This design comes from an exercise in tuning for small area and a short achievable clock period on the open sky130 flow, not from production work.
Where RTL was checked, it was by simulation tests only, not by an equivalence proof against the original.
Some runs may be left out. An edit can pass the tests and still lose a function that they never use.
For runs 3 and 4, only the layout was checked, not whether the RTL still works.
No activity file was given, so power comes from the tool's default toggle rates.

<file path="flow/run.sh">
#!/bin/bash
# synth_recipe.tcl (not shown) runs the flow's synth.tcl, then flattens the netlist and writes it again
# the make line also repeats each setting of config.mk as NAME=value (left out here)
make -C /OpenROAD-flow-scripts/flow DESIGN_CONFIG=/design/flow/config.mk WORK_HOME=/design/flow/orfs CLKGATE_MAP_FILE= SYNTH_SCRIPT=/design/flow/synth_recipe.tcl finish
</file>
<file path="flow/design.v">
`timescale 1ns / 1ps
module gen_register( clk, rst, data_in, data_out, write_en  );
	parameter WORD_SIZE = 32 ; 
	input wire clk, rst, write_en;
	input wire [WORD_SIZE-1:0] data_in;
	output reg [WORD_SIZE-1:0] data_out;	
always @ (posedge rst or posedge clk ) begin
	if ( rst ) begin
		data_out <= { WORD_SIZE {1'b0} };
	end else begin
		if(write_en)
			data_out <= data_in;
	end
end
endmodule
`timescale 1ns / 1ps
module fp_adder_stage1#(parameter FP_SIZE = 32,parameter FRAC_SIZE = 23)
		(
		N1,
		N2,
		significand_1,
		shifted_significand_2,
		exponent_1,
		exponent_2,
		exponent_difference,
		sign_bit,
		num_1,
		num_2
    );
	input wire [FP_SIZE-1:0] N1;
	input wire [FP_SIZE-1:0] N2;
	output reg [(FP_SIZE-FRAC_SIZE-1)-1:0] exponent_1;
	output reg [(FP_SIZE-FRAC_SIZE-1)-1:0] exponent_2;
	output reg [(FP_SIZE-FRAC_SIZE-1)-1:0] exponent_difference;
	output reg [FRAC_SIZE:0] significand_1;
	output reg [FRAC_SIZE:0] shifted_significand_2;
	output reg sign_bit;
	output reg [FP_SIZE-1:0] num_1;  
	output reg [FP_SIZE-1:0] num_2;  
	reg [FRAC_SIZE:0] significand_2;
	 always@(*)begin
		significand_2='d0;
		if (N2[30:23] > N1[30:23]) begin
			num_1=N2;
			num_2=N1;
		end else begin
			num_1=N1;
			num_2=N2;
		end
		exponent_1 = num_1[30:23];
		exponent_2 = num_2[30:23];
		significand_1[22:0]=num_1[22:0];
		significand_2[22:0]=num_2[22:0];
		if (exponent_1 == 'd0) begin
			significand_1[23] = 1'b0;
		end else begin
			significand_1[23] = 1'b1;
		end
		if (exponent_2 == 'd0) begin
			significand_2[23] = 1'b0;
		end else begin
			significand_2[23] = 1'b1;
		end
		exponent_difference = $signed(exponent_1) - $signed(exponent_2);
		if(exponent_difference[7]==1'b1)begin
			exponent_difference=~exponent_difference;
			exponent_difference=exponent_difference+8'b00000001;
		end
		shifted_significand_2 = significand_2 >> exponent_difference;
		if (shifted_significand_2>significand_1) begin
			sign_bit=num_2[FP_SIZE-1];
		end else begin
			sign_bit=num_1[FP_SIZE-1];
		end
		if (num_1[FP_SIZE-1] != num_2[FP_SIZE-1]) begin
			shifted_significand_2 = ~ shifted_significand_2;
			shifted_significand_2 = shifted_significand_2 + 'd1;
		end
	 end
endmodule
`timescale 1ns / 1ps
module fp_adder_stage2#(parameter FP_SIZE = 32,parameter FRAC_SIZE = 23)
(
	num_1,
	num_2,
	exponent_1,
	exponent_2,
	significand_1,
	significand_2,
	result_significand,
	carryout);
	input wire [FP_SIZE-1:0] num_1;
	input wire [FP_SIZE-1:0] num_2;
	input wire [(FP_SIZE-FRAC_SIZE-1)-1:0] exponent_1;
	input wire [(FP_SIZE-FRAC_SIZE-1)-1:0] exponent_2;
	input wire [FRAC_SIZE:0] significand_1;
	input wire [FRAC_SIZE:0] significand_2;
	output reg [FRAC_SIZE:0] result_significand;
	output reg carryout;
	always@(*) begin
		carryout='d0;
		{carryout,result_significand} = {1'b0, significand_1} + {1'b0, significand_2};
		if((num_1[FP_SIZE-1] != num_2[FP_SIZE-1]) && result_significand[FRAC_SIZE]==1'b1 && carryout==1'b0) begin
			result_significand=~result_significand;
			result_significand=result_significand+24'd1;
		end
	end
endmodule
`timescale 1ns / 1ps
module fp_adder_stage3#(parameter FP_SIZE = 32,parameter FRAC_SIZE = 23)
(
		num_1,
		num_2,
		carryout,
		sign_bit,
		exponent_1,
		significand,
		result,
		zero
    );
	input wire [FP_SIZE-1:0] num_1;
	input wire [FP_SIZE-1:0] num_2;
	output reg [FP_SIZE-1:0] result;
	input wire [FRAC_SIZE:0] significand;
	input wire [(FP_SIZE-FRAC_SIZE-1)-1:0] exponent_1;
	input wire carryout;
	input wire sign_bit;
	output reg zero;
	integer i; 
	reg [FRAC_SIZE:0] c_significand;
	reg [(FP_SIZE-FRAC_SIZE-1)-1:0] left_shift;
	reg [(FP_SIZE-FRAC_SIZE-1)-1:0] exponent;
	always@(*) begin
		zero=1'b1;  
		left_shift='d0;
		exponent='d0;
		c_significand=significand;
		if ((num_1[FP_SIZE-1]==num_2[FP_SIZE-1]) && carryout==1'b1) begin
			c_significand=c_significand>>1;
			c_significand[FRAC_SIZE]=1'b1;
			left_shift=-'d1;
			zero=1'b0;
		end else begin
			for(i=0;i<=24;i=i+1) begin
				if(c_significand[FRAC_SIZE]!=1'b1) begin 
					c_significand=c_significand<<1;
					left_shift=left_shift+'d1;
				end else begin
					zero=1'b0;
				end
			end
		end
		c_significand[FRAC_SIZE]=sign_bit;  
		if (zero) begin
			exponent='d0;
		end else begin 
			exponent=exponent_1-left_shift;
		end
		if (zero) begin
			result='d0;
		end else begin
			result={c_significand[FRAC_SIZE],exponent,c_significand[FRAC_SIZE-1:0]};
		end
	end
endmodule
`timescale 1ns / 1ps
module FP_Adder 
	#(
		parameter FP_SIZE = 32,
		parameter FRAC_SIZE = 23,
		parameter EXP_SIZE = 8
	)
	(
		input clk,
		input rst,
		input enable,
		input[FP_SIZE-1:0]  N1,
		input[FP_SIZE-1:0]  N2,
		input wire valid,
		output reg[FP_SIZE-1:0] result
	);
	wire [FRAC_SIZE:0] stg1_significand_1;
	wire [FRAC_SIZE:0] stg1_significand_2;
	wire [(FP_SIZE-FRAC_SIZE-1)-1:0] stg1_exponent_1;
	wire [(FP_SIZE-FRAC_SIZE-1)-1:0] stg1_exponent_2;
	wire [(FP_SIZE-FRAC_SIZE-1)-1:0] stg1_exponent_difference;
	wire stg1_sign_bit;
	wire [FP_SIZE-1:0] stg1_num_1;
	wire [FP_SIZE-1:0] stg1_num_2;
	reg [FP_SIZE-1:0] c_N1;
	reg [FP_SIZE-1:0] c_N2;
	wire[FRAC_SIZE:0] stg2_result_significand;
	wire stg2_carryout;
	wire [FP_SIZE-1:0] stg3_result;
	wire stg3_zero;
		wire [23:0] rb11_out;	 
		wire [23:0] rb12_out;	 
		wire [7:0] 	rb13_out;	 
		wire [7:0] 	rb14_out;	 
		wire [7:0] 	rb15_out;	 
		wire [31:0] rb16_out;	 
		wire [31:0] rb17_out;	 
		wire 			rb18_out;	 
		wire [31:0] rb21_out; 	 
		wire [31:0] rb22_out;	 
		wire [23:0] rb23_out;	 
		wire 			rb24_out;	 
		wire 			rb25_out;	 
		wire [7:0] rb26_out;		 
		wire [31:0] rb31_out;	 
		wire 			rb32_out;	 
	always@(*) begin
		if(valid) begin
			c_N1 = N1;
			c_N2 = N2;
		end else begin
			c_N1='d0;
			c_N2='d0;
		end
	end
	fp_adder_stage1 #(FP_SIZE,FRAC_SIZE) stage_1 
		(
		.N1(c_N1),
		.N2(c_N2),
		.significand_1(stg1_significand_1),
		.shifted_significand_2(stg1_significand_2),
		.exponent_1(stg1_exponent_1),
		.exponent_2(stg1_exponent_2),
		.exponent_difference(stg1_exponent_difference),
		.sign_bit(stg1_sign_bit),
		.num_1(stg1_num_1),
		.num_2(stg1_num_2)
    );
	gen_register #(24) rb11 (.clk(clk),
									.rst(rst),
									.write_en(enable),
									.data_in(stg1_significand_1),
									.data_out(rb11_out));
	gen_register #(24) rb12 (.clk(clk),
									.rst(rst),
									.write_en(enable),
									.data_in(stg1_significand_2),
									.data_out(rb12_out));
	gen_register #(8) rb13 (.clk(clk),
									.rst(rst),
									.write_en(enable),
									.data_in(stg1_exponent_1),
									.data_out(rb13_out));
	gen_register #(8) rb14 (.clk(clk),
									.rst(rst),
									.write_en(enable),
									.data_in(stg1_exponent_2),
									.data_out(rb14_out));
	gen_register #(8) rb15 (.clk(clk),
									.rst(rst),
									.write_en(enable),
									.data_in(stg1_exponent_difference),
									.data_out(rb15_out));
	gen_register #(32) rb16 (.clk(clk),
									.rst(rst),
									.write_en(enable),
									.data_in(stg1_num_1),
									.data_out(rb16_out));
	gen_register #(32) rb17 (.clk(clk),
									.rst(rst),
									.write_en(enable),
									.data_in(stg1_num_2),
									.data_out(rb17_out));
	gen_register #(1) rb18 (.clk(clk),
									.rst(rst),
									.write_en(enable),
									.data_in(stg1_sign_bit),
									.data_out(rb18_out));
	 fp_adder_stage2 #(FP_SIZE,FRAC_SIZE) stage_2
	 (
	 .num_1(rb16_out),
		.num_2(rb17_out),
		.exponent_1(rb13_out),
		.exponent_2(rb14_out),
		.significand_1(rb11_out),
		.significand_2(rb12_out),
		.result_significand(stg2_result_significand),
		.carryout(stg2_carryout));
	gen_register #(32) rb21 (.clk(clk),
									.rst(rst),
									.write_en(enable),
									.data_in(rb16_out),
									.data_out(rb21_out));
	gen_register #(32) rb22 (.clk(clk),
									.rst(rst),
									.write_en(enable),
									.data_in(rb17_out),
									.data_out(rb22_out));
	gen_register #(24) rb23 (.clk(clk),
									.rst(rst),
									.write_en(enable),
									.data_in(stg2_result_significand),
									.data_out(rb23_out));
	gen_register #(1) rb24 (.clk(clk),
									.rst(rst),
									.write_en(enable),
									.data_in(rb18_out),
									.data_out(rb24_out));
	gen_register #(1) rb25 (.clk(clk),
									.rst(rst),
									.write_en(enable),
									.data_in(stg2_carryout),
									.data_out(rb25_out));
	gen_register #(8) rb26(.clk(clk),
									.rst(rst),
									.write_en(enable),
									.data_in(rb13_out),
									.data_out(rb26_out));
	fp_adder_stage3 #(FP_SIZE,FRAC_SIZE) stage3
	(
		.num_1(rb21_out),
		.num_2(rb22_out),
		.carryout(rb25_out),
		.sign_bit(rb24_out),
		.exponent_1(rb26_out),
		.significand(rb23_out),
		.result(stg3_result),
		.zero(stg3_zero)
    );
	gen_register #(32) rb31(.clk(clk),
									.rst(rst),
									.write_en(enable),
									.data_in(stg3_result),
									.data_out(rb31_out));
	gen_register #(1) rb32(.clk(clk),
									.rst(rst),
									.write_en(enable),
									.data_in(stg3_zero),
									.data_out(rb32_out));
	always@(posedge clk or posedge rst) begin
		if(rst) begin
			result<='d0;
		end else begin
			result<=rb31_out;
		end
	end
endmodule 
</file>
<file path="flow/config.mk">
export PLATFORM = sky130hd
export DESIGN_NAME = FP_Adder
export DESIGN_NICKNAME = FP_Adder
export VERILOG_FILES = /design/flow/design.v
export SDC_FILE = /design/flow/constraint.sdc
export NUM_CORES = 4
export LEC_CHECK = 0
export CAP_MARGIN = 20
export CORE_MARGIN = 2
export CORE_UTILIZATION = 40
export SLEW_MARGIN = 20
</file>
<file path="flow/constraint.sdc">
create_clock -name core_clock -period 16.0 [get_ports {clk}]
set_input_delay 3.2000 -clock core_clock [delete_from_list [all_inputs] [get_ports {clk}]]
set_output_delay 3.2000 -clock core_clock [all_outputs]
set_load 0.01 [all_outputs]
</file>
==> qor.yml, run 1 <==
status:
  status: "complete, no violations"
cts:
  clk_latency_ps: 460
  h-tree-depth: 4
  cts_root_buf: "clkbuf_16"
  clock_path_buffers: 2
  cts_sinks: 159
  cts.clk_slew.worst_paths_ps: 70
  cts_resized: 0
  tritoncts: "built"
  post_cts.repair.setup_buffers: 0
  postCtsHoldBufs: 0
  cts_buffers: 17
critical_path:
  critical_path.top_delay_family: "adder cells"
  crit_path_end_kind: "flip-flop"
  cp-startpoint: "rb23.data_out[22]"
  crit_end: "rb31.data_out[30]"
  worstSetupPathType: "flip-flop to flip-flop"
  cpMaxStageDelayCell: "dfrtp_4"
  cp.required_ps: 16300
  worstPathArrival_ps: 15130
  cp-start-kind: "flip-flop"
  rr_endpoint: "rb31.data_out[30]"
  critical_path_depth: 73
  r2r_start: "rb23.data_out[22]"
  crit_buf_inv: 6
  critical_path.max_stage_delay_ps: 530
  critPathMaxFanout: 12
  rr_worst_depth: 73
  r2r_slack_ps: 1170
  cp_common_cell: "ha_1"
yosys:
  synthCells: 2194
  ys.flop_type: "dfrtp_1"
  synthesis.nets: 2353
  synth_area_mm2: 0.0176
  synth_seq_cells: 159
  async_flop_share_pct: 100
  yosysMostFrequentCell: "nor2_1"
  synth_area_leaders: "dfrtp_1, mux2i_1, ha_1"
  synth_top_area_share_pct: 22.6
  yosysWarnings: 8
  syn_avg_cell_area_um2: 8.03
  synth_edf_count: 0
  synth_commonest_cells: "nor2_1, nand2_1, dfrtp_1"
  yosys.area.top_type: "dfrtp_1"
  ys_seq_area_share_pct: 22.6
  synth.distinct_cells: 107
min_path:
  whs_endpoint: "result[11]"
  hold_depth: 0
  hp-class: "flip-flop to flip-flop"
  worstHoldStart: "rb31.data_out[11]"
finish:
  multi_input_area_mm2: 0.0127
  final_area_mm2: 0.0198
  fin_cells: 2828
  top_regs: "rb31.data_out: 32 flops, result: 32 flops"
  nets: 2389
  drive_gt1_share_pct: 11.1
  diodes: 0
  fillers: 4362
  area_growth_pct: 12.4
sta:
  skew_ps: 15.4
  worst_slack_ps: 1170
  min_period_ps: 14830
  rsz0062_at_grt: "no"
  hold_viol_final: 0
  setup_tns_ps: 0
  fin_crit_sh_pct: 92.7
  setup_viol: 0
  tightest_slew_ps: 1040
  hold_ws_ps: 373
  drv_slew: 0
  slew_headroom_pct: 30.1
  max_freq_ghz: 0.0674
placement:
  place.gp.congestion: 0.903
  place_ws_ps: 475
  dp_cells: 2782
  post_dp_cell_area_mm2: 0.0191
  dp_hpwl_um: 39900
drt:
  drt_iter0_drc: 1176
  antenna_left: 0
  drt-pass1-iter-count: 5
  wl_met2_um: 24300
  drc: 0
  wl_met3_um: 2280
  vias_per_cell: 5.81
  wl_met1_um: 23500
  topRoutingLayerUsed: "met4"
power_and_ir_drop:
  p_int_mw: 1.88
  p_leak_nw: 8.47
  power_leader: "combinational logic"
  clk-power_mw: 0.418
  seq_power_share_pct: 18.6
  p_sw_mw: 1.93
  irDropWorstVdd_mv: 0.112
  p_sw_share_pct: 50.7
  finalPower_mw: 3.81
  pg_comb_mw: 2.68
  pwr-share-clk_pct: 11.0
  power_density_mw_per_mm2: 193
  combPwrFrac_pct: 70.4
grt:
  grt_max_degree: 101
  grt.overflow.total: 0
  use_met3_pct: 2.89
  grt_pass1_wl_um: 83900
  antenna_found_initial: 1
  grt_pass1_vias: 15900
floorplanning:
  die_area_mm2: 0.0457
  die_height_um: 214
  start_util_pct: 40.7
  fp.coreArea_mm2: 0.0433
  fp-row-count: 76
  die_w_um: 214
flow_run:
  cap_violations: 0
run 1: area by class of cell:
class	instances	area share (%)
repair buffers	143	6.66
well taps	585	3.70
inverters	109	2.11
clock buffers	19	2.19
clock inverters	13	0.759
flip-flops and latches	159	20.1
multi-input cells	1800	64.4
run 1: cells in the final DEF, fill, tap and decap left out, types with 12 or more instances in the layout:
master	count
o21a_1	19
nor2_1	210
a31oi_1	27
o211ai_1	35
nor3b_1	12
nand4_1	26
clkdlybuf4s50_1	97
or2_2	15
xnor2_1	73
dfrtp_1	157
xor2_1	50
nor3_1	46
a211oi_1	22
a21oi_1	150
a21o_1	23
nand3_1	63
o31ai_1	12
buf_4	44
and3_1	17
mux2i_1	135
nand2b_1	34
or3_1	28
and2_1	26
ha_1	89
nor2b_1	42
o22ai_1	28
o21bai_1	16
clkbuf_16	17
inv_1	105
mux2_2	84
o21ai_0	111
nand2_1	194
run 1: cells by family after synthesis:
group | synth area share [%]
AND/OR/NAND/NOR | 21.4
AO/OA/AOI/OAI | 21.0
buffers and inverters | 5.22
multiplexers | 14.4
flip-flops | 22.6
XOR/XNOR | 8.56
adder cells (fa/ha/maj) | 6.84
**Run 1: where the registers sit**

Scale: 2 px per um. Other sequential cells in the stronger grey, the rest of the logic in the fainter grey.
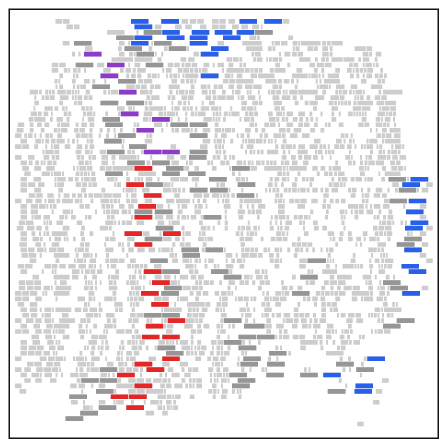
Purple is rb21.data_out, placed flops 9, where north-west. Blue is result, placed flops 32, where spread over the die. Red is rb12.data_out, placed flops 24.
Another 94 sequential cells are not coloured.
Final Util: 45.7%
P_seq: 0.710 mW
register area: 0.00398 mm^2
sequential share of cell area: 20.1%

**Run 1: M2 wires**

Scale: 2 px per um.
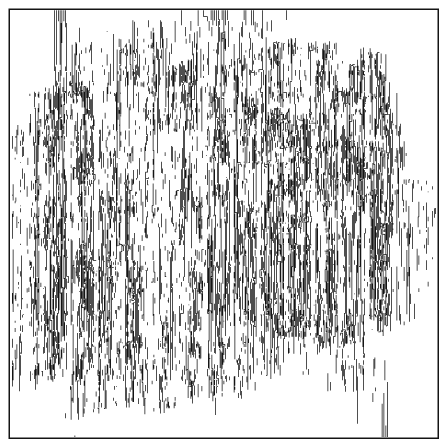
The wires run mostly vertical. The layer carries 24.3 mm of wire. 2016 nets have wire on it. The longest straight run is 67.7 um.
GR Util met2: 38.2%
via count: 16.4k
Post-Route WL: 51900 um

**Run 1: congestion heat map**

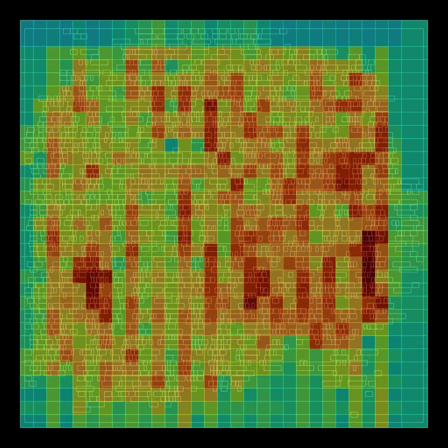
GRT busiest layer: met2
wire per inst: 18.4 um
met1 Use GR: 30.3%
GRT Total Usage: 23.1%

**Run 1: port wiring**

Scale: 3 px per um.
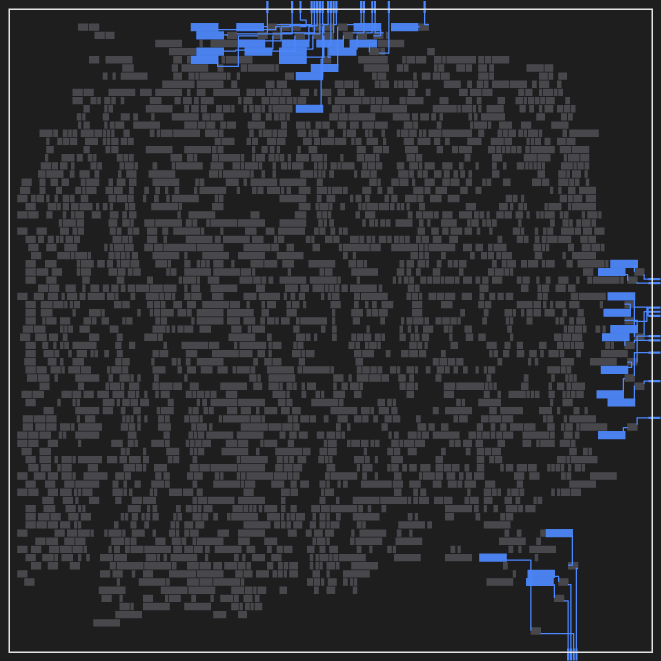
Blue is result, bits 32, direction output, end cells 32, buffers 32, wire 661 um.
I/O pin total: 100
Port Buffers: 99

**Run 1: cells by drive strength**

Scale: 3 px per um.
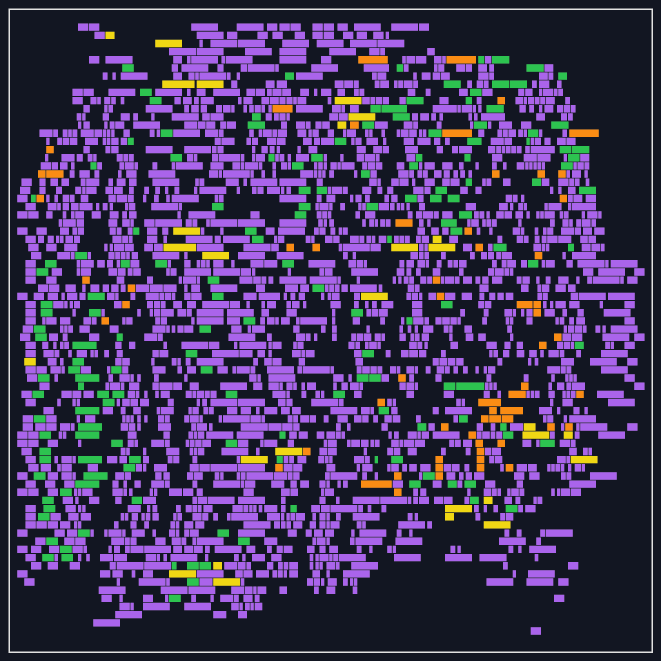

## Run 2: files that changed since run 1, shown whole
==> flow/design.v <==
`timescale 1ns / 1ps
module gen_register( clk, rst, data_in, data_out, write_en  );
	parameter WORD_SIZE = 32 ;
	input wire clk, rst, write_en;
	input wire [WORD_SIZE-1:0] data_in;
	output reg [WORD_SIZE-1:0] data_out;
always @ (posedge rst or posedge clk ) begin
	if ( rst ) begin
		data_out <= { WORD_SIZE {1'b0} };
	end else begin
		if(write_en)
			data_out <= data_in;
	end
end
endmodule
`timescale 1ns / 1ps
module fp_adder_stage1
	(
		input  wire [31:0] n1,
		input  wire [31:0] n2,
		output wire [7:0]  exp_a,
		output wire [23:0] sig_a,
		output wire [23:0] sig_b_sh,
		output wire        sign_a,
		output wire        sign_b
	);
	wire [7:0] e1 = n1[30:23];
	wire [7:0] e2 = n2[30:23];
	wire [23:0] m1 = {|e1, n1[22:0]};
	wire [23:0] m2 = {|e2, n2[22:0]};
	wire [8:0] d12 = {1'b0, e1} - {1'b0, e2};
	wire [7:0] d21 = e2 - e1;
	wire       swap = d12[8];              
	wire [7:0] sh = d12[7] ? d21 : d12[7:0];
	assign exp_a  = swap ? e2 : e1;
	assign sig_a  = swap ? m2 : m1;
	assign sign_a = swap ? n2[31] : n1[31];
	assign sign_b = swap ? n1[31] : n2[31];
	wire [23:0] sig_b = swap ? m1 : m2;
	assign sig_b_sh = sig_b >> sh;
endmodule
`timescale 1ns / 1ps
module fp_adder_stage2
	(
		input  wire [23:0] sig_a,
		input  wire [23:0] sig_b_sh,
		input  wire        sign_a,
		input  wire        sign_b,
		output wire [24:0] mag,
		output wire        sign
	);
	wire sub = sign_a ^ sign_b;
	wire [24:0] s = {1'b0, sig_a} + {1'b0, sig_b_sh};
	wire [24:0] t = {1'b0, sig_a} - {1'b0, sig_b_sh};
	wire borrow = t[24];                   
	wire b_zero = ~|sig_b_sh;
	wire neg = t[23] & (borrow | b_zero);
	wire [23:0] dmag = neg ? (24'd0 - t[23:0]) : t[23:0];
	assign mag  = sub ? {1'b0, dmag} : s;
	assign sign = borrow ? sign_b : sign_a;
endmodule
`timescale 1ns / 1ps
module fp_adder_stage3
	(
		input  wire [24:0] mag,
		input  wire        sign,
		input  wire [7:0]  exp_a,
		input  wire        live,
		output wire [31:0] result
	);
	reg [4:0]  lz;
	reg [24:0] norm;
	integer i;
	always @(*) begin
		lz = 5'd0;
		for (i = 0; i <= 24; i = i + 1)
			if (mag[i]) lz = 5'd24 - i[4:0];
	end
	always @(*) norm = mag << lz;
	wire zero = ~|mag;
	wire [7:0] exp_r = exp_a + 8'd1 - {3'd0, lz};
	assign result = (zero | ~live) ? 32'd0 : {sign, exp_r, norm[23:1]};
endmodule
`timescale 1ns / 1ps
module FP_Adder
	#(
		parameter FP_SIZE = 32,
		parameter FRAC_SIZE = 23,
		parameter EXP_SIZE = 8
	)
	(
		input clk,
		input rst,
		input enable,
		input[FP_SIZE-1:0]  N1,
		input[FP_SIZE-1:0]  N2,
		input wire valid,
		output reg[FP_SIZE-1:0] result
	);
	reg [31:0] r_n1;
	reg [31:0] r_n2;
	reg        r_valid;
	reg        r_en;
	always @(posedge clk) begin
		r_n1    <= N1;
		r_n2    <= N2;
		r_valid <= valid;
	end
	always @(posedge clk or posedge rst) begin
		if (rst) r_en <= 1'b0;
		else     r_en <= enable;
	end
	wire [7:0]  a_exp_d;
	wire [23:0] a_sig_d;
	wire [23:0] a_bsh_d;
	wire        a_sa_d, a_sb_d;
	fp_adder_stage1 stage_1 (
		.n1(r_n1), .n2(r_n2),
		.exp_a(a_exp_d), .sig_a(a_sig_d), .sig_b_sh(a_bsh_d),
		.sign_a(a_sa_d), .sign_b(a_sb_d));
	reg [7:0]  a_exp;
	reg [23:0] a_sig;
	reg [23:0] a_bsh;
	reg        a_sa, a_sb;
	reg        a_live;
	always @(posedge clk) begin
		if (r_en) begin
			a_exp <= a_exp_d;
			a_sig <= a_sig_d;
			a_bsh <= a_bsh_d;
			a_sa  <= a_sa_d;
			a_sb  <= a_sb_d;
		end
	end
	always @(posedge clk or posedge rst) begin
		if (rst)       a_live <= 1'b0;
		else if (r_en) a_live <= r_valid;
	end
	wire [24:0] b_mag_d;
	wire        b_sign_d;
	fp_adder_stage2 stage_2 (
		.sig_a(a_sig), .sig_b_sh(a_bsh), .sign_a(a_sa), .sign_b(a_sb),
		.mag(b_mag_d), .sign(b_sign_d));
	reg [24:0] b_mag;
	reg        b_sign;
	reg [7:0]  b_exp;
	reg        b_live;
	always @(posedge clk) begin
		if (r_en) begin
			b_mag  <= b_mag_d;
			b_sign <= b_sign_d;
			b_exp  <= a_exp;
		end
	end
	always @(posedge clk or posedge rst) begin
		if (rst)       b_live <= 1'b0;
		else if (r_en) b_live <= a_live;
	end
	wire [31:0] c_result;
	fp_adder_stage3 stage3 (
		.mag(b_mag), .sign(b_sign), .exp_a(b_exp), .live(b_live),
		.result(c_result));
	always @(posedge clk or posedge rst) begin
		if (rst)       result <= 'd0;
		else if (r_en) result <= c_result;
	end
endmodule
**Run 2: cells by drive strength**

Scale: 3 px per um.
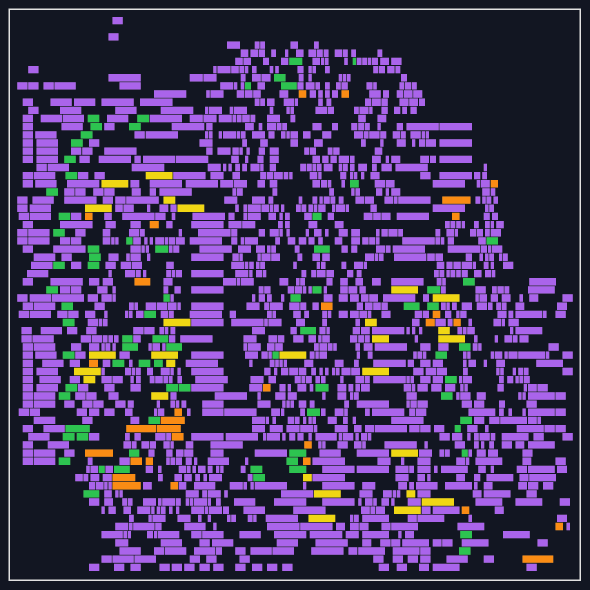
Orange is drive 3 to 4, cells 30, share 2.0%. Yellow is drive 6 and up, cells 27, share 1.8%. Purple is drive 1 or less, cells 1399, share 91%. Green is drive 2, cells 76, share 5.0%.
Design Area, Final: 0.0157 mm^2
area grow syn2layout: 13.9%
Non-clk bufs: 113

**Run 2: congestion heat map**

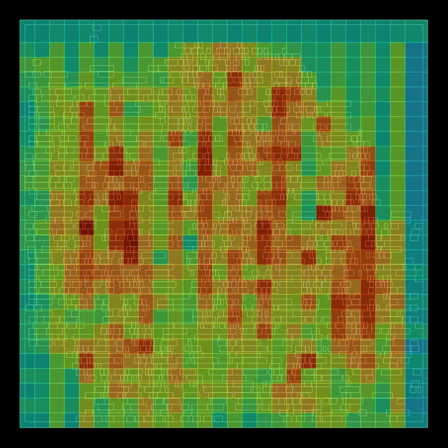
GR Util met3: 2.69%
met1 Use GR: 26.8%
GRT Total Usage: 20.5%
GR Util met2: 35.6%
Final Util: 45.9%

==> run 2 against run 1 <==
Effect of this change:
- sequential cell count increased by 33
- wire length decreased by 29%
- clock power increased by 3%
- core utilization increased by 0.16 points
- total power decreased by 44%
- critical path type is now flip-flop to primary output
- via count decreased by 31%
- count of clock-buffer cells in the layout decreased by 1
- worst setup slack improved by 10000 ps
- critical path depth decreased by 72
- global-route usage decreased by 2.6 points
- first-iteration DRC count decreased by 31%
==> qor.yml, run 2 <==
drt:
  drt_iter0_drc: 808
  wl_met3_um: 1460
  topRoutingLayerUsed: "met4"
  antenna_left: 0
  drc: 0
  wl_per_cell_um: 18.5
  drt-pass1-iter-count: 6
  vias: 11300
  vias_per_cell: 5.68
  routed_wl_um: 36800
  wl_met2_um: 18000
  wl_met1_um: 16700
finish:
  sh_seq_area_pct: 31.4
  largest_cell_class: "multi-input combinational cells"
  multi_input_area_mm2: 0.00819
  nonClkBufAreaFrac_pct: 6.97
  drive_gt1_share_pct: 8.68
  fillers: 3249
  clockNetworkAreaShare_pct: 3.79
  multi_input_area_share_pct: 52.1
  fin_cells: 1987
  nets: 1667
  nClkBuffers: 18
  multi_input_gates: 1106
  top_regs: "r_n1: 32 flops, r_n2: 32 flops, result: 32 flops"
  layout_commonest_cell: "nand2_1"
  seqCellArea_mm2: 0.00494
  inverters: 89
  diodes: 0
  seq_cell_count: 192
critical_path:
  cp-start-kind: "flip-flop"
  critical_path.top_delay_family: "buffers and inverters"
  crit_buf_inv: 1
  cp.required_ps: 12800
  cp-startpoint: "result[15]"
  worstSetupPathType: "flip-flop to primary output"
  cpMaxStageDelayCell: "clkdlybuf4s50_1"
  crit_path_end_kind: "primary output"
  worstPathArrival_ps: 1380
  critical_path.max_stage_delay_ps: 560
  r2r_start: "r_n1[27]"
  critical_path_depth: 1
  rr_worst_depth: 12
  critPathMaxFanout: 2
cts:
  clk_latency_ps: 440
  h-tree-depth: 4
  cts_root_buf: "clkbuf_16"
  post_cts.repair.setup_buffers: 0
  cts.clk_slew.worst_paths_ps: 70
  tritoncts: "built"
  cts_resized: 0
  cts_buffers: 17
  cts_sinks: 192
  postCtsHoldBufs: 0
  clock_path_buffers: 2
power_and_ir_drop:
  seq_power_share_pct: 32.5
  pg_comb_mw: 1.01
  irDropWorstVdd_mv: 0.0874
  power_leader: "combinational logic"
  p_leak_nw: 6.29
  p_sw_mw: 0.869
  p_int_mw: 1.26
  power_density_mw_per_mm2: 135
  clk-power_mw: 0.430
  pwr-share-clk_pct: 20.2
  p_seq_mw: 0.692
  p_sw_share_pct: 40.8
  combPwrFrac_pct: 47.4
yosys:
  synth_seq_cells: 192
  synth_area_mm2: 0.0138
  ys_seq_area_share_pct: 35.8
  synthSimpleGateAreaFrac_pct: 15.8
  synthMuxAreaShare_pct: 11.9
  synthesis.nets: 1611
  synth_top_family_by_area: "compound AO/OA/AOI/OAI gates"
  syn_avg_cell_area_um2: 9.44
  synth_xor_area_share_pct: 3.31
  synth_area_leaders: "edfxtp_1, dfxtp_1, mux2i_1"
  synth_top_area_share_pct: 20.0
  synth_commonest_cells: "nand2_1, mux2i_1, nor2_1"
  yosysMostFrequentCell: "nand2_1"
  synth_compound_area_share_pct: 20.5
  synth_fa_ha_area_share_pct: 7.52
  yosysWarnings: 2
  yosys.area.top_type: "edfxtp_1"
  synthCells: 1463
  synth_edf_count: 92
  ys.flop_type: "edfxtp_1"
  synth.distinct_cells: 100
  async_flop_share_pct: 18.2
grt:
  grt.overflow.total: 0
  busiest_layer: "met2"
  grt_max_degree: 51
  antenna_found_initial: 0
  grt_pass1_wl_um: 58500
  grt_pass1_vias: 10900
sta:
  setup_tns_ps: 0
  max_freq_ghz: 0.219
  min_period_ps: 4580
  drv_slew: 0
  skew_ps: 12.8
  tightest_slew_ps: 1100
  worst_slack_ps: 11420
  rsz0062_at_grt: "no"
  slew_headroom_pct: 26.6
  hold_viol_final: 0
  hold_ws_ps: 420
  setup_viol: 0
  fin_crit_sh_pct: 28.6
floorplanning:
  io_pins: 100
  die_w_um: 190
  fp.coreArea_mm2: 0.0343
  die_height_um: 190
  start_util_pct: 40.3
  fp-row-count: 68
  die_area_mm2: 0.0360
  num_tap_cells: 455
flow_run:
  cap_violations: 0
placement:
  numPortBuffers: 99
  place.gp.congestion: 0.938
  dp_cells: 1955
  place_ws_ps: 11500
  dp_hpwl_um: 28700
min_path:
  hold_depth: 0
  worstHoldStart: "a_exp[1]"
  hp-class: "flip-flop to flip-flop"
status:
  status: "complete, no violations"
run 2: cell types whose count changed after synthesis, sizes merged, moves of 37 or more:
| cell | previous run | this run |
|---|---|---|
| mux2 | 87 | 44 |
| xor2 | 51 | 14 |
| nand2 | 194 | 112 |
| dfrtp | 159 | 35 |
| clkbuf | 94 | 38 |
| dfxtp | 0 | 65 |
| xnor2 | 87 | 36 |
| a21oi | 153 | 79 |
| o21ai | 119 | 57 |
| edfxtp | 0 | 92 |
| nor2 | 214 | 105 |
run 2: final timing paths:
path                               to  slack (ps)
max in group asynchronous        r_en       12510
min in group asynchronous        r_en        3150
min reg2reg                  b_exp[1]         420
min                          b_exp[1]         420
max                        result[15]       11420
max reg2reg                  a_bsh[8]       11430
run 2: cells by family (layout without fill, tap and decap cells):
kind of cell | Yosys count | after routing
simple gates | 436 | 436
compound gates | 384 | 384
flops | 192 | 192
buf+inv | 165 | 234
mux | 156 | 156
fa+ha+maj | 80 | 80
xor+xnor | 50 | 50
run 2: metrics by stage:
stage	area [um^2]	total power, mW
2_1_floorplan	13800	1.41
3_3_place_gp	15100	1.69
3_5_place_dp	15100	1.70
4_1_cts	15700	2.13
5_1_grt	15700	2.27
6_report	15700	2.13
**Run 2: where the registers sit**

Scale: 2 px per um. Other sequential cells in the stronger grey, the rest of the logic in the fainter grey.
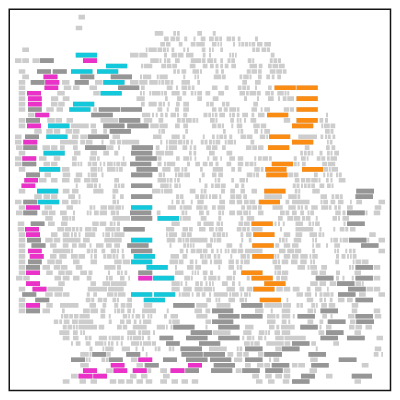

==> run 3: a larger rewrite; changed files in full <==
removed: flow/run.sh
==> flow/design.v <==
`timescale 1ns / 1ps
module gen_register( clk, rst, data_in, data_out, write_en  );
	parameter WORD_SIZE = 32 ;
	input wire clk, rst, write_en;
	input wire [WORD_SIZE-1:0] data_in;
	output reg [WORD_SIZE-1:0] data_out;
always @ (posedge rst or posedge clk ) begin
	if ( rst ) begin
		data_out <= { WORD_SIZE {1'b0} };
	end else begin
		if(write_en)
			data_out <= data_in;
	end
end
endmodule
`timescale 1ns / 1ps
module fp_adder_stage1
	(
		input  wire [31:0] n1,
		input  wire [31:0] n2,
		output wire [7:0]  exp_a,
		output wire [23:0] sig_a,
		output wire [23:0] sig_b_sh,
		output wire        sign_a,
		output wire        sub
	);
	wire [7:0] e1 = n1[30:23];
	wire [7:0] e2 = n2[30:23];
	wire [23:0] m1 = {|e1, n1[22:0]};
	wire [23:0] m2 = {|e2, n2[22:0]};
	wire [8:0] d12 = {1'b0, e1} - {1'b0, e2};
	wire [7:0] d21 = e2 - e1;
	wire       swap = d12[8];              
	wire [7:0] sh = d12[7] ? d21 : d12[7:0];
	wire       big = sh[7] | sh[6] | sh[5] | (sh[4] & sh[3]);    
	assign exp_a  = swap ? e2 : e1;
	assign sig_a  = swap ? m2 : m1;
	assign sign_a = swap ? n2[31] : n1[31];
	assign sub    = n1[31] ^ n2[31];
	wire [23:0] sig_b = swap ? m1 : m2;
	wire [23:0] s0 = sh[4] ? {16'd0, sig_b[23:16]} : sig_b;
	wire [23:0] s1 = sh[3] ? {8'd0, s0[23:8]} : s0;
	wire [23:0] s2 = sh[2] ? {4'd0, s1[23:4]} : s1;
	wire [23:0] s3 = sh[1] ? {2'd0, s2[23:2]} : s2;
	wire [23:0] s4 = sh[0] ? {1'd0, s3[23:1]} : s3;
	assign sig_b_sh = big ? 24'd0 : s4;
endmodule
`timescale 1ns / 1ps
module fp_adder_stage2
	(
		input  wire [23:0] sig_a,
		input  wire [23:0] sig_b_sh,
		input  wire        sign_a,
		input  wire        sub,
		output wire [24:0] mag,
		output wire        sign
	);
	wire [23:0] b = sig_b_sh ^ {24{sub}};
	wire [23:0] g0 = sig_a & b;
	wire [23:0] p0 = sig_a ^ b;
	wire [24*6-1:0] g;
	wire [24*6-1:0] p;
	assign g[23:0] = g0;
	assign p[23:0] = p0;
	genvar k, i;
	generate
		for (k = 0; k < 5; k = k + 1) begin : lvl
			for (i = 0; i < 24; i = i + 1) begin : bt
				if ((i >> k) & 1) begin : node
					localparam integer J = ((i >> k) << k) - 1;
					assign g[24*(k+1)+i] = g[24*k+i] | (p[24*k+i] & g[24*k+J]);
					assign p[24*(k+1)+i] = p[24*k+i] & p[24*k+J];
				end else begin : pass
					assign g[24*(k+1)+i] = g[24*k+i];
					assign p[24*(k+1)+i] = p[24*k+i];
				end
			end
		end
	endgenerate
	wire [23:0] G = g[24*5 +: 24];
	wire [23:0] P = p[24*5 +: 24];
	wire cout  = G[23];
	wire force_ = sub & ~|sig_b_sh & sig_a[23];
	wire cin   = sub & cout & ~force_;
	wire [23:0] c = {G[22:0], 1'b0} | ({P[22:0], 1'b1} & {24{cin}});
	wire [23:0] s = p0 ^ c;
	wire inv = sub & ~cin;
	assign mag  = {~sub & cout, s ^ {24{inv}}};
	assign sign = sign_a ^ (sub & ~cout);
endmodule
`timescale 1ns / 1ps
module fp_adder_stage3
	(
		input  wire [24:0] mag,
		input  wire        sign,
		input  wire [7:0]  exp_a,
		input  wire        live,
		output wire [31:0] result
	);
	wire z16 = ~|mag[24:9];
	wire [24:0] v1 = z16 ? {mag[8:0], 16'd0} : mag;
	wire z8 = ~|v1[24:17];
	wire [24:0] v2 = z8 ? {v1[16:0], 8'd0} : v1;
	wire z4 = ~|v2[24:21];
	wire [24:0] v3 = z4 ? {v2[20:0], 4'd0} : v2;
	wire z2 = ~|v3[24:23];
	wire [24:0] v4 = z2 ? {v3[22:0], 2'd0} : v3;
	wire z1 = ~v4[24];
	wire [24:0] v5 = z1 ? {v4[23:0], 1'd0} : v4;
	wire [7:0] ed = exp_a + 8'd1 - {3'd0, z16, z8, z4, z2, 1'b0};
	wire [7:0] ed1 = ed - 8'd1;
	wire [7:0] exp_r = z1 ? ed1 : ed;
	wire kill = ~v5[24] | ~live;
	assign result = kill ? 32'd0 : {sign, exp_r, v5[23:1]};
endmodule
`timescale 1ns / 1ps
module FP_Adder
	#(
		parameter FP_SIZE = 32,
		parameter FRAC_SIZE = 23,
		parameter EXP_SIZE = 8
	)
	(
		input clk,
		input rst,
		input enable,
		input[FP_SIZE-1:0]  N1,
		input[FP_SIZE-1:0]  N2,
		input wire valid,
		output reg[FP_SIZE-1:0] result
	);
	reg [31:0] r_n1;
	reg [31:0] r_n2;
	reg        r_valid;
	reg        r_en;
	always @(posedge clk) begin
		r_n1    <= N1;
		r_n2    <= N2;
		r_valid <= valid;
	end
	always @(posedge clk or posedge rst) begin
		if (rst) r_en <= 1'b0;
		else     r_en <= enable;
	end
	wire [7:0]  a_exp_d;
	wire [23:0] a_sig_d;
	wire [23:0] a_bsh_d;
	wire        a_sa_d, a_sub_d;
	fp_adder_stage1 stage_1 (
		.n1(r_n1), .n2(r_n2),
		.exp_a(a_exp_d), .sig_a(a_sig_d), .sig_b_sh(a_bsh_d),
		.sign_a(a_sa_d), .sub(a_sub_d));
	reg [7:0]  a_exp;
	reg [23:0] a_sig;
	reg [23:0] a_bsh;
	reg        a_sa, a_sub;
	reg        a_live;
	always @(posedge clk) begin
		if (r_en) begin
			a_exp <= a_exp_d;
			a_sig <= a_sig_d;
			a_bsh <= a_bsh_d;
			a_sa  <= a_sa_d;
			a_sub  <= a_sub_d;
		end
	end
	always @(posedge clk or posedge rst) begin
		if (rst)       a_live <= 1'b0;
		else if (r_en) a_live <= r_valid;
	end
	wire [24:0] b_mag_d;
	wire        b_sign_d;
	fp_adder_stage2 stage_2 (
		.sig_a(a_sig), .sig_b_sh(a_bsh), .sign_a(a_sa), .sub(a_sub),
		.mag(b_mag_d), .sign(b_sign_d));
	reg [24:0] b_mag;
	reg        b_sign;
	reg [7:0]  b_exp;
	reg        b_live;
	always @(posedge clk) begin
		if (r_en) begin
			b_mag  <= b_mag_d;
			b_sign <= b_sign_d;
			b_exp  <= a_exp;
		end
	end
	always @(posedge clk or posedge rst) begin
		if (rst)       b_live <= 1'b0;
		else if (r_en) b_live <= a_live;
	end
	wire [31:0] c_result;
	fp_adder_stage3 stage3 (
		.mag(b_mag), .sign(b_sign), .exp_a(b_exp), .live(b_live),
		.result(c_result));
	always @(posedge clk or posedge rst) begin
		if (rst)       result <= 'd0;
		else if (r_en) result <= c_result;
	end
endmodule
==> flow/flow/run.sh <==
#!/bin/bash
# Own layout flow: the standard synthesis, then ORFS's standard layout steps
# with timing repair aimed below the 16 ns clock (setup margin) and plain
# buffers on the ports.  Each step's full output goes to a log here.
set -uo pipefail
MARGIN=$(cat flow/margin.txt 2>/dev/null || echo 11.8)
bash standard.sh synth > synth.log 2>&1 || { tail -50 synth.log; exit 1; }
export SETUP_SLACK_MARGIN=$MARGIN
export BUFFER_PORTS_ARGS="-buffer_cell sky130_fd_sc_hd__buf_2"
bash standard.sh finish > layout.log 2>&1 || { tail -50 layout.log; exit 1; }
tail -5 layout.log
==> flow/flow/margin.txt <==
11.8
==> flow/standard.sh <==
#!/bin/bash
# synth_recipe.tcl (not shown) runs the flow's synth.tcl, then flattens the netlist and writes it again
# the make line also repeats each setting of config.mk as NAME=value (left out here)
make -C /OpenROAD-flow-scripts/flow DESIGN_CONFIG=/design/flow/config.mk WORK_HOME=/design/flow/orfs CLKGATE_MAP_FILE= SYNTH_SCRIPT=/design/flow/synth_recipe.tcl "${@:-finish}"
**Run 3: where the registers sit**

Scale: 3 px per um. Other sequential cells in the stronger grey, the rest of the logic in the fainter grey.
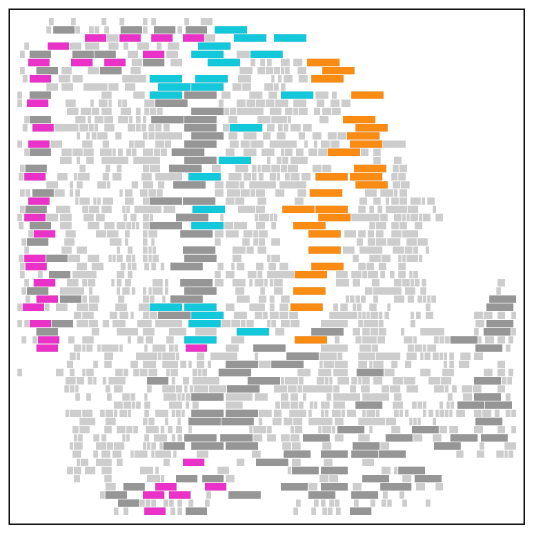
Magenta is r_n2, placed flops 32. Orange is b_mag, placed flops 25. Cyan is a_sig, placed flops 24.
Another 111 sequential cells are not coloured.
sequential share of cell area: 36.9%
P_seq: 0.713 mW
Final Util: 48.4%
register area: 0.00494 mm^2

**Run 3: port wiring**

Scale: 4 px per um.
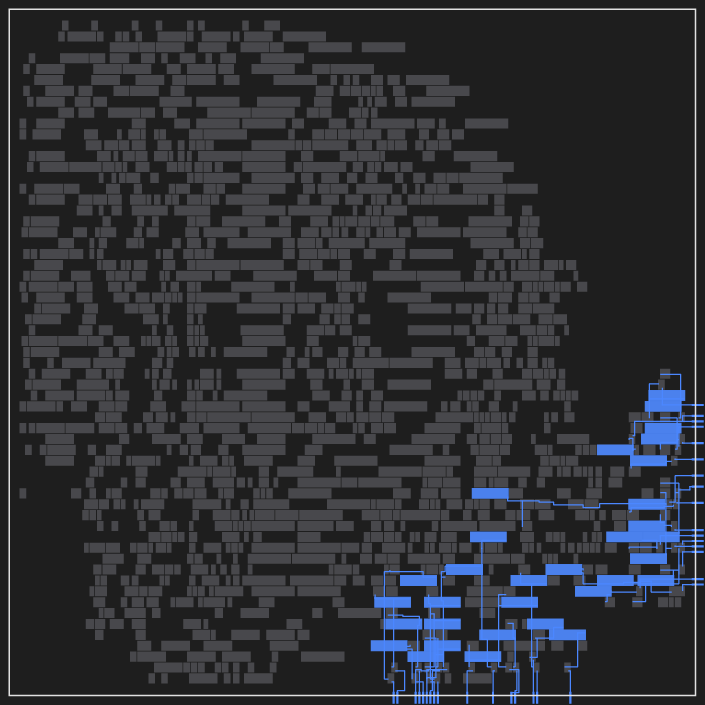
Blue is result, bits 32, direction output, end cells 32, buffers 32, wire 871 um.

==> run 3 against run 2 <==
Effect of this change:
- worst setup slack better by 380 ps
- critical path depth is the same
- sequential cell count unchanged
- global-route usage decreased by 1.6 points
- combinational power fell by 12%
- clock power hardly changed
- via count shrank 24%
- sequential share of layout area rose by 5.5 points
- still clean on timing, DRC and antenna
==> qor.yml, run 3 <==
status:
  status: "complete, no violations"
finish:
  drive_gt1_share_pct: 24.8
  fin_cells: 1594
  nets: 1322
  nonClkBufAreaFrac_pct: 7.65
  multi_input_area_mm2: 0.00616
  top_regs: "r_n1: 32 flops, r_n2: 32 flops, result: 32 flops"
  layout_commonest_cell: "buf_2"
  fillers: 2616
  inverters: 43
  area_growth_pct: 19.7
  clockNetworkAreaShare_pct: 4.59
  multi_input_gates: 786
  layout_common_cells: "buf_2, edfxtp_1, nand2_1, mux2i_1, nor2_1"
  multi_input_area_share_pct: 46.0
  largest_cell_class: "multi-input combinational cells"
  final_area_mm2: 0.0134
min_path:
  hp-class: "flip-flop to flip-flop"
floorplanning:
  die_height_um: 171
  fp.coreArea_mm2: 0.0276
  die_area_mm2: 0.0293
  die_w_um: 171
  num_tap_cells: 378
  start_util_pct: 40.5
grt:
  grt.overflow.total: 0
  grt_max_degree: 64
  grt_use_total_pct: 18.8
  busiest_layer: "met2"
  grt_pass1_wl_um: 43300
  antenna_found_initial: 0
  use_met3_pct: 2.97
  grt_pass1_vias: 8081
  grt_use_met1_pct: 24.5
  use_met2_pct: 31.4
yosys:
  synth_fa_ha_area_share_pct: 5.91
  synth_seq_cells: 192
  syn_avg_cell_area_um2: 10.4
  synth_edf_count: 92
  synth.distinct_cells: 73
  synth_top_family_by_area: "compound AO/OA/AOI/OAI gates"
  synth_area_mm2: 0.0112
  yosysWarnings: 1
  yosysMostFrequentCell: "edfxtp_1"
  synthCells: 1075
  synth_commonest_cells: "edfxtp_1, nand2_1, mux2i_1"
  synth_xor_area_share_pct: 6.90
  yosys.area.top_type: "edfxtp_1"
  synth_compound_area_share_pct: 16.8
  ys_seq_area_share_pct: 44.2
  synth_top_area_share_pct: 24.7
  async_flop_share_pct: 18.2
  ys.flop_type: "edfxtp_1"
cts:
  clk_latency_ps: 440
  clock_path_buffers: 2
  postCtsHoldBufs: 0
  cts_sinks: 192
  cts_buffers: 17
  cts.clk_slew.worst_paths_ps: 80
  h-tree-depth: 4
  cts_resized: 16
power_and_ir_drop:
  finalPower_mw: 2.04
  irDropWorstVdd_mv: 0.0709
  p_leak_nw: 5.56
sta:
  max_freq_ghz: 0.238
  fin_crit_sh_pct: 26.2
  tightest_slew_ps: 911
  slew_headroom_pct: 39.2
  skew_ps: 12.0
  rsz0062_at_grt: "yes"
  worst_slack_ps: 11800
  min_period_ps: 4200
  drv_slew: 0
critical_path:
  crit_path_end_kind: "primary output"
  crit_buf_inv: 1
  cp-start-kind: "flip-flop"
  critPathMaxFanout: 2
  critical_path.max_stage_delay_ps: 410
  cp.required_ps: 12800
  worstSetupPathType: "flip-flop to primary output"
  cpMaxStageDelayCell: "dfrtp_1"
  critical_path.top_delay_family: "flip-flops"
  worstPathArrival_ps: 1000
drt:
  drt_iter0_drc: 514
  antenna_left: 0
  vias: 8597
  wl_met3_um: 1140
  wl_met1_um: 12400
  routed_wl_um: 27900
  topRoutingLayerUsed: "met4"
  wl_met2_um: 13500
  drc: 0
  drt-pass1-iter-count: 5
  wl_per_cell_um: 17.5
placement:
  numPortBuffers: 99
  dp_cells: 1503
  post_dp_cell_area_mm2: 0.0121
  place_ws_ps: 10900
  place.gp.congestion: 0.895
==> run 3: cell types whose count changed after synthesis, moves of 16 or more <==
cell / change
nor3_1: -16
ha_1: -27
o2bb2ai_1: +22
nand2_1: -33
o21ai_0: -19
xor2_1: +32
mux2i_1: -34
inv_1: -44
nor2_1: -34
a21oi_1: -18
==> run 3: cell families after synthesis <==
group           Yosys count
compound gates          266
buf+inv                 100
fa+ha+maj                51
flops                   192
mux                     121
simple gates            257
xor+xnor                 88
==> run 3: where the power goes <==
part	leakage [nW]	internal [mW]	total [mW]	switching, mW
Combinational	3.36	0.401	0.893	0.492
Sequential	1.90	0.630	0.713	0.0831
Clock	0.298	0.214	0.430	0.216
Total	5.56	1.25	2.04	0.790
==> run 3: final timing paths <==
| kind | to | cells past startpoint | slack [ps] | from |
|---|---|---|---|---|
| min | b_exp[5] | 0 | 420 | a_exp[5] |
| max | result[4] | 1 | 11800 | result[4] |
| min in group asynchronous | result[15] | 3 | 2850 | rst |
| min reg2reg | b_exp[5] | 0 | 420 | a_exp[5] |
| max reg2reg | result[30] | 19 | 11940 | b_mag[7] |
| max in group asynchronous | r_en | 3 | 12800 | rst |
**Run 3: congestion heat map**

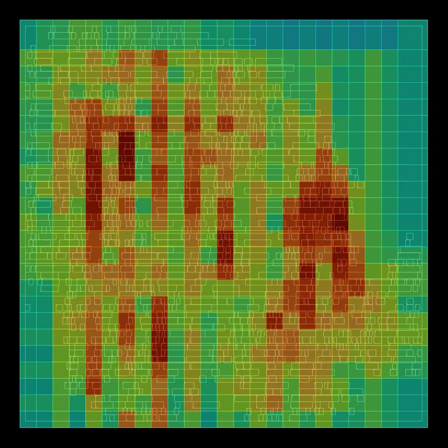

==> inputs of run 4 (changes only) <==
==> flow/flow/margin.txt (replaced) <==
12.3
**Run 4: congestion heat map**

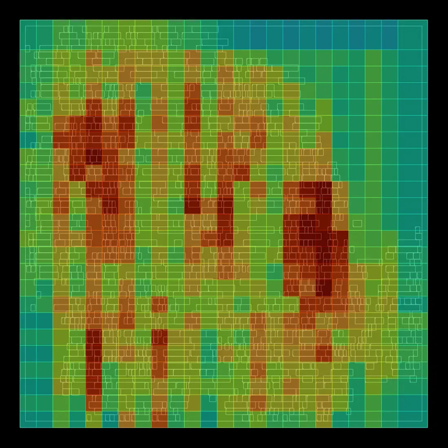
GR Util met2: 33.8%
GRT Total Usage: 19.9%
met1 Use GR: 24.9%

**Run 4: cells by drive strength**

Scale: 3 px per um.
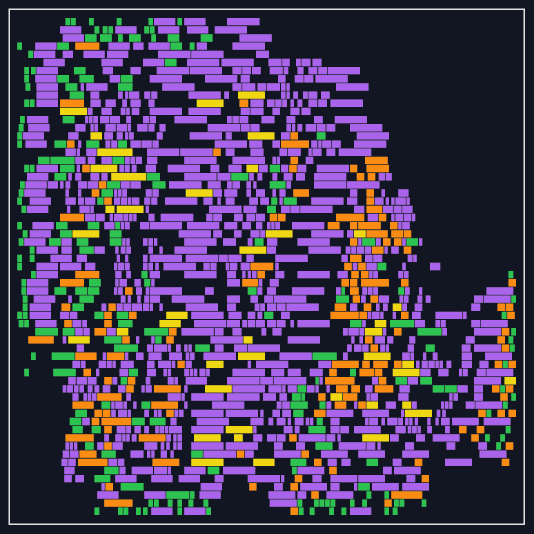
Green is drive 2, cells 213, share 17%. Orange is drive 3 to 4, cells 152, share 12%. Purple is drive 1 or less, cells 857, share 68%. Yellow is drive 6 and up, cells 41, share 3.2%.
Non-clk bufs: 208
Design Area, Final: 0.0142 mm^2
worst setup margin: 11810 ps
area grow syn2layout: 27.1%

==> run 4 against run 3 <==
Effect of this change:
- still clean
- sequential share of layout area down 2.1 points
- critical path depth unchanged
- sequential cell count unchanged
- cell area up 6.2%
- global-route usage up 1.1 points
- critical path type unchanged
- critical endpoint is now result[27]
==> qor.yml, run 4 <==
drt:
  vias_per_cell: 5.44
  vias: 8927
  drt_iter0_drc: 691
  routed_wl_um: 29500
  antenna_left: 0
  wl_per_cell_um: 18.0
  drc: 0
  drt-pass1-iter-count: 5
cts:
  tritoncts: "built"
  h-tree-depth: 4
  cts_sinks: 192
  clk_latency_ps: 440
  cts_resized: 83
  cts.clk_slew.worst_paths_ps: 70
  clock_path_buffers: 2
  postCtsHoldBufs: 0
  cts_root_buf: "clkbuf_16"
  cts_buffers: 17
  post_cts.repair.setup_buffers: 62
critical_path:
  critical_path.top_delay_family: "flip-flops"
  crit_chain: "buf_2"
  cp-startpoint: "result[27]"
  cp.required_ps: 12800
  crit_path_end_kind: "primary output"
  crit_buf_inv: 1
  cp-start-kind: "flip-flop"
  worstSetupPathType: "flip-flop to primary output"
  cpMaxStageDelayCell: "dfrtp_1"
  critPathMaxFanout: 2
  critical_path.max_stage_delay_ps: 400
  worstPathArrival_ps: 990
  r2r_start: "b_mag[12]"
floorplanning:
  fp-row-count: 61
  fp.coreArea_mm2: 0.0276
  die_area_mm2: 0.0293
  die_w_um: 171
  io_pins: 100
  die_height_um: 171
  num_tap_cells: 378
  start_util_pct: 40.5
placement:
  place_ws_ps: 10850
  dp_hpwl_um: 20400
  place.gp.congestion: 0.911
  dp_cells: 1503
  numPortBuffers: 99
  post_dp_cell_area_mm2: 0.0121
finish:
  diodes: 0
  top_regs: "r_n1: 32 flops, r_n2: 32 flops, result: 32 flops"
  fin_util_pct: 51.4
  clockNetworkAreaShare_pct: 4.19
  nets: 1369
  fin_cells: 1641
  multi_input_area_mm2: 0.00656
  layout_commonest_cell: "buf_2"
  multi_input_area_share_pct: 46.2
  nClkBuffers: 18
  multi_input_gates: 788
  sh_seq_area_pct: 34.9
  nonClkBufAreaFrac_pct: 10.2
  drive_gt1_share_pct: 32.1
  inverters: 43
  largest_cell_class: "multi-input combinational cells"
  seqCellArea_mm2: 0.00495
  fillers: 2524
  layout_common_cells: "buf_2, buf_4, edfxtp_1, nand2_1, nor2_1"
  seq_cell_count: 192
status:
  status: "complete, no violations"
yosys:
  syn_avg_cell_area_um2: 10.4
  ys_seq_area_share_pct: 44.2
  synth_top_area_share_pct: 24.7
  synth_area_leaders: "edfxtp_1, dfxtp_1, dfrtp_1"
  synth_area_mm2: 0.0112
  synth_seq_cells: 192
  yosysWarnings: 1
  yosysMostFrequentCell: "edfxtp_1"
  ys.flop_type: "edfxtp_1"
  yosys.area.top_type: "edfxtp_1"
  synth.distinct_cells: 73
  async_flop_share_pct: 18.2
  synth_edf_count: 92
  synthesis.nets: 1194
  synth_commonest_cells: "edfxtp_1, nand2_1, mux2i_1"
  synthCells: 1075
sta:
  skew_ps: 10.6
  hold_ws_ps: 421
  drv_slew: 0
  tightest_slew_ps: 922
  slew_headroom_pct: 38.5
  rsz0062_at_grt: "yes"
  setup_tns_ps: 0
  hold_viol_final: 0
  fin_crit_sh_pct: 26.2
  max_freq_ghz: 0.239
  setup_viol: 0
  min_period_ps: 4190
power_and_ir_drop:
  p_leak_nw: 5.85
  finalPower_mw: 2.15
  power_density_mw_per_mm2: 151
  irDropWorstVdd_mv: 0.0834
grt:
  busiest_layer: "met2"
  use_met3_pct: 3.15
  grt_pass1_wl_um: 45400
  grt_pass1_vias: 8406
  antenna_found_initial: 0
  grt_max_degree: 55
  grt.overflow.total: 0
min_path:
  worstHoldStart: "a_exp[5]"
  hp-class: "flip-flop to flip-flop"
flow_run:
  cap_violations: 0
==> run 4: cell counts after synthesis <==
Identical to the previous run, type by type.
==> run 4: metal layers <==
metal  part of all wire [%]  vias up  wire, um
li1                       -     4346         -
met1                     43     4198     12600
met2                     49      309     14500
met3                    4.3       74      1280
met4                    3.8        0      1120
met5                      0        -         0
==> run 4: logic make-up after synthesis <==
| logic type | synth area share (%) |
|---|---|
| simple gates | 10.8 |
| mux | 11.6 |
| flops | 44.2 |
| buf+inv | 3.77 |
| xor+xnor | 6.90 |
| fa+ha+maj | 5.91 |
| compound gates | 16.8 |
==> run 4: worst paths after layout <==
kind                       cells past startpoint  slack (ps)          to
max                                            1       11810  result[27]
min                                            0         420    b_exp[5]
max reg2reg                                   20       12010  result[29]
min reg2reg                                    0         420    b_exp[5]
max in group asynchronous                      2       12650        r_en
min in group asynchronous                      2        2870  result[10]
==> run 4: power by group <==
part | internal (mW) | switching (mW) | total [mW]
logic | 0.472 | 0.529 | 1.00
clock network | 0.224 | 0.208 | 0.432
registers | 0.630 | 0.0874 | 0.718
total | 1.33 | 0.824 | 2.15
**Run 4: port wiring**

Scale: 4 px per um.
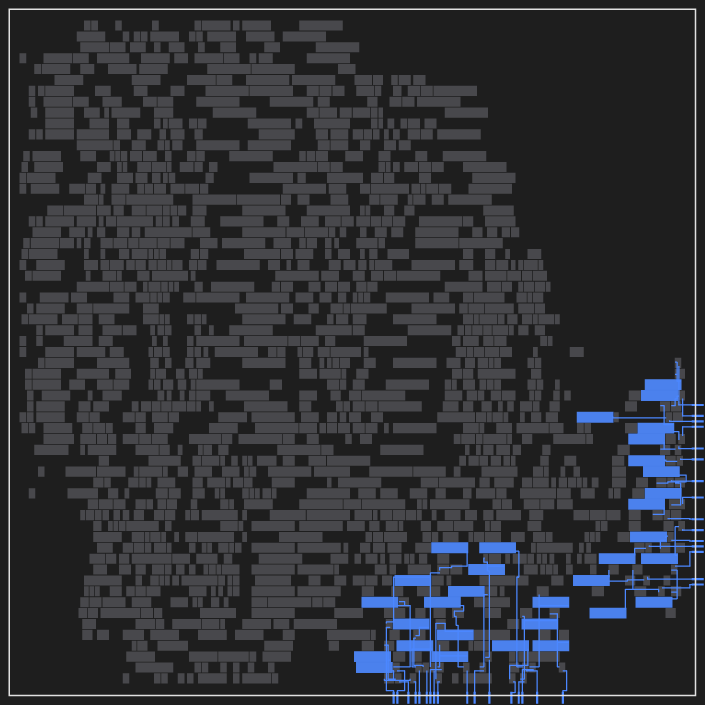

==> inputs of run 5 (changes only) <==
--- a/flow/design.v
+++ b/flow/design.v
@@ -93,25 +93,48 @@
 	(
 		input  wire [24:0] mag,
 		input  wire        sign,
-		input  wire [7:0]  exp_a,
+		input  wire [7:0]  exp_a1,
 		input  wire        live,
 		output wire [31:0] result
 	);
-	wire z16 = ~|mag[24:9];
-	wire [24:0] v1 = z16 ? {mag[8:0], 16'd0} : mag;
-	wire z8 = ~|v1[24:17];
-	wire [24:0] v2 = z8 ? {v1[16:0], 8'd0} : v1;
-	wire z4 = ~|v2[24:21];
-	wire [24:0] v3 = z4 ? {v2[20:0], 4'd0} : v2;
-	wire z2 = ~|v3[24:23];
-	wire [24:0] v4 = z2 ? {v3[22:0], 2'd0} : v3;
-	wire z1 = ~v4[24];
-	wire [24:0] v5 = z1 ? {v4[23:0], 1'd0} : v4;
-	wire [7:0] ed = exp_a + 8'd1 - {3'd0, z16, z8, z4, z2, 1'b0};
-	wire [7:0] ed1 = ed - 8'd1;
-	wire [7:0] exp_r = z1 ? ed1 : ed;
-	wire kill = ~v5[24] | ~live;
-	assign result = kill ? 32'd0 : {sign, exp_r, v5[23:1]};
+	wire [31:0] x = {mag, 7'd0};
+	wire [15:0] v0;
+	wire [15:0] c0;
+	wire [7:0]  v1;
+	wire [15:0] c1;
+	wire [3:0]  v2;
+	wire [11:0] c2;
+	wire [1:0]  v3;
+	wire [7:0]  c3;
+	genvar j;
+	generate
+		for (j = 0; j < 16; j = j + 1) begin : l0
+			assign v0[j] = x[2*j+1] | x[2*j];
+			assign c0[j] = ~x[2*j+1];
+		end
+		for (j = 0; j < 8; j = j + 1) begin : l1
+			assign v1[j] = v0[2*j+1] | v0[2*j];
+			assign c1[2*j +: 2] = v0[2*j+1] ? {1'b0, c0[2*j+1]} : {1'b1, c0[2*j]};
+		end
+		for (j = 0; j < 4; j = j + 1) begin : l2
+			assign v2[j] = v1[2*j+1] | v1[2*j];
+			assign c2[3*j +: 3] = v1[2*j+1] ? {1'b0, c1[2*(2*j+1) +: 2]} : {1'b1, c1[2*(2*j) +: 2]};
+		end
+		for (j = 0; j < 2; j = j + 1) begin : l3
+			assign v3[j] = v2[2*j+1] | v2[2*j];
+			assign c3[4*j +: 4] = v2[2*j+1] ? {1'b0, c2[3*(2*j+1) +: 3]} : {1'b1, c2[3*(2*j) +: 3]};
+		end
+	endgenerate
+	wire       nz = v3[1] | v3[0];
+	wire [4:0] lz = v3[1] ? {1'b0, c3[7:4]} : {1'b1, c3[3:0]};
+	wire [24:0] n1 = lz[4] ? {mag[8:0], 16'd0} : mag;
+	wire [24:0] n2 = lz[3] ? {n1[16:0], 8'd0} : n1;
+	wire [24:0] n3 = lz[2] ? {n2[20:0], 4'd0} : n2;
+	wire [24:0] n4 = lz[1] ? {n3[22:0], 2'd0} : n3;
+	wire [24:0] n5 = lz[0] ? {n4[23:0], 1'd0} : n4;
+	wire [7:0] exp_r = exp_a1 - {3'd0, lz};
+	wire kill = ~nz | ~live;
+	assign result = kill ? 32'd0 : {sign, exp_r, n5[23:1]};
 endmodule
 `timescale 1ns / 1ps
 module FP_Adder
@@ -175,13 +198,13 @@
 		.mag(b_mag_d), .sign(b_sign_d));
 	reg [24:0] b_mag;
 	reg        b_sign;
-	reg [7:0]  b_exp;
+	reg [7:0]  b_exp;       
 	reg        b_live;
 	always @(posedge clk) begin
 		if (r_en) begin
 			b_mag  <= b_mag_d;
 			b_sign <= b_sign_d;
-			b_exp  <= a_exp;
+			b_exp  <= a_exp + 8'd1;
 		end
 	end
 	always @(posedge clk or posedge rst) begin
@@ -190,7 +213,7 @@
 	end
 	wire [31:0] c_result;
 	fp_adder_stage3 stage3 (
-		.mag(b_mag), .sign(b_sign), .exp_a(b_exp), .live(b_live),
+		.mag(b_mag), .sign(b_sign), .exp_a1(b_exp), .live(b_live),
 		.result(c_result));
 	always @(posedge clk or posedge rst) begin
 		if (rst)       result <= 'd0;
==> flow/flow/margin.txt (replaced) <==
12.0
**Run 5: port wiring**

Scale: 4 px per um.
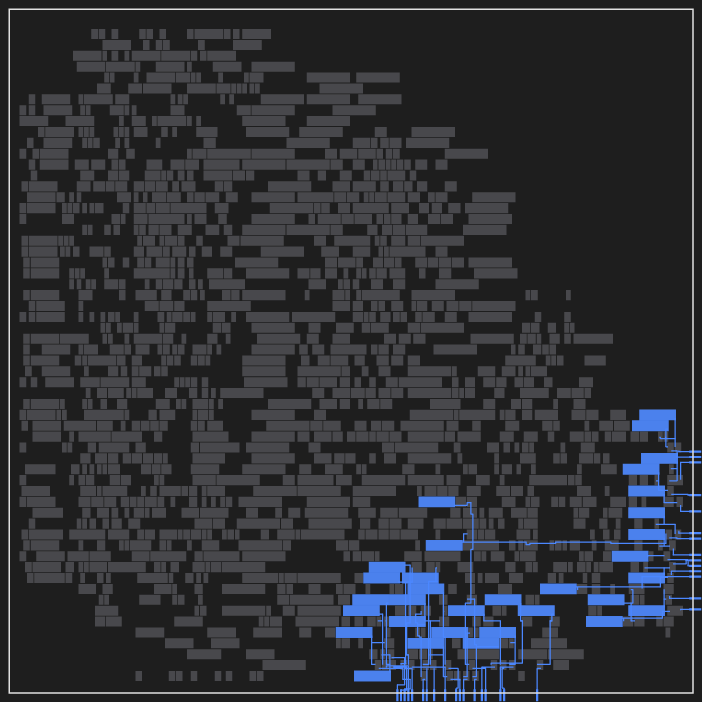
Blue is result, bits 32, direction output, end cells 32, buffers 32, wire 769 um.

**Run 5: where the registers sit**

Scale: 3 px per um. Other sequential cells in the stronger grey, the rest of the logic in the fainter grey.
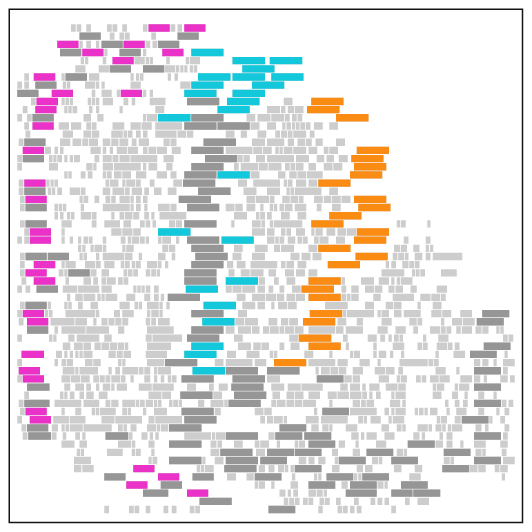
Orange is b_mag, placed flops 25. Magenta is r_n2, placed flops 32. Cyan is a_sig, placed flops 24.
Another 111 sequential cells are not coloured.
P_seq: 0.738 mW
sequential share of cell area: 37.6%
Final Util: 48.7%
register area: 0.00496 mm^2

==> run 5 against run 4 <==
Effect of this change:
- still clean
- synthesized cell count increased by 7.3%
- die area shrank 0.70%
- sequential share of layout area grew 2.7 points
- core utilization down 2.7 points
- wire length is 8.5% lower
- total power decreased by 5.4%
- maximum frequency down 0.79%
- clock power about the same
- worst setup slack got worse by 33 ps
- sequential cell count stayed put
- via count is 2.2% lower
- final cell count rose by 0.18%
- highest routed layer unchanged
==> qor.yml, run 5 <==
drt:
  vias: 8729
  wl_per_cell_um: 16.4
  drt-pass1-iter-count: 5
  drt_iter0_drc: 607
  antenna_left: 0
  drc: 0
  vias_per_cell: 5.31
  routed_wl_um: 27000
yosys:
  syn_avg_cell_area_um2: 9.63
  synthMuxAreaShare_pct: 7.77
  yosysMostFrequentCell: "nand2_1"
  synth_edf_count: 92
  synth_area_leaders: "edfxtp_1, dfxtp_1, dfrtp_1"
  synth_top_area_share_pct: 24.9
  synthSimpleGateAreaFrac_pct: 13.2
  synth_top_family_by_area: "compound AO/OA/AOI/OAI gates"
  ys_seq_area_share_pct: 44.5
  synth_area_mm2: 0.0111
  synth_commonest_cells: "nand2_1, edfxtp_1, inv_1"
  synth_fa_ha_area_share_pct: 5.61
  synthCells: 1153
  yosys.area.top_type: "edfxtp_1"
  ys.flop_type: "edfxtp_1"
  synthesis.nets: 1269
  synth_xor_area_share_pct: 6.79
  synth_seq_cells: 192
  async_flop_share_pct: 18.2
  synth_compound_area_share_pct: 17.1
  yosysWarnings: 1
  synth.distinct_cells: 73
placement:
  dp_hpwl_um: 19500
  numPortBuffers: 99
  dp_cells: 1568
  place_ws_ps: 11240
  place.gp.congestion: 0.896
  post_dp_cell_area_mm2: 0.0119
cts:
  cts_resized: 29
  cts_root_buf: "clkbuf_16"
  tritoncts: "built"
  clock_path_buffers: 2
  clk_latency_ps: 450
  h-tree-depth: 4
  cts_buffers: 17
  cts_sinks: 192
  post_cts.repair.setup_buffers: 7
  postCtsHoldBufs: 0
  cts.clk_slew.worst_paths_ps: 80
power_and_ir_drop:
  p_leak_nw: 5.58
  pwr-share-clk_pct: 21.3
  p_int_mw: 1.25
  finalPower_mw: 2.03
  power_density_mw_per_mm2: 154
  seq_power_share_pct: 36.3
  p_sw_mw: 0.782
  combPwrFrac_pct: 42.4
  power_leader: "combinational logic"
  p_sw_share_pct: 38.4
  pg_comb_mw: 0.864
  irDropWorstVdd_mv: 0.0603
  clk-power_mw: 0.433
status:
  status: "complete, no violations"
grt:
  grt_pass1_wl_um: 42000
  antenna_found_initial: 0
  grt_max_degree: 70
  grt_use_total_pct: 18.4
  grt.overflow.total: 0
  grt_pass1_vias: 8020
finish:
  nClkBuffers: 18
  multi_input_area_share_pct: 44.8
  multi_input_area_mm2: 0.00591
  layout_commonest_cell: "nand2_1"
  final_area_mm2: 0.0132
  nonClkBufAreaFrac_pct: 7.42
  signal_buffers: 153
  clockNetworkAreaShare_pct: 4.61
  drive_gt1_share_pct: 20.4
  area_growth_pct: 18.9
  seq_cell_count: 192
  multi_input_gates: 822
  top_regs: "r_n1: 32 flops, r_n2: 32 flops, result: 32 flops"
  largest_cell_class: "multi-input combinational cells"
  diodes: 0
  layout_common_cells: "nand2_1, buf_2, edfxtp_1, inv_1"
  nets: 1375
  fillers: 2521
  fin_cells: 1644
  inverters: 73
sta:
  worst_slack_ps: 11780
  max_freq_ghz: 0.237
  setup_viol: 0
  setup_tns_ps: 0
  drv_slew: 0
  min_period_ps: 4220
  tightest_slew_ps: 779
  slew_headroom_pct: 48.0
  hold_ws_ps: 473
  skew_ps: 14.5
  fin_crit_sh_pct: 26.4
  rsz0062_at_grt: "yes"
  hold_viol_final: 0
floorplanning:
  io_pins: 100
  fp.coreArea_mm2: 0.0271
  die_w_um: 171
  die_area_mm2: 0.0291
  num_tap_cells: 372
  die_height_um: 171
  start_util_pct: 41.0
  fp-row-count: 60
critical_path:
  critPathMaxFanout: 2
  critical_path.top_delay_family: "flip-flops"
  worstPathArrival_ps: 1020
  cpMaxStageDelayCell: "dfrtp_1"
  cp-start-kind: "flip-flop"
  crit_path_end_kind: "primary output"
  cp.required_ps: 12800
  critical_path.max_stage_delay_ps: 420
  crit_buf_inv: 1
  worstSetupPathType: "flip-flop to primary output"
  crit_chain: "buf_2"
flow_run:
  cap_violations: 0
min_path:
  hp-class: "flip-flop to flip-flop"
==> run 5: cell count changes in the layout (fill, tap and decap cells not counted), moves of 9 or more <==
cell / before / now
nand2_1: 71 / 153
o2bb2ai_1: 29 / 9
o22ai_1: 17 / 45
o21ai_0: 27 / 45
buf_4: 97 / 46
inv_1: 37 / 70
mux2_2: 42 / 16
nor2b_1: 4 / 13
xnor2_1: 40 / 51
mux2i_2: 10 / 1
==> run 5: per-layer routing <==
metal | global-route usage, % | share of wire, %
met1 | 24.3 | 45
met2 | 30.3 | 47
met3 | 2.96 | 4.9
met4 | 7.13 | 3.2
met5 | 0 | 0
==> run 5: final timing paths <==
path / from / endpoint / slack, ps / depth (start not counted)
worst max-delay path: result[2] / result[2] / 11780 / 1
worst min-delay path: r_valid / a_live / 470 / 1
worst max register to register: r_n1[24] / a_bsh[6] / 12000 / 12
worst min register to register: r_valid / a_live / 470 / 1
max in group asynchronous: rst / r_en / 12820 / 3
min in group asynchronous: rst / result[5] / 2830 / 3
**Run 5: cells by drive strength**

Scale: 3 px per um.
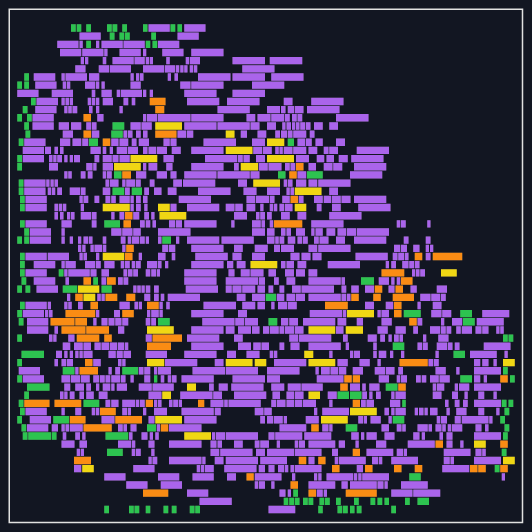

==> inputs of run 6 (changes only) <==
==> flow/flow/run.sh (replaced) <==
#!/bin/bash
# Own layout flow: the standard synthesis, then ORFS's standard layout steps
# with timing repair aimed below the 16 ns clock (setup margin), plain
# buffers on the ports, and resizing free to change cell footprints.  Each
# step's full output goes to a log file here.
set -uo pipefail
MARGIN=$(cat flow/margin.txt 2>/dev/null || echo 11.8)
bash standard.sh synth > synth.log 2>&1 || { tail -50 synth.log; exit 1; }
export SETUP_SLACK_MARGIN=$MARGIN
export BUFFER_PORTS_ARGS="-buffer_cell sky130_fd_sc_hd__buf_2"
export MATCH_CELL_FOOTPRINT=0
bash standard.sh finish > layout.log 2>&1 || { tail -50 layout.log; exit 1; }
tail -5 layout.log
==> flow/flow/margin.txt (replaced) <==
11.95
--- a/flow/config.mk
+++ b/flow/config.mk
@@ -7,5 +7,5 @@
 export LEC_CHECK = 0
 export CAP_MARGIN = 20
 export CORE_MARGIN = 2
-export CORE_UTILIZATION = 40
+export CORE_UTILIZATION = 65
 export SLEW_MARGIN = 20
**Run 6: cells by drive strength**

Scale: 4 px per um.
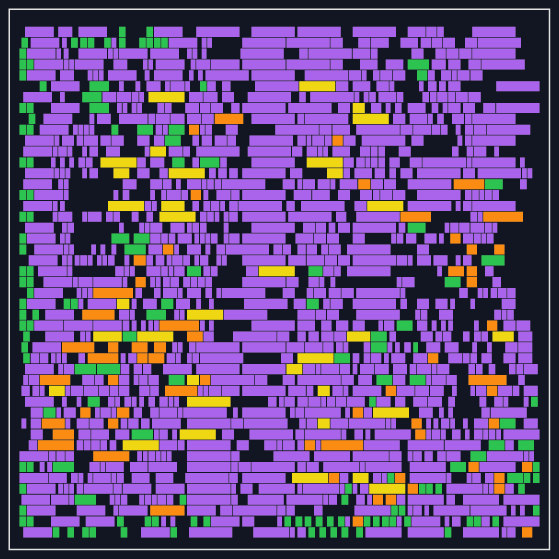
Non-clk bufs: 139
worst setup margin: 11790 ps
area grow syn2layout: 15.4%
Design Area, Final: 0.0128 mm^2

**Run 6: congestion heat map**

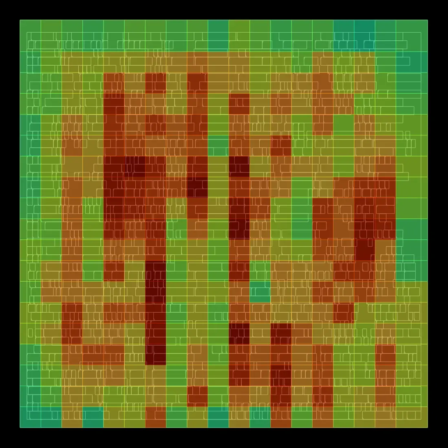
GRT Total Usage: 30.2%
met1 Use GR: 40.1%
wire per inst: 18.7 um
GR Util met2: 51.4%

==> run 6 against run 5 <==
Effect of this change:
- still clean
- hold slack improved by 17 ps
- cell area shrank 2.9%
- die area shrank 38%
- clock power is 1% lower
- count of clock-buffer cells in the layout down 1
- sequential share of layout area is 1.1 points higher
- critical path type unchanged
- critical endpoint is now result[24]
- largest power group unchanged
==> qor.yml, run 6 <==
status:
  status: "complete, no violations"
finish:
  diodes: 0
  nets: 1360
  top_regs: "r_n1: 32 flops, r_n2: 32 flops, result: 32 flops"
  drive_gt1_share_pct: 19.1
  fin_util_pct: 77.0
  seqCellArea_mm2: 0.00495
  fillers: 1116
  layout_common_cells: "nand2_1, buf_2, edfxtp_1, inv_1, dfxtp_1"
  layout_commonest_cell: "nand2_1"
  multi_input_area_mm2: 0.00587
drt:
  antenna_left: 0
  drt_iter0_drc: 782
  vias_per_cell: 6.06
  vias: 8956
  drt-pass1-iter-count: 5
  drc: 0
  wl_met1_um: 11500
  wl_met3_um: 1800
  topRoutingLayerUsed: "met4"
  routed_wl_um: 27700
power_and_ir_drop:
  power_leader: "combinational logic"
  p_leak_nw: 5.48
  seq_power_share_pct: 36.4
  pg_comb_mw: 0.867
  combPwrFrac_pct: 42.6
  pwr-share-clk_pct: 21.0
  power_density_mw_per_mm2: 159
  p_sw_mw: 0.793
  irDropWorstVdd_mv: 0.0983
  p_seq_mw: 0.739
  finalPower_mw: 2.03
  p_int_mw: 1.24
  p_sw_share_pct: 39.0
  clk-power_mw: 0.427
grt:
  antenna_found_initial: 0
  use_met3_pct: 4.05
  grt.overflow.total: 0
  grt_max_degree: 90
  grt_pass1_wl_um: 42800
  grt_pass1_vias: 8398
placement:
  place.gp.congestion: 0.963
  place_ws_ps: 11410
  numPortBuffers: 99
  post_dp_cell_area_mm2: 0.0117
  dp_hpwl_um: 19500
  dp_cells: 1415
floorplanning:
  fp.coreArea_mm2: 0.0166
  die_height_um: 135
  die_w_um: 135
  io_pins: 100
  die_area_mm2: 0.0181
  start_util_pct: 66.7
  fp-row-count: 47
sta:
  setup_viol: 0
  slew_headroom_pct: 29.8
  hold_viol_final: 0
  max_freq_ghz: 0.238
  skew_ps: 12.3
  rsz0062_at_grt: "yes"
  hold_ws_ps: 490
  tightest_slew_ps: 1050
  min_period_ps: 4210
yosys:
  synth_top_area_share_pct: 24.9
  synth_seq_cells: 192
  synth.distinct_cells: 73
  synth_commonest_cells: "nand2_1, edfxtp_1, inv_1"
  async_flop_share_pct: 18.2
  synth_area_leaders: "edfxtp_1, dfxtp_1, dfrtp_1"
  synthCells: 1153
  ys.flop_type: "edfxtp_1"
  yosysWarnings: 1
  synth_area_mm2: 0.0111
  yosysMostFrequentCell: "nand2_1"
  synthesis.nets: 1269
  synth_edf_count: 92
cts:
  cts.clk_slew.worst_paths_ps: 80
  cts_root_buf: "clkbuf_16"
  cts_buffers: 17
  postCtsHoldBufs: 0
  tritoncts: "built"
  clk_latency_ps: 440
  h-tree-depth: 4
  cts_sinks: 192
  clock_path_buffers: 2
min_path:
  hp-class: "flip-flop to flip-flop"
  worstHoldStart: "r_valid"
critical_path:
  cp-startpoint: "result[24]"
  crit_buf_inv: 1
  critical_path.max_stage_delay_ps: 420
  worstSetupPathType: "flip-flop to primary output"
  cp.required_ps: 12800
  worstPathArrival_ps: 1010
  r2r_start: "r_n1[24]"
  critical_path.top_delay_family: "flip-flops"
  cpMaxStageDelayCell: "dfrtp_1"
flow_run:
  cap_violations: 0
-- run 6: logic make-up after synthesis --
logic type / synth area share (%)
DFF: 44.5
adders and majority gates: 5.61
xor gates and xnor gates: 6.79
buffers and inverters: 5.06
and+or+nand+nor: 13.2
AOI/OAI and AO/OA: 17.1
muxes: 7.77
-- run 6: repair_timing --
item                       4_1_cts  5_1_grt
setup endpoints to repair       77       58
buffers inserted                 6       23
resized for setup               20       36
cloned                           0        1
pin swaps                        0        6
-- run 6: worst paths after layout --
| kind | end | slack (ps) | depth (start not counted) |
|---|---|---|---|
| min reg2reg | a_live | 490 | 1 |
| min in group asynchronous | result[18] | 2840 | 3 |
| max | result[24] | 11790 | 1 |
| min | a_live | 490 | 1 |
| max in group asynchronous | r_en | 12810 | 3 |
| max reg2reg | a_bsh[6] | 12040 | 13 |
-- run 6: layout make-up --
type / instances / area share (%)
multi-input combinational: 821 / 45.8
clock inverter: 15 / 1.31
clock buffer: 17 / 3.32
sequential: 192 / 38.6
tap: 220 / 2.15
timing repair buffer: 139 / 6.61
inverter: 73 / 2.17
**Run 6: where the registers sit**

Scale: 4 px per um. Other sequential cells in the stronger grey, the rest of the logic in the fainter grey.
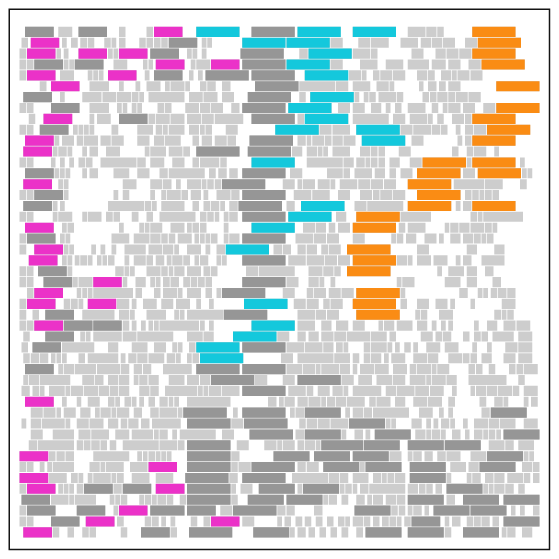

==> inputs of run 7 (changes only) <==
--- a/flow/config.mk
+++ b/flow/config.mk
@@ -7,5 +7,5 @@
 export LEC_CHECK = 0
 export CAP_MARGIN = 20
 export CORE_MARGIN = 2
-export CORE_UTILIZATION = 65
+export CORE_UTILIZATION = 40
 export SLEW_MARGIN = 20
**Run 7: where the registers sit**

Scale: 3 px per um. Other sequential cells in the stronger grey, the rest of the logic in the fainter grey.
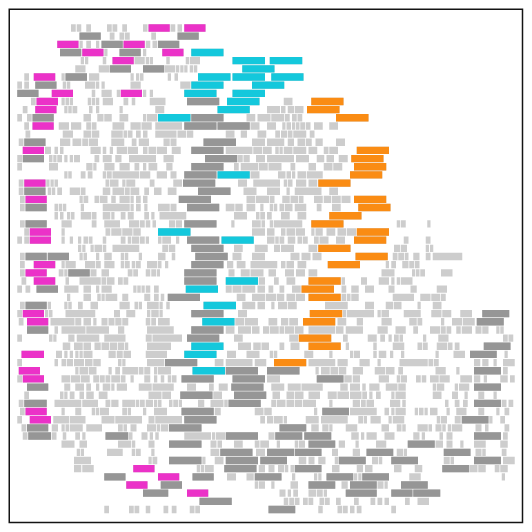
Cyan is a_sig, placed flops 24. Magenta is r_n2, placed flops 32. Orange is b_mag, placed flops 25.
Another 111 sequential cells are not coloured.
register area: 0.00495 mm^2
Final Util: 48.3%
sequential share of cell area: 37.8%
P_seq: 0.736 mW

**Run 7: M2 wires**

Scale: 2 px per um.
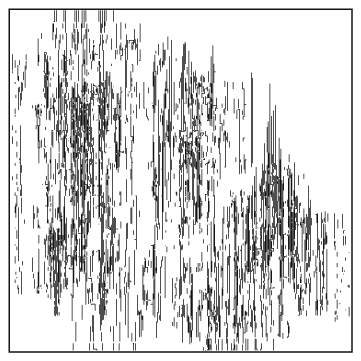
GR Util met2: 30.2%
Post-Route WL: 26600 um
via count: 8566

==> run 7 against run 6 <==
Effect of this change:
- still clean on timing, DRC and antenna
- critical path depth did not move
- combinational power fell by 1%
- die area is 60% higher
- cell area rose by 2.2%
- first-iteration DRC count shrank 30%
- critical endpoint is now result[2]
==> qor.yml, run 7 <==
sta:
  tightest_slew_ps: 777
  skew_ps: 14.7
  slew_headroom_pct: 48.2
  max_freq_ghz: 0.237
  drv_slew: 0
  rsz0062_at_grt: "yes"
  min_period_ps: 4210
  setup_tns_ps: 0
finish:
  fin_cells: 1635
  fillers: 2544
  diodes: 0
  nets: 1366
  area_growth_pct: 17.9
  multi_input_area_mm2: 0.00586
  layout_common_cells: "nand2_1, buf_2, edfxtp_1, inv_1"
  layout_commonest_cell: "nand2_1"
  drive_gt1_share_pct: 19.6
floorplanning:
  die_height_um: 171
  fp-row-count: 60
  start_util_pct: 41.0
  die_area_mm2: 0.0291
  fp.coreArea_mm2: 0.0271
  io_pins: 100
  die_w_um: 171
yosys:
  synth_seq_cells: 192
  synth_xor_area_share_pct: 6.79
  synth_compound_area_share_pct: 17.1
  synthSimpleGateAreaFrac_pct: 13.2
  synthMuxAreaShare_pct: 7.77
  synth_fa_ha_area_share_pct: 5.61
  ys.flop_type: "edfxtp_1"
  synth.distinct_cells: 73
  async_flop_share_pct: 18.2
  synth_commonest_cells: "nand2_1, edfxtp_1, inv_1"
  synthesis.nets: 1269
  yosysMostFrequentCell: "nand2_1"
  yosysWarnings: 1
  yosys.area.top_type: "edfxtp_1"
  synthCells: 1153
  synth_area_mm2: 0.0111
  synth_top_area_share_pct: 24.9
  syn_avg_cell_area_um2: 9.63
  ys_seq_area_share_pct: 44.5
drt:
  antenna_left: 0
  vias_per_cell: 5.24
  wl_per_cell_um: 16.3
  drt_iter0_drc: 544
critical_path:
  cpMaxStageDelayCell: "dfrtp_1"
  worstSetupPathType: "flip-flop to primary output"
  crit_end: "result[2]"
  crit_buf_inv: 1
  rr_endpoint: "a_bsh[0]"
  cp-startpoint: "result[2]"
  crit_path_end_kind: "primary output"
  critical_path_depth: 1
  worstPathArrival_ps: 1010
  critical_path.top_delay_family: "flip-flops"
  critical_path.max_stage_delay_ps: 420
  rr_worst_depth: 15
  crit_chain: "buf_2"
  r2r_slack_ps: 12070
  cp-start-kind: "flip-flop"
  r2r_start: "r_n1[23]"
  critPathMaxFanout: 2
power_and_ir_drop:
  p_int_mw: 1.25
  power_density_mw_per_mm2: 155
  pwr-share-clk_pct: 21.4
  p_leak_nw: 5.53
  combPwrFrac_pct: 42.3
  p_sw_mw: 0.777
  p_sw_share_pct: 38.3
  power_leader: "combinational logic"
  seq_power_share_pct: 36.3
  clk-power_mw: 0.433
  pg_comb_mw: 0.858
placement:
  dp_cells: 1568
  numPortBuffers: 99
  dp_hpwl_um: 19500
cts:
  clock_path_buffers: 2
  clk_latency_ps: 450
  cts_sinks: 192
  cts_root_buf: "clkbuf_16"
  cts_resized: 24
  post_cts.repair.setup_buffers: 7
  cts.clk_slew.worst_paths_ps: 80
  postCtsHoldBufs: 0
  tritoncts: "built"
  cts_buffers: 17
  h-tree-depth: 4
grt:
  grt_max_degree: 70
  grt.overflow.total: 0
  grt_pass1_vias: 7982
  grt_use_total_pct: 18.4
  grt_pass1_wl_um: 41800
flow_run:
  cap_violations: 0
status:
  status: "complete, no violations"
-- run 7: layer usage --
layer	track usage [%]	wire length [um]
met1	24.3	12300
met4	7.13	761
met2	30.2	12600
met5	0	0
met3	2.96	975
-- run 7: cell type report --
type	instances	area share [%]
Sequential cell	192	37.8
Multi-Input combinational cell	821	44.7
Clock buffer	18	3.44
Clock inverter	14	1.20
Inverter	73	2.12
Timing Repair Buffer	145	7.11
Tap cell	372	3.56
-- run 7: per-stage QoR --
step                      hold WS, ps  area [um^2]  power, mW  worst slack [ps]
after floorplan                   439        11100       1.30             12020
after global placement            448        11900       1.51             11220
after detailed placement          453        11900       1.52             11240
after CTS                         473        12700       1.97             11770
after global routing              498        13100       2.15             11770
final                             473        13100       2.03             11790
-- run 7: worst min-delay path by stage --
stage	start	end	slack, ps	depth (start not counted)
floorplan	r_valid	a_live	440	1
global placement	r_valid	a_live	450	1
detailed placement	r_valid	a_live	450	1
CTS	r_valid	a_live	470	1
global route	r_valid	a_live	500	1
finish	r_valid	a_live	470	1
**Run 7: cells by drive strength**

Scale: 3 px per um.
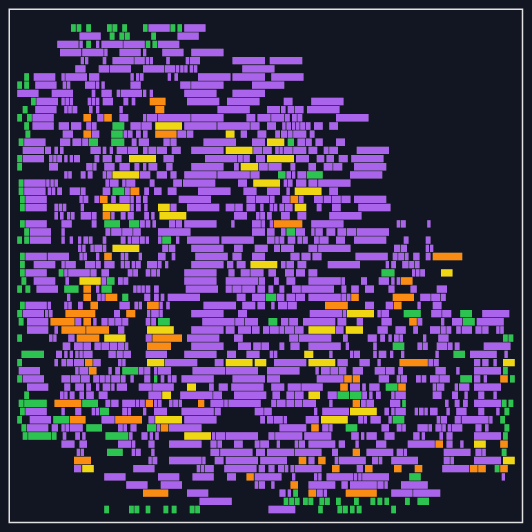

==> inputs of run 8 (changes only) <==
==> flow/flow/run.sh (replaced) <==
#!/bin/bash
# Own layout flow: the standard synthesis (standard.sh synth, unchanged),
# then ORFS's standard layout steps with
#  - timing repair aimed below the 16 ns clock (setup margin in margin.txt),
#  - resizing free to change cell footprints (drive strengths),
#  - plain buffers (not delay cells) on the ports.
# Each step's full output goes to a log file in this folder.
set -uo pipefail
MARGIN=$(cat flow/margin.txt 2>/dev/null || echo 11.8)
bash standard.sh synth > synth.log 2>&1 || { tail -50 synth.log; exit 1; }
bash standard.sh SETUP_SLACK_MARGIN=$MARGIN MATCH_CELL_FOOTPRINT=0 \
  "BUFFER_PORTS_ARGS=-buffer_cell sky130_fd_sc_hd__buf_2" finish > layout.log 2>&1 \
  || { tail -50 layout.log; exit 1; }
tail -5 layout.log
==> flow/flow/margin.txt (replaced) <==
11.9
--- a/flow/config.mk
+++ b/flow/config.mk
@@ -8,4 +8,6 @@
 export CAP_MARGIN = 20
 export CORE_MARGIN = 2
 export CORE_UTILIZATION = 40
+export CTS_CLUSTER_DIAMETER = 150
+export CTS_CLUSTER_SIZE = 50
 export SLEW_MARGIN = 20
**Run 8: cells by drive strength**

Scale: 3 px per um.
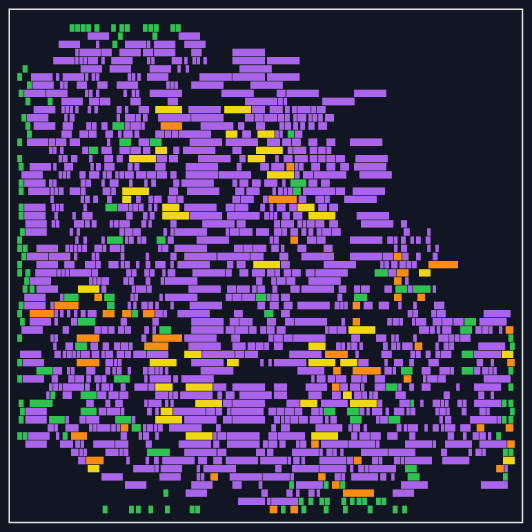
Orange is drive 3 to 4, cells 45, share 3.6%. Yellow is drive 6 and up, cells 38, share 3.0%. Green is drive 2, cells 142, share 11%. Purple is drive 1 or less, cells 1022, share 82%.
worst setup margin: 11740 ps
area grow syn2layout: 16.2%
Non-clk bufs: 129

==> run 8 against run 7 <==
Effect of this change:
- still clean
- combinational power shrank 5.1%
- core utilization down 0.70 points
- via count fell by 1.7%
- first-iteration DRC count up 2.4%
- synthesized area unchanged
- worst setup slack worse by 47 ps
- sequential power about the same
- cell area fell by 1.5%
==> qor.yml, run 8 <==
status:
  status: "complete, no violations"
power_and_ir_drop:
  power_density_mw_per_mm2: 155
  clk-power_mw: 0.454
  pg_comb_mw: 0.814
  seq_power_share_pct: 36.7
  p_sw_share_pct: 38.7
  p_sw_mw: 0.776
  pwr-share-clk_pct: 22.6
  finalPower_mw: 2.00
grt:
  grt.overflow.total: 0
  grt_pass1_wl_um: 42000
  grt_pass1_vias: 8014
  grt_use_total_pct: 18.3
yosys:
  synth_seq_cells: 192
  synth_edf_count: 92
  synth_commonest_cells: "nand2_1, edfxtp_1, inv_1"
  yosysMostFrequentCell: "nand2_1"
  synth_area_leaders: "edfxtp_1, dfxtp_1, dfrtp_1"
  synthCells: 1153
  synth_top_area_share_pct: 24.9
  synth_area_mm2: 0.0111
  syn_avg_cell_area_um2: 9.63
  yosys.area.top_type: "edfxtp_1"
  ys_seq_area_share_pct: 44.5
sta:
  drv_slew: 0
  fin_crit_sh_pct: 26.6
  min_period_ps: 4260
  rsz0062_at_grt: "yes"
  setup_tns_ps: 0
min_path:
  worstHoldStart: "r_valid"
critical_path:
  rr_endpoint: "a_bsh[3]"
  worstPathArrival_ps: 1060
  r2r_slack_ps: 12110
  cp-startpoint: "result[2]"
  crit_chain: "buf_2"
  critical_path_depth: 1
  crit_end: "result[2]"
  r2r_start: "r_n1[27]"
floorplanning:
  start_util_pct: 41.0
  die_area_mm2: 0.0291
  fp.coreArea_mm2: 0.0271
  die_w_um: 171
  die_height_um: 171
  io_pins: 100
cts:
  cts_root_buf: "clkbuf_16"
  h-tree-depth: 4
  cts_buffers: 17
  clock_path_buffers: 2
  cts_resized: 19
  clk_latency_ps: 470
drt:
  routed_wl_um: 26100
  drt_iter0_drc: 557
  wl_met2_um: 12500
  antenna_left: 0
  drc: 0
  drt-pass1-iter-count: 6
  wl_per_cell_um: 16.1
  vias: 8419
placement:
  dp_hpwl_um: 19400
  dp_cells: 1568
  place.gp.congestion: 0.898
  numPortBuffers: 99
finish:
  layout_commonest_cell: "nand2_1"
  drive_gt1_share_pct: 18.0
  nets: 1350
  diodes: 0
**Run 8: port wiring**

Scale: 4 px per um.
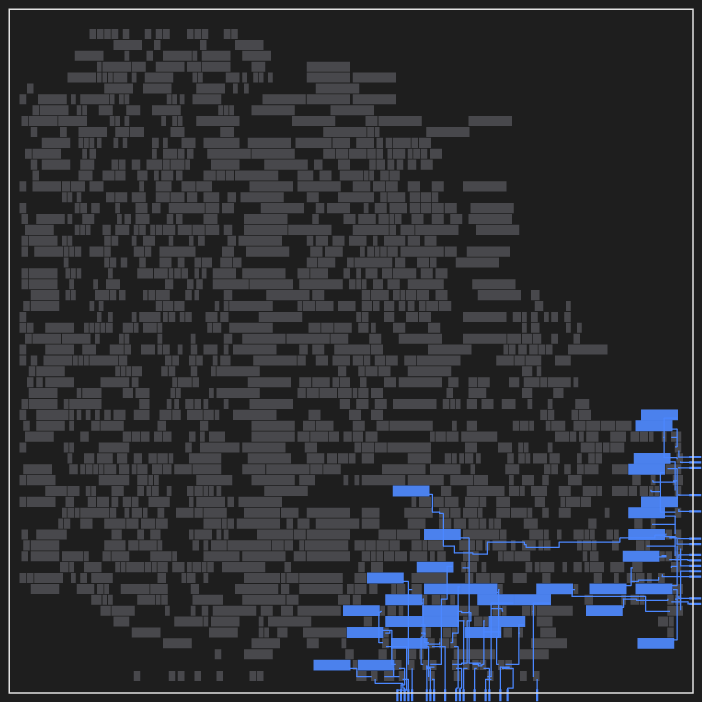

## run 8: stage by stage
step	hold WS (ps)	area, um^2	util, %
after floorplan	439	11100	-
after global placement	450	11900	44.0
after detailed placement	453	11900	44.0
after CTS	473	12700	46.8
after global routing	494	12900	47.6
final	467	12900	47.6
## run 8: layout make-up
cell class / count / area, um^2
Clock buffer: 18 / 450
Clock inverter: 14 / 198
Fill cell: 2574 / 14200
Inverter: 73 / 278
Multi-Input combinational cell: 821 / 5810
Sequential cell: 192 / 4950
Tap cell: 372 / 465
Timing Repair Buffer: 129 / 757
## run 8: logic make-up (layout without fill, tap and decap cells)
kind of cell    after synthesis  count (layout)  share of synthesized area [%]
flops                       192             192                           44.5
compound gates              277             277                           17.1
mux                          84              84                           7.77
simple gates                326             326                           13.2
xor+xnor                     86              86                           6.79
fa+ha+maj                    48              48                           5.61
buf+inv                     140             234                           5.06
## run 8: layer usage
| layer | vias to the layer above | global-route usage, % |
|---|---|---|
| met5 | - | 0 |
| met4 | 0 | 6.39 |
| met2 | 214 | 30.4 |
| met3 | 43 | 2.85 |
| li1 | 4294 | - |
| met1 | 3868 | 24.4 |
**Run 8: M2 wires**

Scale: 2 px per um.
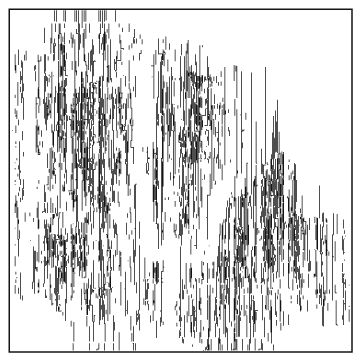

==> inputs of run 9 (changes only) <==
==> flow/config.mk (replaced) <==
export PLATFORM = sky130hd
export DESIGN_NAME = FP_Adder
export DESIGN_NICKNAME = FP_Adder
export VERILOG_FILES = /design/flow/design.v
export SDC_FILE = /design/flow/constraint.sdc
export NUM_CORES = 4
export LEC_CHECK = 0
export ABC_AREA = 1
export CAP_MARGIN = 20
export CORE_MARGIN = 2
export CORE_UTILIZATION = 65
export SLEW_MARGIN = 20
**Run 9: M2 wires**

Scale: 3 px per um.
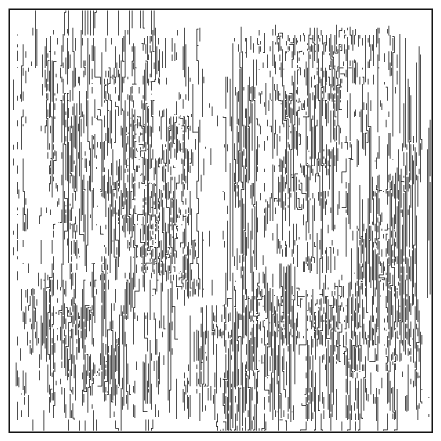
The longest straight run is 71.1 um. The layer holds 48% of the routed length. The wires run mostly vertical.
GR Util met2: 49.7%
via count: 10.8k
Post-Route WL: 29500 um

==> run 9 against run 8 <==
Effect of this change:
- maximum frequency grew 1.8%
- count of clock-buffer cells in the layout increased by 3
- sequential share of layout area fell by 1.0 points
- cell area increased by 2.6%
- synthesized area up 9.1%
- die area decreased by 32%
- final cell count increased by 18%
- worst setup slack improved by 75 ps
- clock power decreased by 9.5%
- non-clock buffer count is 8 lower
- global-route usage up 11 points
- critical endpoint is now result[5]
- largest cell class unchanged
- highest routed layer unchanged
==> qor.yml, run 9 <==
grt:
  grt_pass1_wl_um: 47300
  grt.overflow.total: 0
  grt_pass1_vias: 9849
  grt_max_degree: 69
  antenna_found_initial: 0
  grt_use_total_pct: 29.8
power_and_ir_drop:
  finalPower_mw: 1.87
  irDropWorstVdd_mv: 0.0786
  power_density_mw_per_mm2: 141
yosys:
  synth_fa_ha_area_share_pct: 5.15
  synthCells: 1588
  synth_top_family_by_area: "simple AND/OR/NAND/NOR gates"
  synth_area_mm2: 0.0121
  synth_seq_cells: 192
  yosysWarnings: 1
  yosys.area.top_type: "edfxtp_1"
  ys.flop_type: "edfxtp_1"
  synthesis.nets: 1704
  syn_avg_cell_area_um2: 7.63
  ys_seq_area_share_pct: 40.8
  yosysMostFrequentCell: "nand2_1"
  synth_commonest_cells: "nand2_1, nand3_1, inv_1"
  synth_xor_area_share_pct: 3.25
finish:
  top_regs: "r_n1: 32 flops, r_n2: 32 flops, result: 32 flops"
  drive_gt1_share_pct: 13.4
  nets: 1778
  layout_commonest_cell: "nand2_1"
  diodes: 0
  fin_cells: 1904
  final_area_mm2: 0.0132
critical_path:
  critical_path.max_stage_delay_ps: 410
  critical_path_depth: 1
  cp.required_ps: 12800
  crit_end: "result[5]"
  critPathMaxFanout: 2
  cpMaxStageDelayCell: "dfrtp_1"
  cp-start-kind: "flip-flop"
  crit_buf_inv: 1
  rr_endpoint: "a_bsh[2]"
  worstSetupPathType: "flip-flop to primary output"
  critical_path.top_delay_family: "flip-flops"
  worstPathArrival_ps: 990
flow_run:
  cap_violations: 0
placement:
  numPortBuffers: 99
  post_dp_cell_area_mm2: 0.0125
  place.gp.congestion: 0.941
drt:
  drt-pass1-iter-count: 5
  wl_per_cell_um: 15.5
sta:
  slew_headroom_pct: 30.3
  hold_ws_ps: 425
  drv_slew: 0
  worst_slack_ps: 11810
  min_period_ps: 4190
  tightest_slew_ps: 1050
  rsz0062_at_grt: "yes"
  skew_ps: 16.9
  setup_viol: 0
  fin_crit_sh_pct: 26.2
  max_freq_ghz: 0.239
floorplanning:
  fp-row-count: 49
  start_util_pct: 66.7
  die_w_um: 140
  fp.coreArea_mm2: 0.0181
  io_pins: 100
  die_area_mm2: 0.0197
cts:
  postCtsHoldBufs: 0
  cts.clk_slew.worst_paths_ps: 70
  cts_sinks: 192
  clk_latency_ps: 440
  tritoncts: "built"
  cts_resized: 1
status:
  status: "complete, no violations"
**Run 9: where the registers sit**

Scale: 3 px per um. Other sequential cells in the stronger grey, the rest of the logic in the fainter grey.
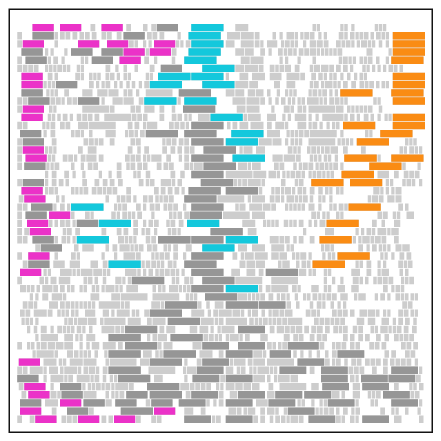
Magenta is r_n2, placed flops 32, where a vertical strip on the left. Orange is b_mag, placed flops 25. Cyan is a_sig, placed flops 24.
Another 111 sequential cells are not coloured.
Final Util: 72.9%
register area: 0.00494 mm^2
sequential share of cell area: 37.3%
P_seq: 0.674 mW

-- run 9: area by class of cell --
| cell class | count | share of cell area, % |
|---|---|---|
| clock inverters | 11 | 0.747 |
| repair buffers | 121 | 5.30 |
| inverters | 151 | 4.32 |
| multi-input cells | 1179 | 46.6 |
| flip-flops and latches | 192 | 37.3 |
| clock buffers | 21 | 3.56 |
| well taps | 229 | 2.16 |
-- run 9: worst min path at each step --
stage | from | slack (ps) | cells after the start | endpoint
final | r_valid | 430 | 2 | a_live
after global routing | r_valid | 450 | 2 | a_live
after CTS | r_valid | 420 | 2 | a_live
after detailed placement | r_valid | 420 | 2 | a_live
after global placement | r_valid | 410 | 2 | a_live
after floorplan | r_valid | 410 | 2 | a_live
-- run 9: metal layers --
metal	routed length, um	share of wire (%)	GRT usage [%]	vias up
met3	1900	6.5	4.51	70
met1	12500	43	40.4	4895
met4	790	2.7	9.37	0
met5	0	0	0	-
met2	14200	48	49.7	437
li1	-	-	-	5427
-- run 9: power breakdown --
part / leakage (nW) / switching (mW) / internal (mW)
combinational: 4.33 / 0.516 / 0.270
clock: 0.283 / 0.193 / 0.218
sequential: 1.91 / 0.0610 / 0.613
**Run 9: port wiring**

Scale: 4 px per um.
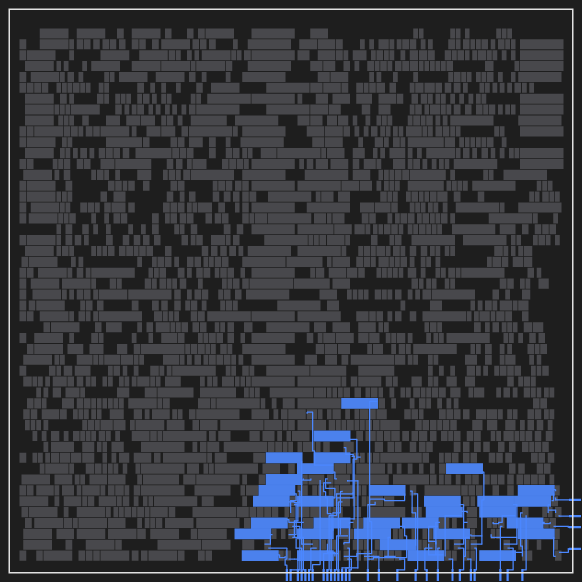

==> inputs of run 10 (changes only) <==
==> flow/flow/run.sh (replaced) <==
#!/bin/bash
# Own layout flow: the standard synthesis (standard.sh synth, unchanged),
# then ORFS's standard layout steps with
#  - timing repair aimed below the 16 ns clock (setup margin in margin.txt),
#  - resizing free to change cell footprints (drive strengths),
#  - plain buf_1 buffers (not delay cells) on all the ports.
# Each step's full output goes to a log file in this folder.
set -uo pipefail
MARGIN=$(cat flow/margin.txt 2>/dev/null || echo 11.9)
bash standard.sh synth > synth.log 2>&1 || { tail -50 synth.log; exit 1; }
bash standard.sh SETUP_SLACK_MARGIN=$MARGIN MATCH_CELL_FOOTPRINT=0 \
  "BUFFER_PORTS_ARGS=-buffer_cell sky130_fd_sc_hd__buf_1" finish > layout.log 2>&1 \
  || { tail -50 layout.log; exit 1; }
tail -5 layout.log
--- a/flow/config.mk
+++ b/flow/config.mk
@@ -5,8 +5,8 @@
 export SDC_FILE = /design/flow/constraint.sdc
 export NUM_CORES = 4
 export LEC_CHECK = 0
-export ABC_AREA = 1
 export CAP_MARGIN = 20
 export CORE_MARGIN = 2
 export CORE_UTILIZATION = 65
+export CTS_BUF_LIST = sky130_fd_sc_hd__clkbuf_8
 export SLEW_MARGIN = 20
**Run 10: port wiring**

Scale: 4 px per um.
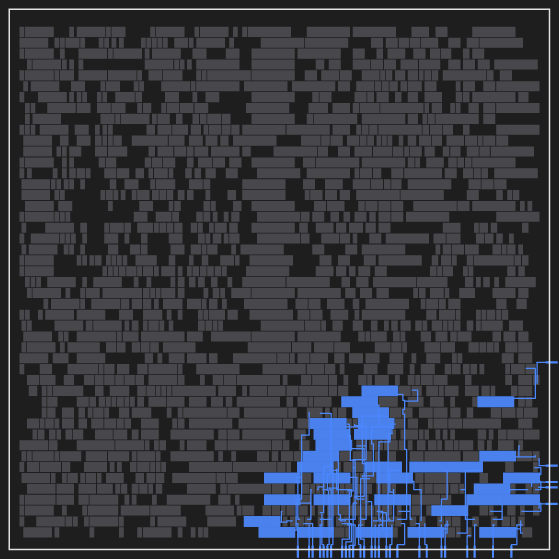
Blue is result, bits 32, direction output, end cells 32, buffers 32, wire 818 um.

**Run 10: cells by drive strength**

Scale: 4 px per um.
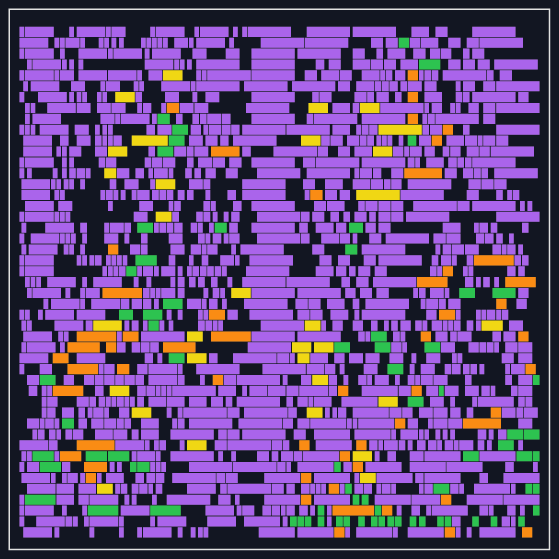
area grow syn2layout: 12.2%
Design Area, Final: 0.0124 mm^2

==> run 10 against run 9 <==
Effect of this change:
- cell area down 6.0%
- critical path type unchanged
- largest cell class unchanged
- register-to-register slack worse by 260 ps
- count of clock-buffer cells in the layout down 4
- global-route usage shrank 0.46 points
- synthesized cell count decreased by 27%
- clock skew increased by 2.7 ps
- sequential share of layout area grew 2.4 points
- synthesized area fell by 8.4%
- highest routed layer unchanged
==> qor.yml, run 10 <==
sta:
  slew_headroom_pct: 46.2
  fin_crit_sh_pct: 26.4
  rsz0062_at_grt: "yes"
  max_freq_ghz: 0.237
  setup_tns_ps: 0
  min_period_ps: 4230
  tightest_slew_ps: 807
  setup_viol: 0
  skew_ps: 19.6
  drv_slew: 0
  hold_viol_final: 0
critical_path:
  cp-start-kind: "flip-flop"
  worstSetupPathType: "flip-flop to primary output"
  crit_end: "result[28]"
  critPathMaxFanout: 2
  r2r_start: "r_n1[24]"
  crit_buf_inv: 1
  cpMaxStageDelayCell: "dfrtp_1"
  worstPathArrival_ps: 1030
  crit_chain: "buf_6"
  critical_path_depth: 1
  r2r_slack_ps: 12050
  critical_path.top_delay_family: "flip-flops"
  rr_worst_depth: 13
  crit_path_end_kind: "primary output"
  cp.required_ps: 12800
  critical_path.max_stage_delay_ps: 420
  rr_endpoint: "a_bsh[3]"
  cp-startpoint: "result[28]"
drt:
  vias: 8836
  drc: 0
  drt_iter0_drc: 725
  wl_met1_um: 11800
  wl_per_cell_um: 18.1
  routed_wl_um: 26600
  vias_per_cell: 6.01
  topRoutingLayerUsed: "met4"
  wl_met2_um: 12800
  drt-pass1-iter-count: 6
  wl_met3_um: 1360
  antenna_left: 0
power_and_ir_drop:
  p_sw_share_pct: 39.5
  seq_power_share_pct: 38.8
  p_leak_nw: 5.16
  p_int_mw: 1.15
  combPwrFrac_pct: 44.3
  pwr-share-clk_pct: 16.8
  p_sw_mw: 0.753
  power_density_mw_per_mm2: 153
  irDropWorstVdd_mv: 0.0773
yosys:
  yosysMostFrequentCell: "nand2_1"
  synth_area_mm2: 0.0111
  synth_commonest_cells: "nand2_1, edfxtp_1, inv_1"
  async_flop_share_pct: 18.2
  ys.flop_type: "edfxtp_1"
  synthesis.nets: 1269
  yosys.area.top_type: "edfxtp_1"
  ys_seq_area_share_pct: 44.5
  synth_top_area_share_pct: 24.9
  syn_avg_cell_area_um2: 9.63
  yosysWarnings: 1
  synth.distinct_cells: 73
  synth_seq_cells: 192
  synth_area_leaders: "edfxtp_1, dfxtp_1, dfrtp_1"
  synthCells: 1153
  synth_edf_count: 92
grt:
  use_met2_pct: 48.3
  grt_max_degree: 71
  grt_pass1_wl_um: 41700
  grt_use_met1_pct: 40.0
  grt_use_total_pct: 29.3
  antenna_found_initial: 0
  busiest_layer: "met2"
  grt.overflow.total: 0
  use_met3_pct: 4.32
  grt_pass1_vias: 8292
cts:
  h-tree-depth: 4
  clock_path_buffers: 2
  cts_sinks: 192
  postCtsHoldBufs: 0
  tritoncts: "built"
  cts.clk_slew.worst_paths_ps: 110
  clk_latency_ps: 470
  cts_buffers: 17
  cts_root_buf: "clkbuf_8"
finish:
  drive_gt1_share_pct: 12.6
  seq_cell_count: 192
  multi_input_gates: 821
  top_regs: "r_n1: 32 flops, r_n2: 32 flops, result: 32 flops"
  fin_util_pct: 74.8
  seqCellArea_mm2: 0.00495
  inverters: 73
  multi_input_area_mm2: 0.00584
  layout_common_cells: "nand2_1, edfxtp_1, inv_1, buf_1"
  nClkBuffers: 17
  diodes: 0
  signal_buffers: 132
  fin_cells: 1470
  fillers: 1213
  multi_input_area_share_pct: 46.9
  sh_seq_area_pct: 39.7
  nonClkBufAreaFrac_pct: 5.75
  largest_cell_class: "multi-input combinational cells"
  layout_commonest_cell: "nand2_1"
  clockNetworkAreaShare_pct: 3.18
  nets: 1353
placement:
  numPortBuffers: 99
  place.gp.congestion: 0.962
  dp_cells: 1415
  post_dp_cell_area_mm2: 0.0116
  dp_hpwl_um: 19200
floorplanning:
  fp.coreArea_mm2: 0.0166
  die_area_mm2: 0.0181
  start_util_pct: 66.7
  io_pins: 100
  die_height_um: 135
  fp-row-count: 47
  num_tap_cells: 220
  die_w_um: 135
status:
  status: "complete, no violations"
min_path:
  hp-class: "flip-flop to flip-flop"
  whs_endpoint: "a_live"
  hold_depth: 1
  worstHoldStart: "r_valid"
flow_run:
  cap_violations: 0
run 10: power by group through the flow:
| stage | logic (mW) | clock network, mW | registers (mW) |
|---|---|---|---|
| after floorplan | 0.596 | 0 | 0.708 |
| after global placement | 0.749 | 0 | 0.743 |
| after detailed placement | 0.762 | 0 | 0.744 |
| after CTS | 0.792 | 0.324 | 0.733 |
| after global routing | 0.923 | 0.345 | 0.747 |
| final | 0.844 | 0.321 | 0.740 |
run 10: per-stage QoR:
step           total power, mW  setup slack (ps)  hold slack (ps)
3_3_place_gp              1.49             11540              451
5_1_grt                   2.01             11730              496
2_1_floorplan             1.30             12000              439
3_5_place_dp              1.51             11310              449
4_1_cts                   1.85             11750              474
6_report                  1.91             11770              474
run 10: kinds of logic (layout without fill, tap and decap cells):
kind of cell	Yosys count	count (layout)	share of synthesized area, %
adders and majority gates	48	48	5.61
DFF	192	192	44.5
xor gates and xnor gates	86	86	6.79
AOI/OAI and AO/OA	277	277	17.1
buffers and inverters	140	237	5.06
and+or+nand+nor	326	326	13.2
muxes	84	84	7.77
run 10: repair_timing:
action,4_1_cts,5_1_grt
endpoints found under the setup margin,84,71
buffers inserted,7,15
resized for setup,43,38
cloned,0,1
pin swaps,0,4
**Run 10: M2 wires**

Scale: 3 px per um.
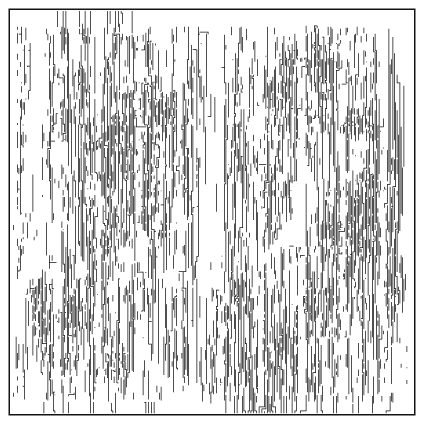

==> inputs of run 11 (changes only) <==
==> flow/flow/margin.txt (replaced) <==
11.7
**Run 11: M2 wires**

Scale: 3 px per um.
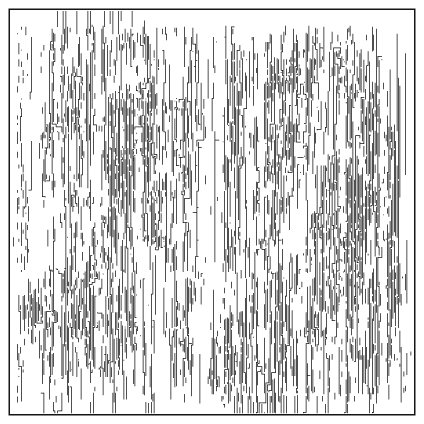
The longest straight run is 45.2 um. The layer holds 48% of the routed length. The wires run mostly vertical.
GR Util met2: 48.7%
via count: 8796
Post-Route WL: 26600 um

==> run 11 against run 10 <==
Effect of this change:
- still clean on timing, DRC and antenna
- count of clock-buffer cells in the layout up 2
- clock skew is essentially flat
- first-iteration DRC count grew 17%
- sequential power about the same
- die area unchanged
- core utilization down 2.0 points
==> qor.yml, run 11 <==
grt:
  antenna_found_initial: 0
  grt_use_total_pct: 29.8
  grt.overflow.total: 0
  grt_pass1_wl_um: 42400
  grt_pass1_vias: 8241
  grt_max_degree: 70
critical_path:
  cp-startpoint: "result[2]"
  crit_path_end_kind: "primary output"
  rr_endpoint: "a_bsh[22]"
  cpMaxStageDelayCell: "dfrtp_1"
  critical_path.max_stage_delay_ps: 400
  rr_worst_depth: 11
  worstPathArrival_ps: 1030
  worstSetupPathType: "flip-flop to primary output"
  cp.required_ps: 12800
  critical_path.top_delay_family: "flip-flops"
  crit_chain: "buf_1"
  crit_buf_inv: 1
  cp-start-kind: "flip-flop"
  critPathMaxFanout: 2
  r2r_slack_ps: 11810
  r2r_start: "r_n1[29]"
drt:
  drt_iter0_drc: 845
  wl_per_cell_um: 18.4
  antenna_left: 0
  drt-pass1-iter-count: 6
  drc: 0
  vias_per_cell: 6.08
sta:
  max_freq_ghz: 0.237
  slew_headroom_pct: 47.5
  worst_slack_ps: 11770
  hold_viol_final: 0
  skew_ps: 20.1
  setup_viol: 0
  drv_slew: 0
  fin_crit_sh_pct: 26.4
  min_period_ps: 4230
  tightest_slew_ps: 788
  setup_tns_ps: 0
  rsz0062_at_grt: "yes"
  hold_ws_ps: 488
placement:
  numPortBuffers: 99
  place.gp.congestion: 0.988
  dp_hpwl_um: 19600
  dp_cells: 1414
  place_ws_ps: 11280
  post_dp_cell_area_mm2: 0.0116
finish:
  multi_input_area_share_pct: 47.7
  multi_input_gates: 821
  signal_buffers: 108
  fin_cells: 1446
  nonClkBufAreaFrac_pct: 3.78
  area_growth_pct: 9.12
  top_regs: "r_n1: 32 flops, r_n2: 32 flops, result: 32 flops"
  inverters: 73
  diodes: 0
  multi_input_area_mm2: 0.00577
  layout_common_cells: "nand2_1, buf_1, edfxtp_1, inv_1"
  seqCellArea_mm2: 0.00494
  seq_cell_count: 192
  nClkBuffers: 19
  drive_gt1_share_pct: 7.67
  final_area_mm2: 0.0121
  nets: 1329
  clockNetworkAreaShare_pct: 3.20
  largest_cell_class: "multi-input combinational cells"
  layout_commonest_cell: "nand2_1"
  fillers: 1277
cts:
  clock_path_buffers: 2
  tritoncts: "built"
  cts_resized: 9
  h-tree-depth: 4
  postCtsHoldBufs: 0
  cts_buffers: 17
  cts_sinks: 192
  cts.clk_slew.worst_paths_ps: 100
  cts_root_buf: "clkbuf_8"
  post_cts.repair.setup_buffers: 0
  clk_latency_ps: 470
floorplanning:
  io_pins: 100
  num_tap_cells: 220
  fp.coreArea_mm2: 0.0166
  start_util_pct: 66.7
  die_height_um: 135
  die_area_mm2: 0.0181
  die_w_um: 135
  fp-row-count: 47
power_and_ir_drop:
  pwr-share-clk_pct: 17.1
  finalPower_mw: 1.85
  power_density_mw_per_mm2: 153
  p_leak_nw: 4.92
  irDropWorstVdd_mv: 0.0829
  p_int_mw: 1.10
  p_sw_mw: 0.745
  combPwrFrac_pct: 42.9
  p_sw_share_pct: 40.3
  seq_power_share_pct: 40.0
yosys:
  synth_seq_cells: 192
  synthCells: 1153
  async_flop_share_pct: 18.2
  yosys.area.top_type: "edfxtp_1"
  synth_area_mm2: 0.0111
  synth_xor_area_share_pct: 6.79
  yosysWarnings: 1
  synth_commonest_cells: "nand2_1, edfxtp_1, inv_1"
  syn_avg_cell_area_um2: 9.63
  yosysMostFrequentCell: "nand2_1"
  ys_seq_area_share_pct: 44.5
  ys.flop_type: "edfxtp_1"
  synth_compound_area_share_pct: 17.1
  synthMuxAreaShare_pct: 7.77
  synth_area_leaders: "edfxtp_1, dfxtp_1, dfrtp_1"
  synth_top_family_by_area: "compound AO/OA/AOI/OAI gates"
  synth.distinct_cells: 73
  synth_edf_count: 92
  synthSimpleGateAreaFrac_pct: 13.2
  synth_top_area_share_pct: 24.9
  synth_fa_ha_area_share_pct: 5.61
  synthesis.nets: 1269
min_path:
  hp-class: "flip-flop to flip-flop"
  whs_endpoint: "a_live"
  worstHoldStart: "r_valid"
  hold_depth: 1
flow_run:
  cap_violations: 0
status:
  status: "complete, no violations"
**Run 11: where the registers sit**

Scale: 4 px per um. Other sequential cells in the stronger grey, the rest of the logic in the fainter grey.
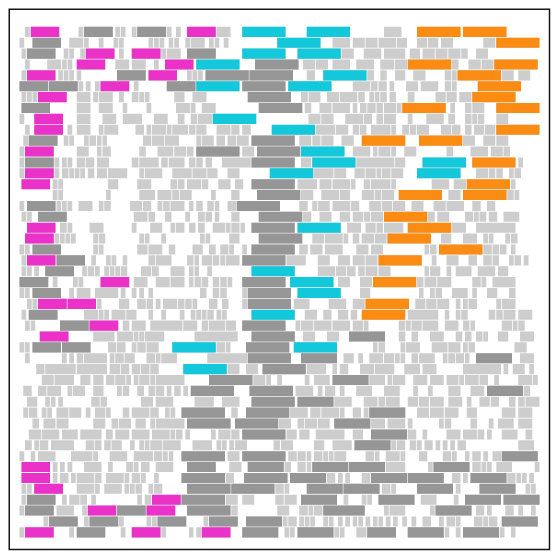
Cyan is a_sig, placed flops 24. Magenta is r_n2, placed flops 32, where a vertical strip on the left. Orange is b_mag, placed flops 25.
Another 111 sequential cells are not coloured.
sequential share of cell area: 40.8%
Final Util: 72.8%
P_seq: 0.739 mW

[run 11: changes by cell type in the layout (fill, tap and decap cells not counted), moves of 3 or more]
cell      delta
clkbuf_2    -29
buf_4       -23
dfxtp_2      -3
ha_2         -4
ha_1         +4
dfxtp_1      +3
clkinv_4     -3
buf_1       +31
[run 11: layer usage]
| metal | track usage (%) | vias up | wire [um] |
|---|---|---|---|
| li1 | - | 4253 | - |
| met1 | 40.4 | 4141 | 11600 |
| met2 | 48.7 | 339 | 12800 |
| met3 | 4.80 | 63 | 1550 |
| met4 | 10.5 | 0 | 665 |
| met5 | 0 | - | 0 |
[run 11: power groups by stage]
| stage | Combinational [mW] | Sequential [mW] | Clock [mW] |
|---|---|---|---|
| global route | 0.870 | 0.748 | 0.337 |
| global placement | 0.749 | 0.743 | 0 |
| detailed placement | 0.766 | 0.743 | 0 |
| CTS | 0.775 | 0.733 | 0.319 |
| finish | 0.794 | 0.739 | 0.316 |
| floorplan | 0.596 | 0.708 | 0 |
[run 11: worst max-delay path by stage]
stage | endpoint | cells past startpoint
floorplan | b_mag[4] | 16
global placement | result[30] | 12
detailed placement | b_mag[4] | 11
CTS | a_bsh[6] | 12
global route | a_bsh[3] | 13
finish | result[2] | 1
**Run 11: congestion heat map**

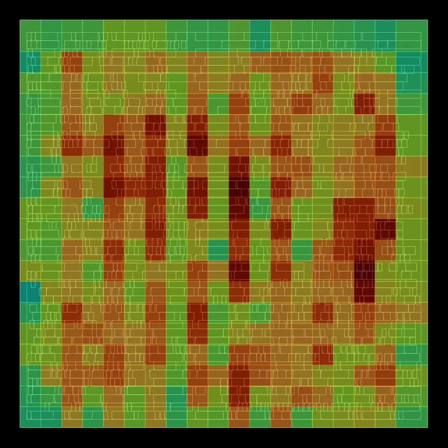

==> inputs of run 12 (changes only) <==
==> flow/flow/margin.txt (replaced) <==
11.8
**Run 12: congestion heat map**

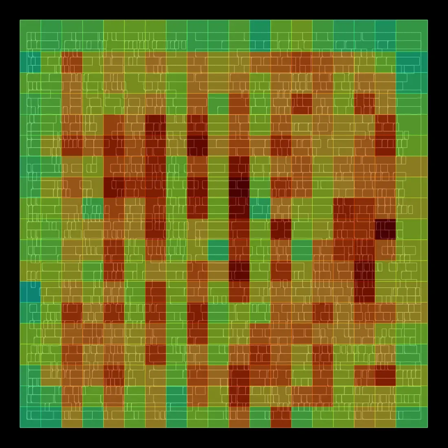
met1 Use GR: 40.5%
GRT Total Usage: 30.0%
GR Util met3: 4.84%
Final Util: 74.1%

==> run 12 against run 11 <==
Effect of this change:
- global-route usage up 0.24 points
- largest cell class unchanged
- clock skew down 2.6 ps
- register-to-register slack better by 130 ps
- clock power about the same
- sequential power about the same
- die area unchanged
- non-clock buffer count up 21
- sequential cell count unchanged
- sequential share of layout area down 0.74 points
==> qor.yml, run 12 <==
critical_path:
  cp-startpoint: "result[2]"
  crit_end: "result[2]"
  crit_chain: "clkbuf_2"
  cp.required_ps: 12800
  r2r_start: "r_n1[28]"
  rr_worst_depth: 11
  worstSetupPathType: "flip-flop to primary output"
  r2r_slack_ps: 11940
  rr_endpoint: "a_bsh[22]"
  critical_path_depth: 1
  cp-start-kind: "flip-flop"
  crit_path_end_kind: "primary output"
  critPathMaxFanout: 2
  critical_path.max_stage_delay_ps: 420
  critical_path.top_delay_family: "flip-flops"
  cpMaxStageDelayCell: "dfrtp_1"
  worstPathArrival_ps: 1020
  crit_buf_inv: 1
cts:
  cts_buffers: 17
  cts_root_buf: "clkbuf_8"
  postCtsHoldBufs: 0
  h-tree-depth: 4
  tritoncts: "built"
  clock_path_buffers: 2
  cts_sinks: 192
  clk_latency_ps: 470
  cts.clk_slew.worst_paths_ps: 100
drt:
  wl_met1_um: 11600
  drt-pass1-iter-count: 6
  routed_wl_um: 26900
  wl_per_cell_um: 18.3
  antenna_left: 0
  vias: 8921
  wl_met2_um: 13000
  drc: 0
  vias_per_cell: 6.08
  wl_met3_um: 1580
  topRoutingLayerUsed: "met4"
  drt_iter0_drc: 952
sta:
  tightest_slew_ps: 780
  hold_viol_final: 0
  max_freq_ghz: 0.237
  drv_slew: 0
  setup_tns_ps: 0
  rsz0062_at_grt: "yes"
  min_period_ps: 4220
  slew_headroom_pct: 48.0
  setup_viol: 0
  skew_ps: 17.5
  worst_slack_ps: 11780
  fin_crit_sh_pct: 26.4
floorplanning:
  die_w_um: 135
  start_util_pct: 66.7
  fp.coreArea_mm2: 0.0166
  io_pins: 100
  die_height_um: 135
  num_tap_cells: 220
  fp-row-count: 47
  die_area_mm2: 0.0181
yosys:
  synth_commonest_cells: "nand2_1, edfxtp_1, inv_1"
  synth.distinct_cells: 73
  synth_seq_cells: 192
  yosys.area.top_type: "edfxtp_1"
  ys_seq_area_share_pct: 44.5
  ys.flop_type: "edfxtp_1"
  synthesis.nets: 1269
  yosysWarnings: 1
  syn_avg_cell_area_um2: 9.63
  synth_area_leaders: "edfxtp_1, dfxtp_1, dfrtp_1"
  synth_edf_count: 92
  async_flop_share_pct: 18.2
  synth_top_area_share_pct: 24.9
  synth_area_mm2: 0.0111
  yosysMostFrequentCell: "nand2_1"
  synthCells: 1153
status:
  status: "complete, no violations"
power_and_ir_drop:
  clk-power_mw: 0.315
  power_leader: "combinational logic"
  irDropWorstVdd_mv: 0.0887
  p_sw_share_pct: 39.9
  p_seq_mw: 0.739
  pwr-share-clk_pct: 16.6
  p_int_mw: 1.14
  p_sw_mw: 0.756
  p_leak_nw: 5.12
  finalPower_mw: 1.89
  seq_power_share_pct: 39.0
  power_density_mw_per_mm2: 154
  combPwrFrac_pct: 44.4
  pg_comb_mw: 0.841
finish:
  multi_input_area_share_pct: 47.0
  clockNetworkAreaShare_pct: 3.14
  layout_commonest_cell: "nand2_1"
  fillers: 1226
  largest_cell_class: "multi-input combinational cells"
  signal_buffers: 129
  layout_common_cells: "nand2_1, edfxtp_1, inv_1, buf_1"
  nClkBuffers: 19
  multi_input_gates: 821
  seq_cell_count: 192
  diodes: 0
  multi_input_area_mm2: 0.00580
  inverters: 73
  nonClkBufAreaFrac_pct: 5.31
  top_regs: "r_n1: 32 flops, r_n2: 32 flops, result: 32 flops"
  nets: 1350
  drive_gt1_share_pct: 11.9
  sh_seq_area_pct: 40.1
  seqCellArea_mm2: 0.00494
placement:
  post_dp_cell_area_mm2: 0.0116
  place.gp.congestion: 0.988
  place_ws_ps: 11280
  numPortBuffers: 99
  dp_hpwl_um: 19600
grt:
  antenna_found_initial: 0
  grt_pass1_vias: 8304
  busiest_layer: "met2"
  use_met2_pct: 49.3
  grt_pass1_wl_um: 42700
  grt.overflow.total: 0
  grt_max_degree: 70
min_path:
  hp-class: "flip-flop to flip-flop"
flow_run:
  cap_violations: 0
**Run 12: cells by drive strength**

Scale: 4 px per um.
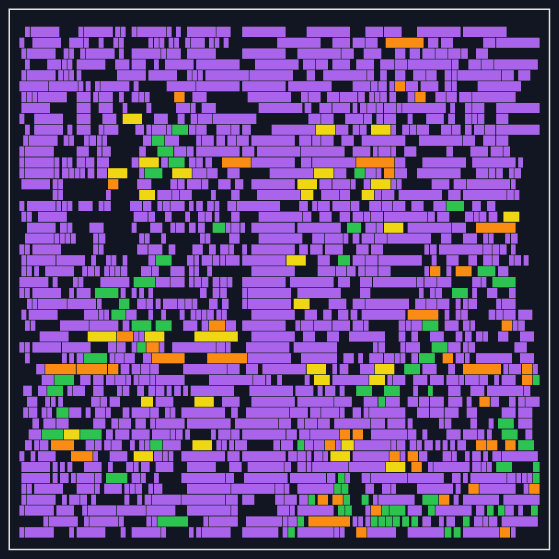
Design Area, Final: 0.0123 mm^2
area grow syn2layout: 11.2%

[run 12: kinds of logic after synthesis]
logic type | Yosys count | synth area share [%]
simple gates | 326 | 13.2
compound gates | 277 | 17.1
flops | 192 | 44.5
buf+inv | 140 | 5.06
xor+xnor | 86 | 6.79
mux | 84 | 7.77
fa+ha+maj | 48 | 5.61
[run 12: repair_timing]
item | in CTS | in global routing
pin swaps | 0 | 3
buffers inserted | 8 | 13
resized for setup | 28 | 38
setup endpoints to repair | 68 | 81
[run 12: through the flow]
stage | hold slack (ps) | std cells
2_1_floorplan | 439 | 1153
3_3_place_gp | 444 | 1414
3_5_place_dp | 463 | 1414
4_1_cts | 485 | 1454
5_1_grt | 506 | 1467
6_report | 490 | 1467
[run 12: worst min path at each step]
stage / slack, ps / depth (start not counted) / to / start
6_report: 490 / 1 / a_live / r_valid
4_1_cts: 480 / 1 / a_live / r_valid
5_1_grt: 510 / 1 / a_live / r_valid
3_5_place_dp: 460 / 1 / a_live / r_valid
2_1_floorplan: 440 / 1 / a_live / r_valid
3_3_place_gp: 440 / 1 / a_live / r_valid

==> static timing again, ports no longer ideal <==
The results above use ideal ports. As a check the final layouts listed here were re-extracted and re-timed, cells and wires unchanged.
Step 1, drivers: a clkbuf_16 drives clk and a buf_2 each remaining input, both assumed.
Step 2 also shifts input and output timing later by t, the mid clock arrival at the registers, as if the neighbouring blocks saw the same clock.
Slacks: ideal / step 1 / step 2; pairs: ideal / step 1.
| run | shift t [ns] | slack for setup (ns) | cell pins on the clock port's net |
|---|---|---|---|
| run 1 | 0.511 | 1.168 / 1.168 / 1.168 | 1 |
| run 2 | 0.493 | 11.424 / 11.369 / 11.425 | 1 |
| run 3 | 0.483 | 11.804 / 11.752 / 11.939 | 1 |
| run 4 | 0.490 | 11.812 / 11.761 / 12.006 | 1 |
| run 5 | 0.493 | 11.778 / 11.730 / 12.004 | 1 |
| run 6 | 0.483 | 11.790 / 11.745 / 12.036 | 1 |
| run 7 | 0.495 | 11.787 / 11.739 / 12.070 | 1 |
| run 8 | 0.500 | 11.739 / 11.691 / 12.113 | 1 |
| run 9 | 0.474 | 11.814 / 11.767 / 12.240 | 1 |
| run 10 | 0.506 | 11.773 / 11.733 / 12.050 | 1 |
| run 11 | 0.502 | 11.773 / 11.731 / 11.812 | 1 |
| run 12 | 0.502 | 11.782 / 11.740 / 11.940 | 1 |
After both steps setup and hold are still met in every run listed.
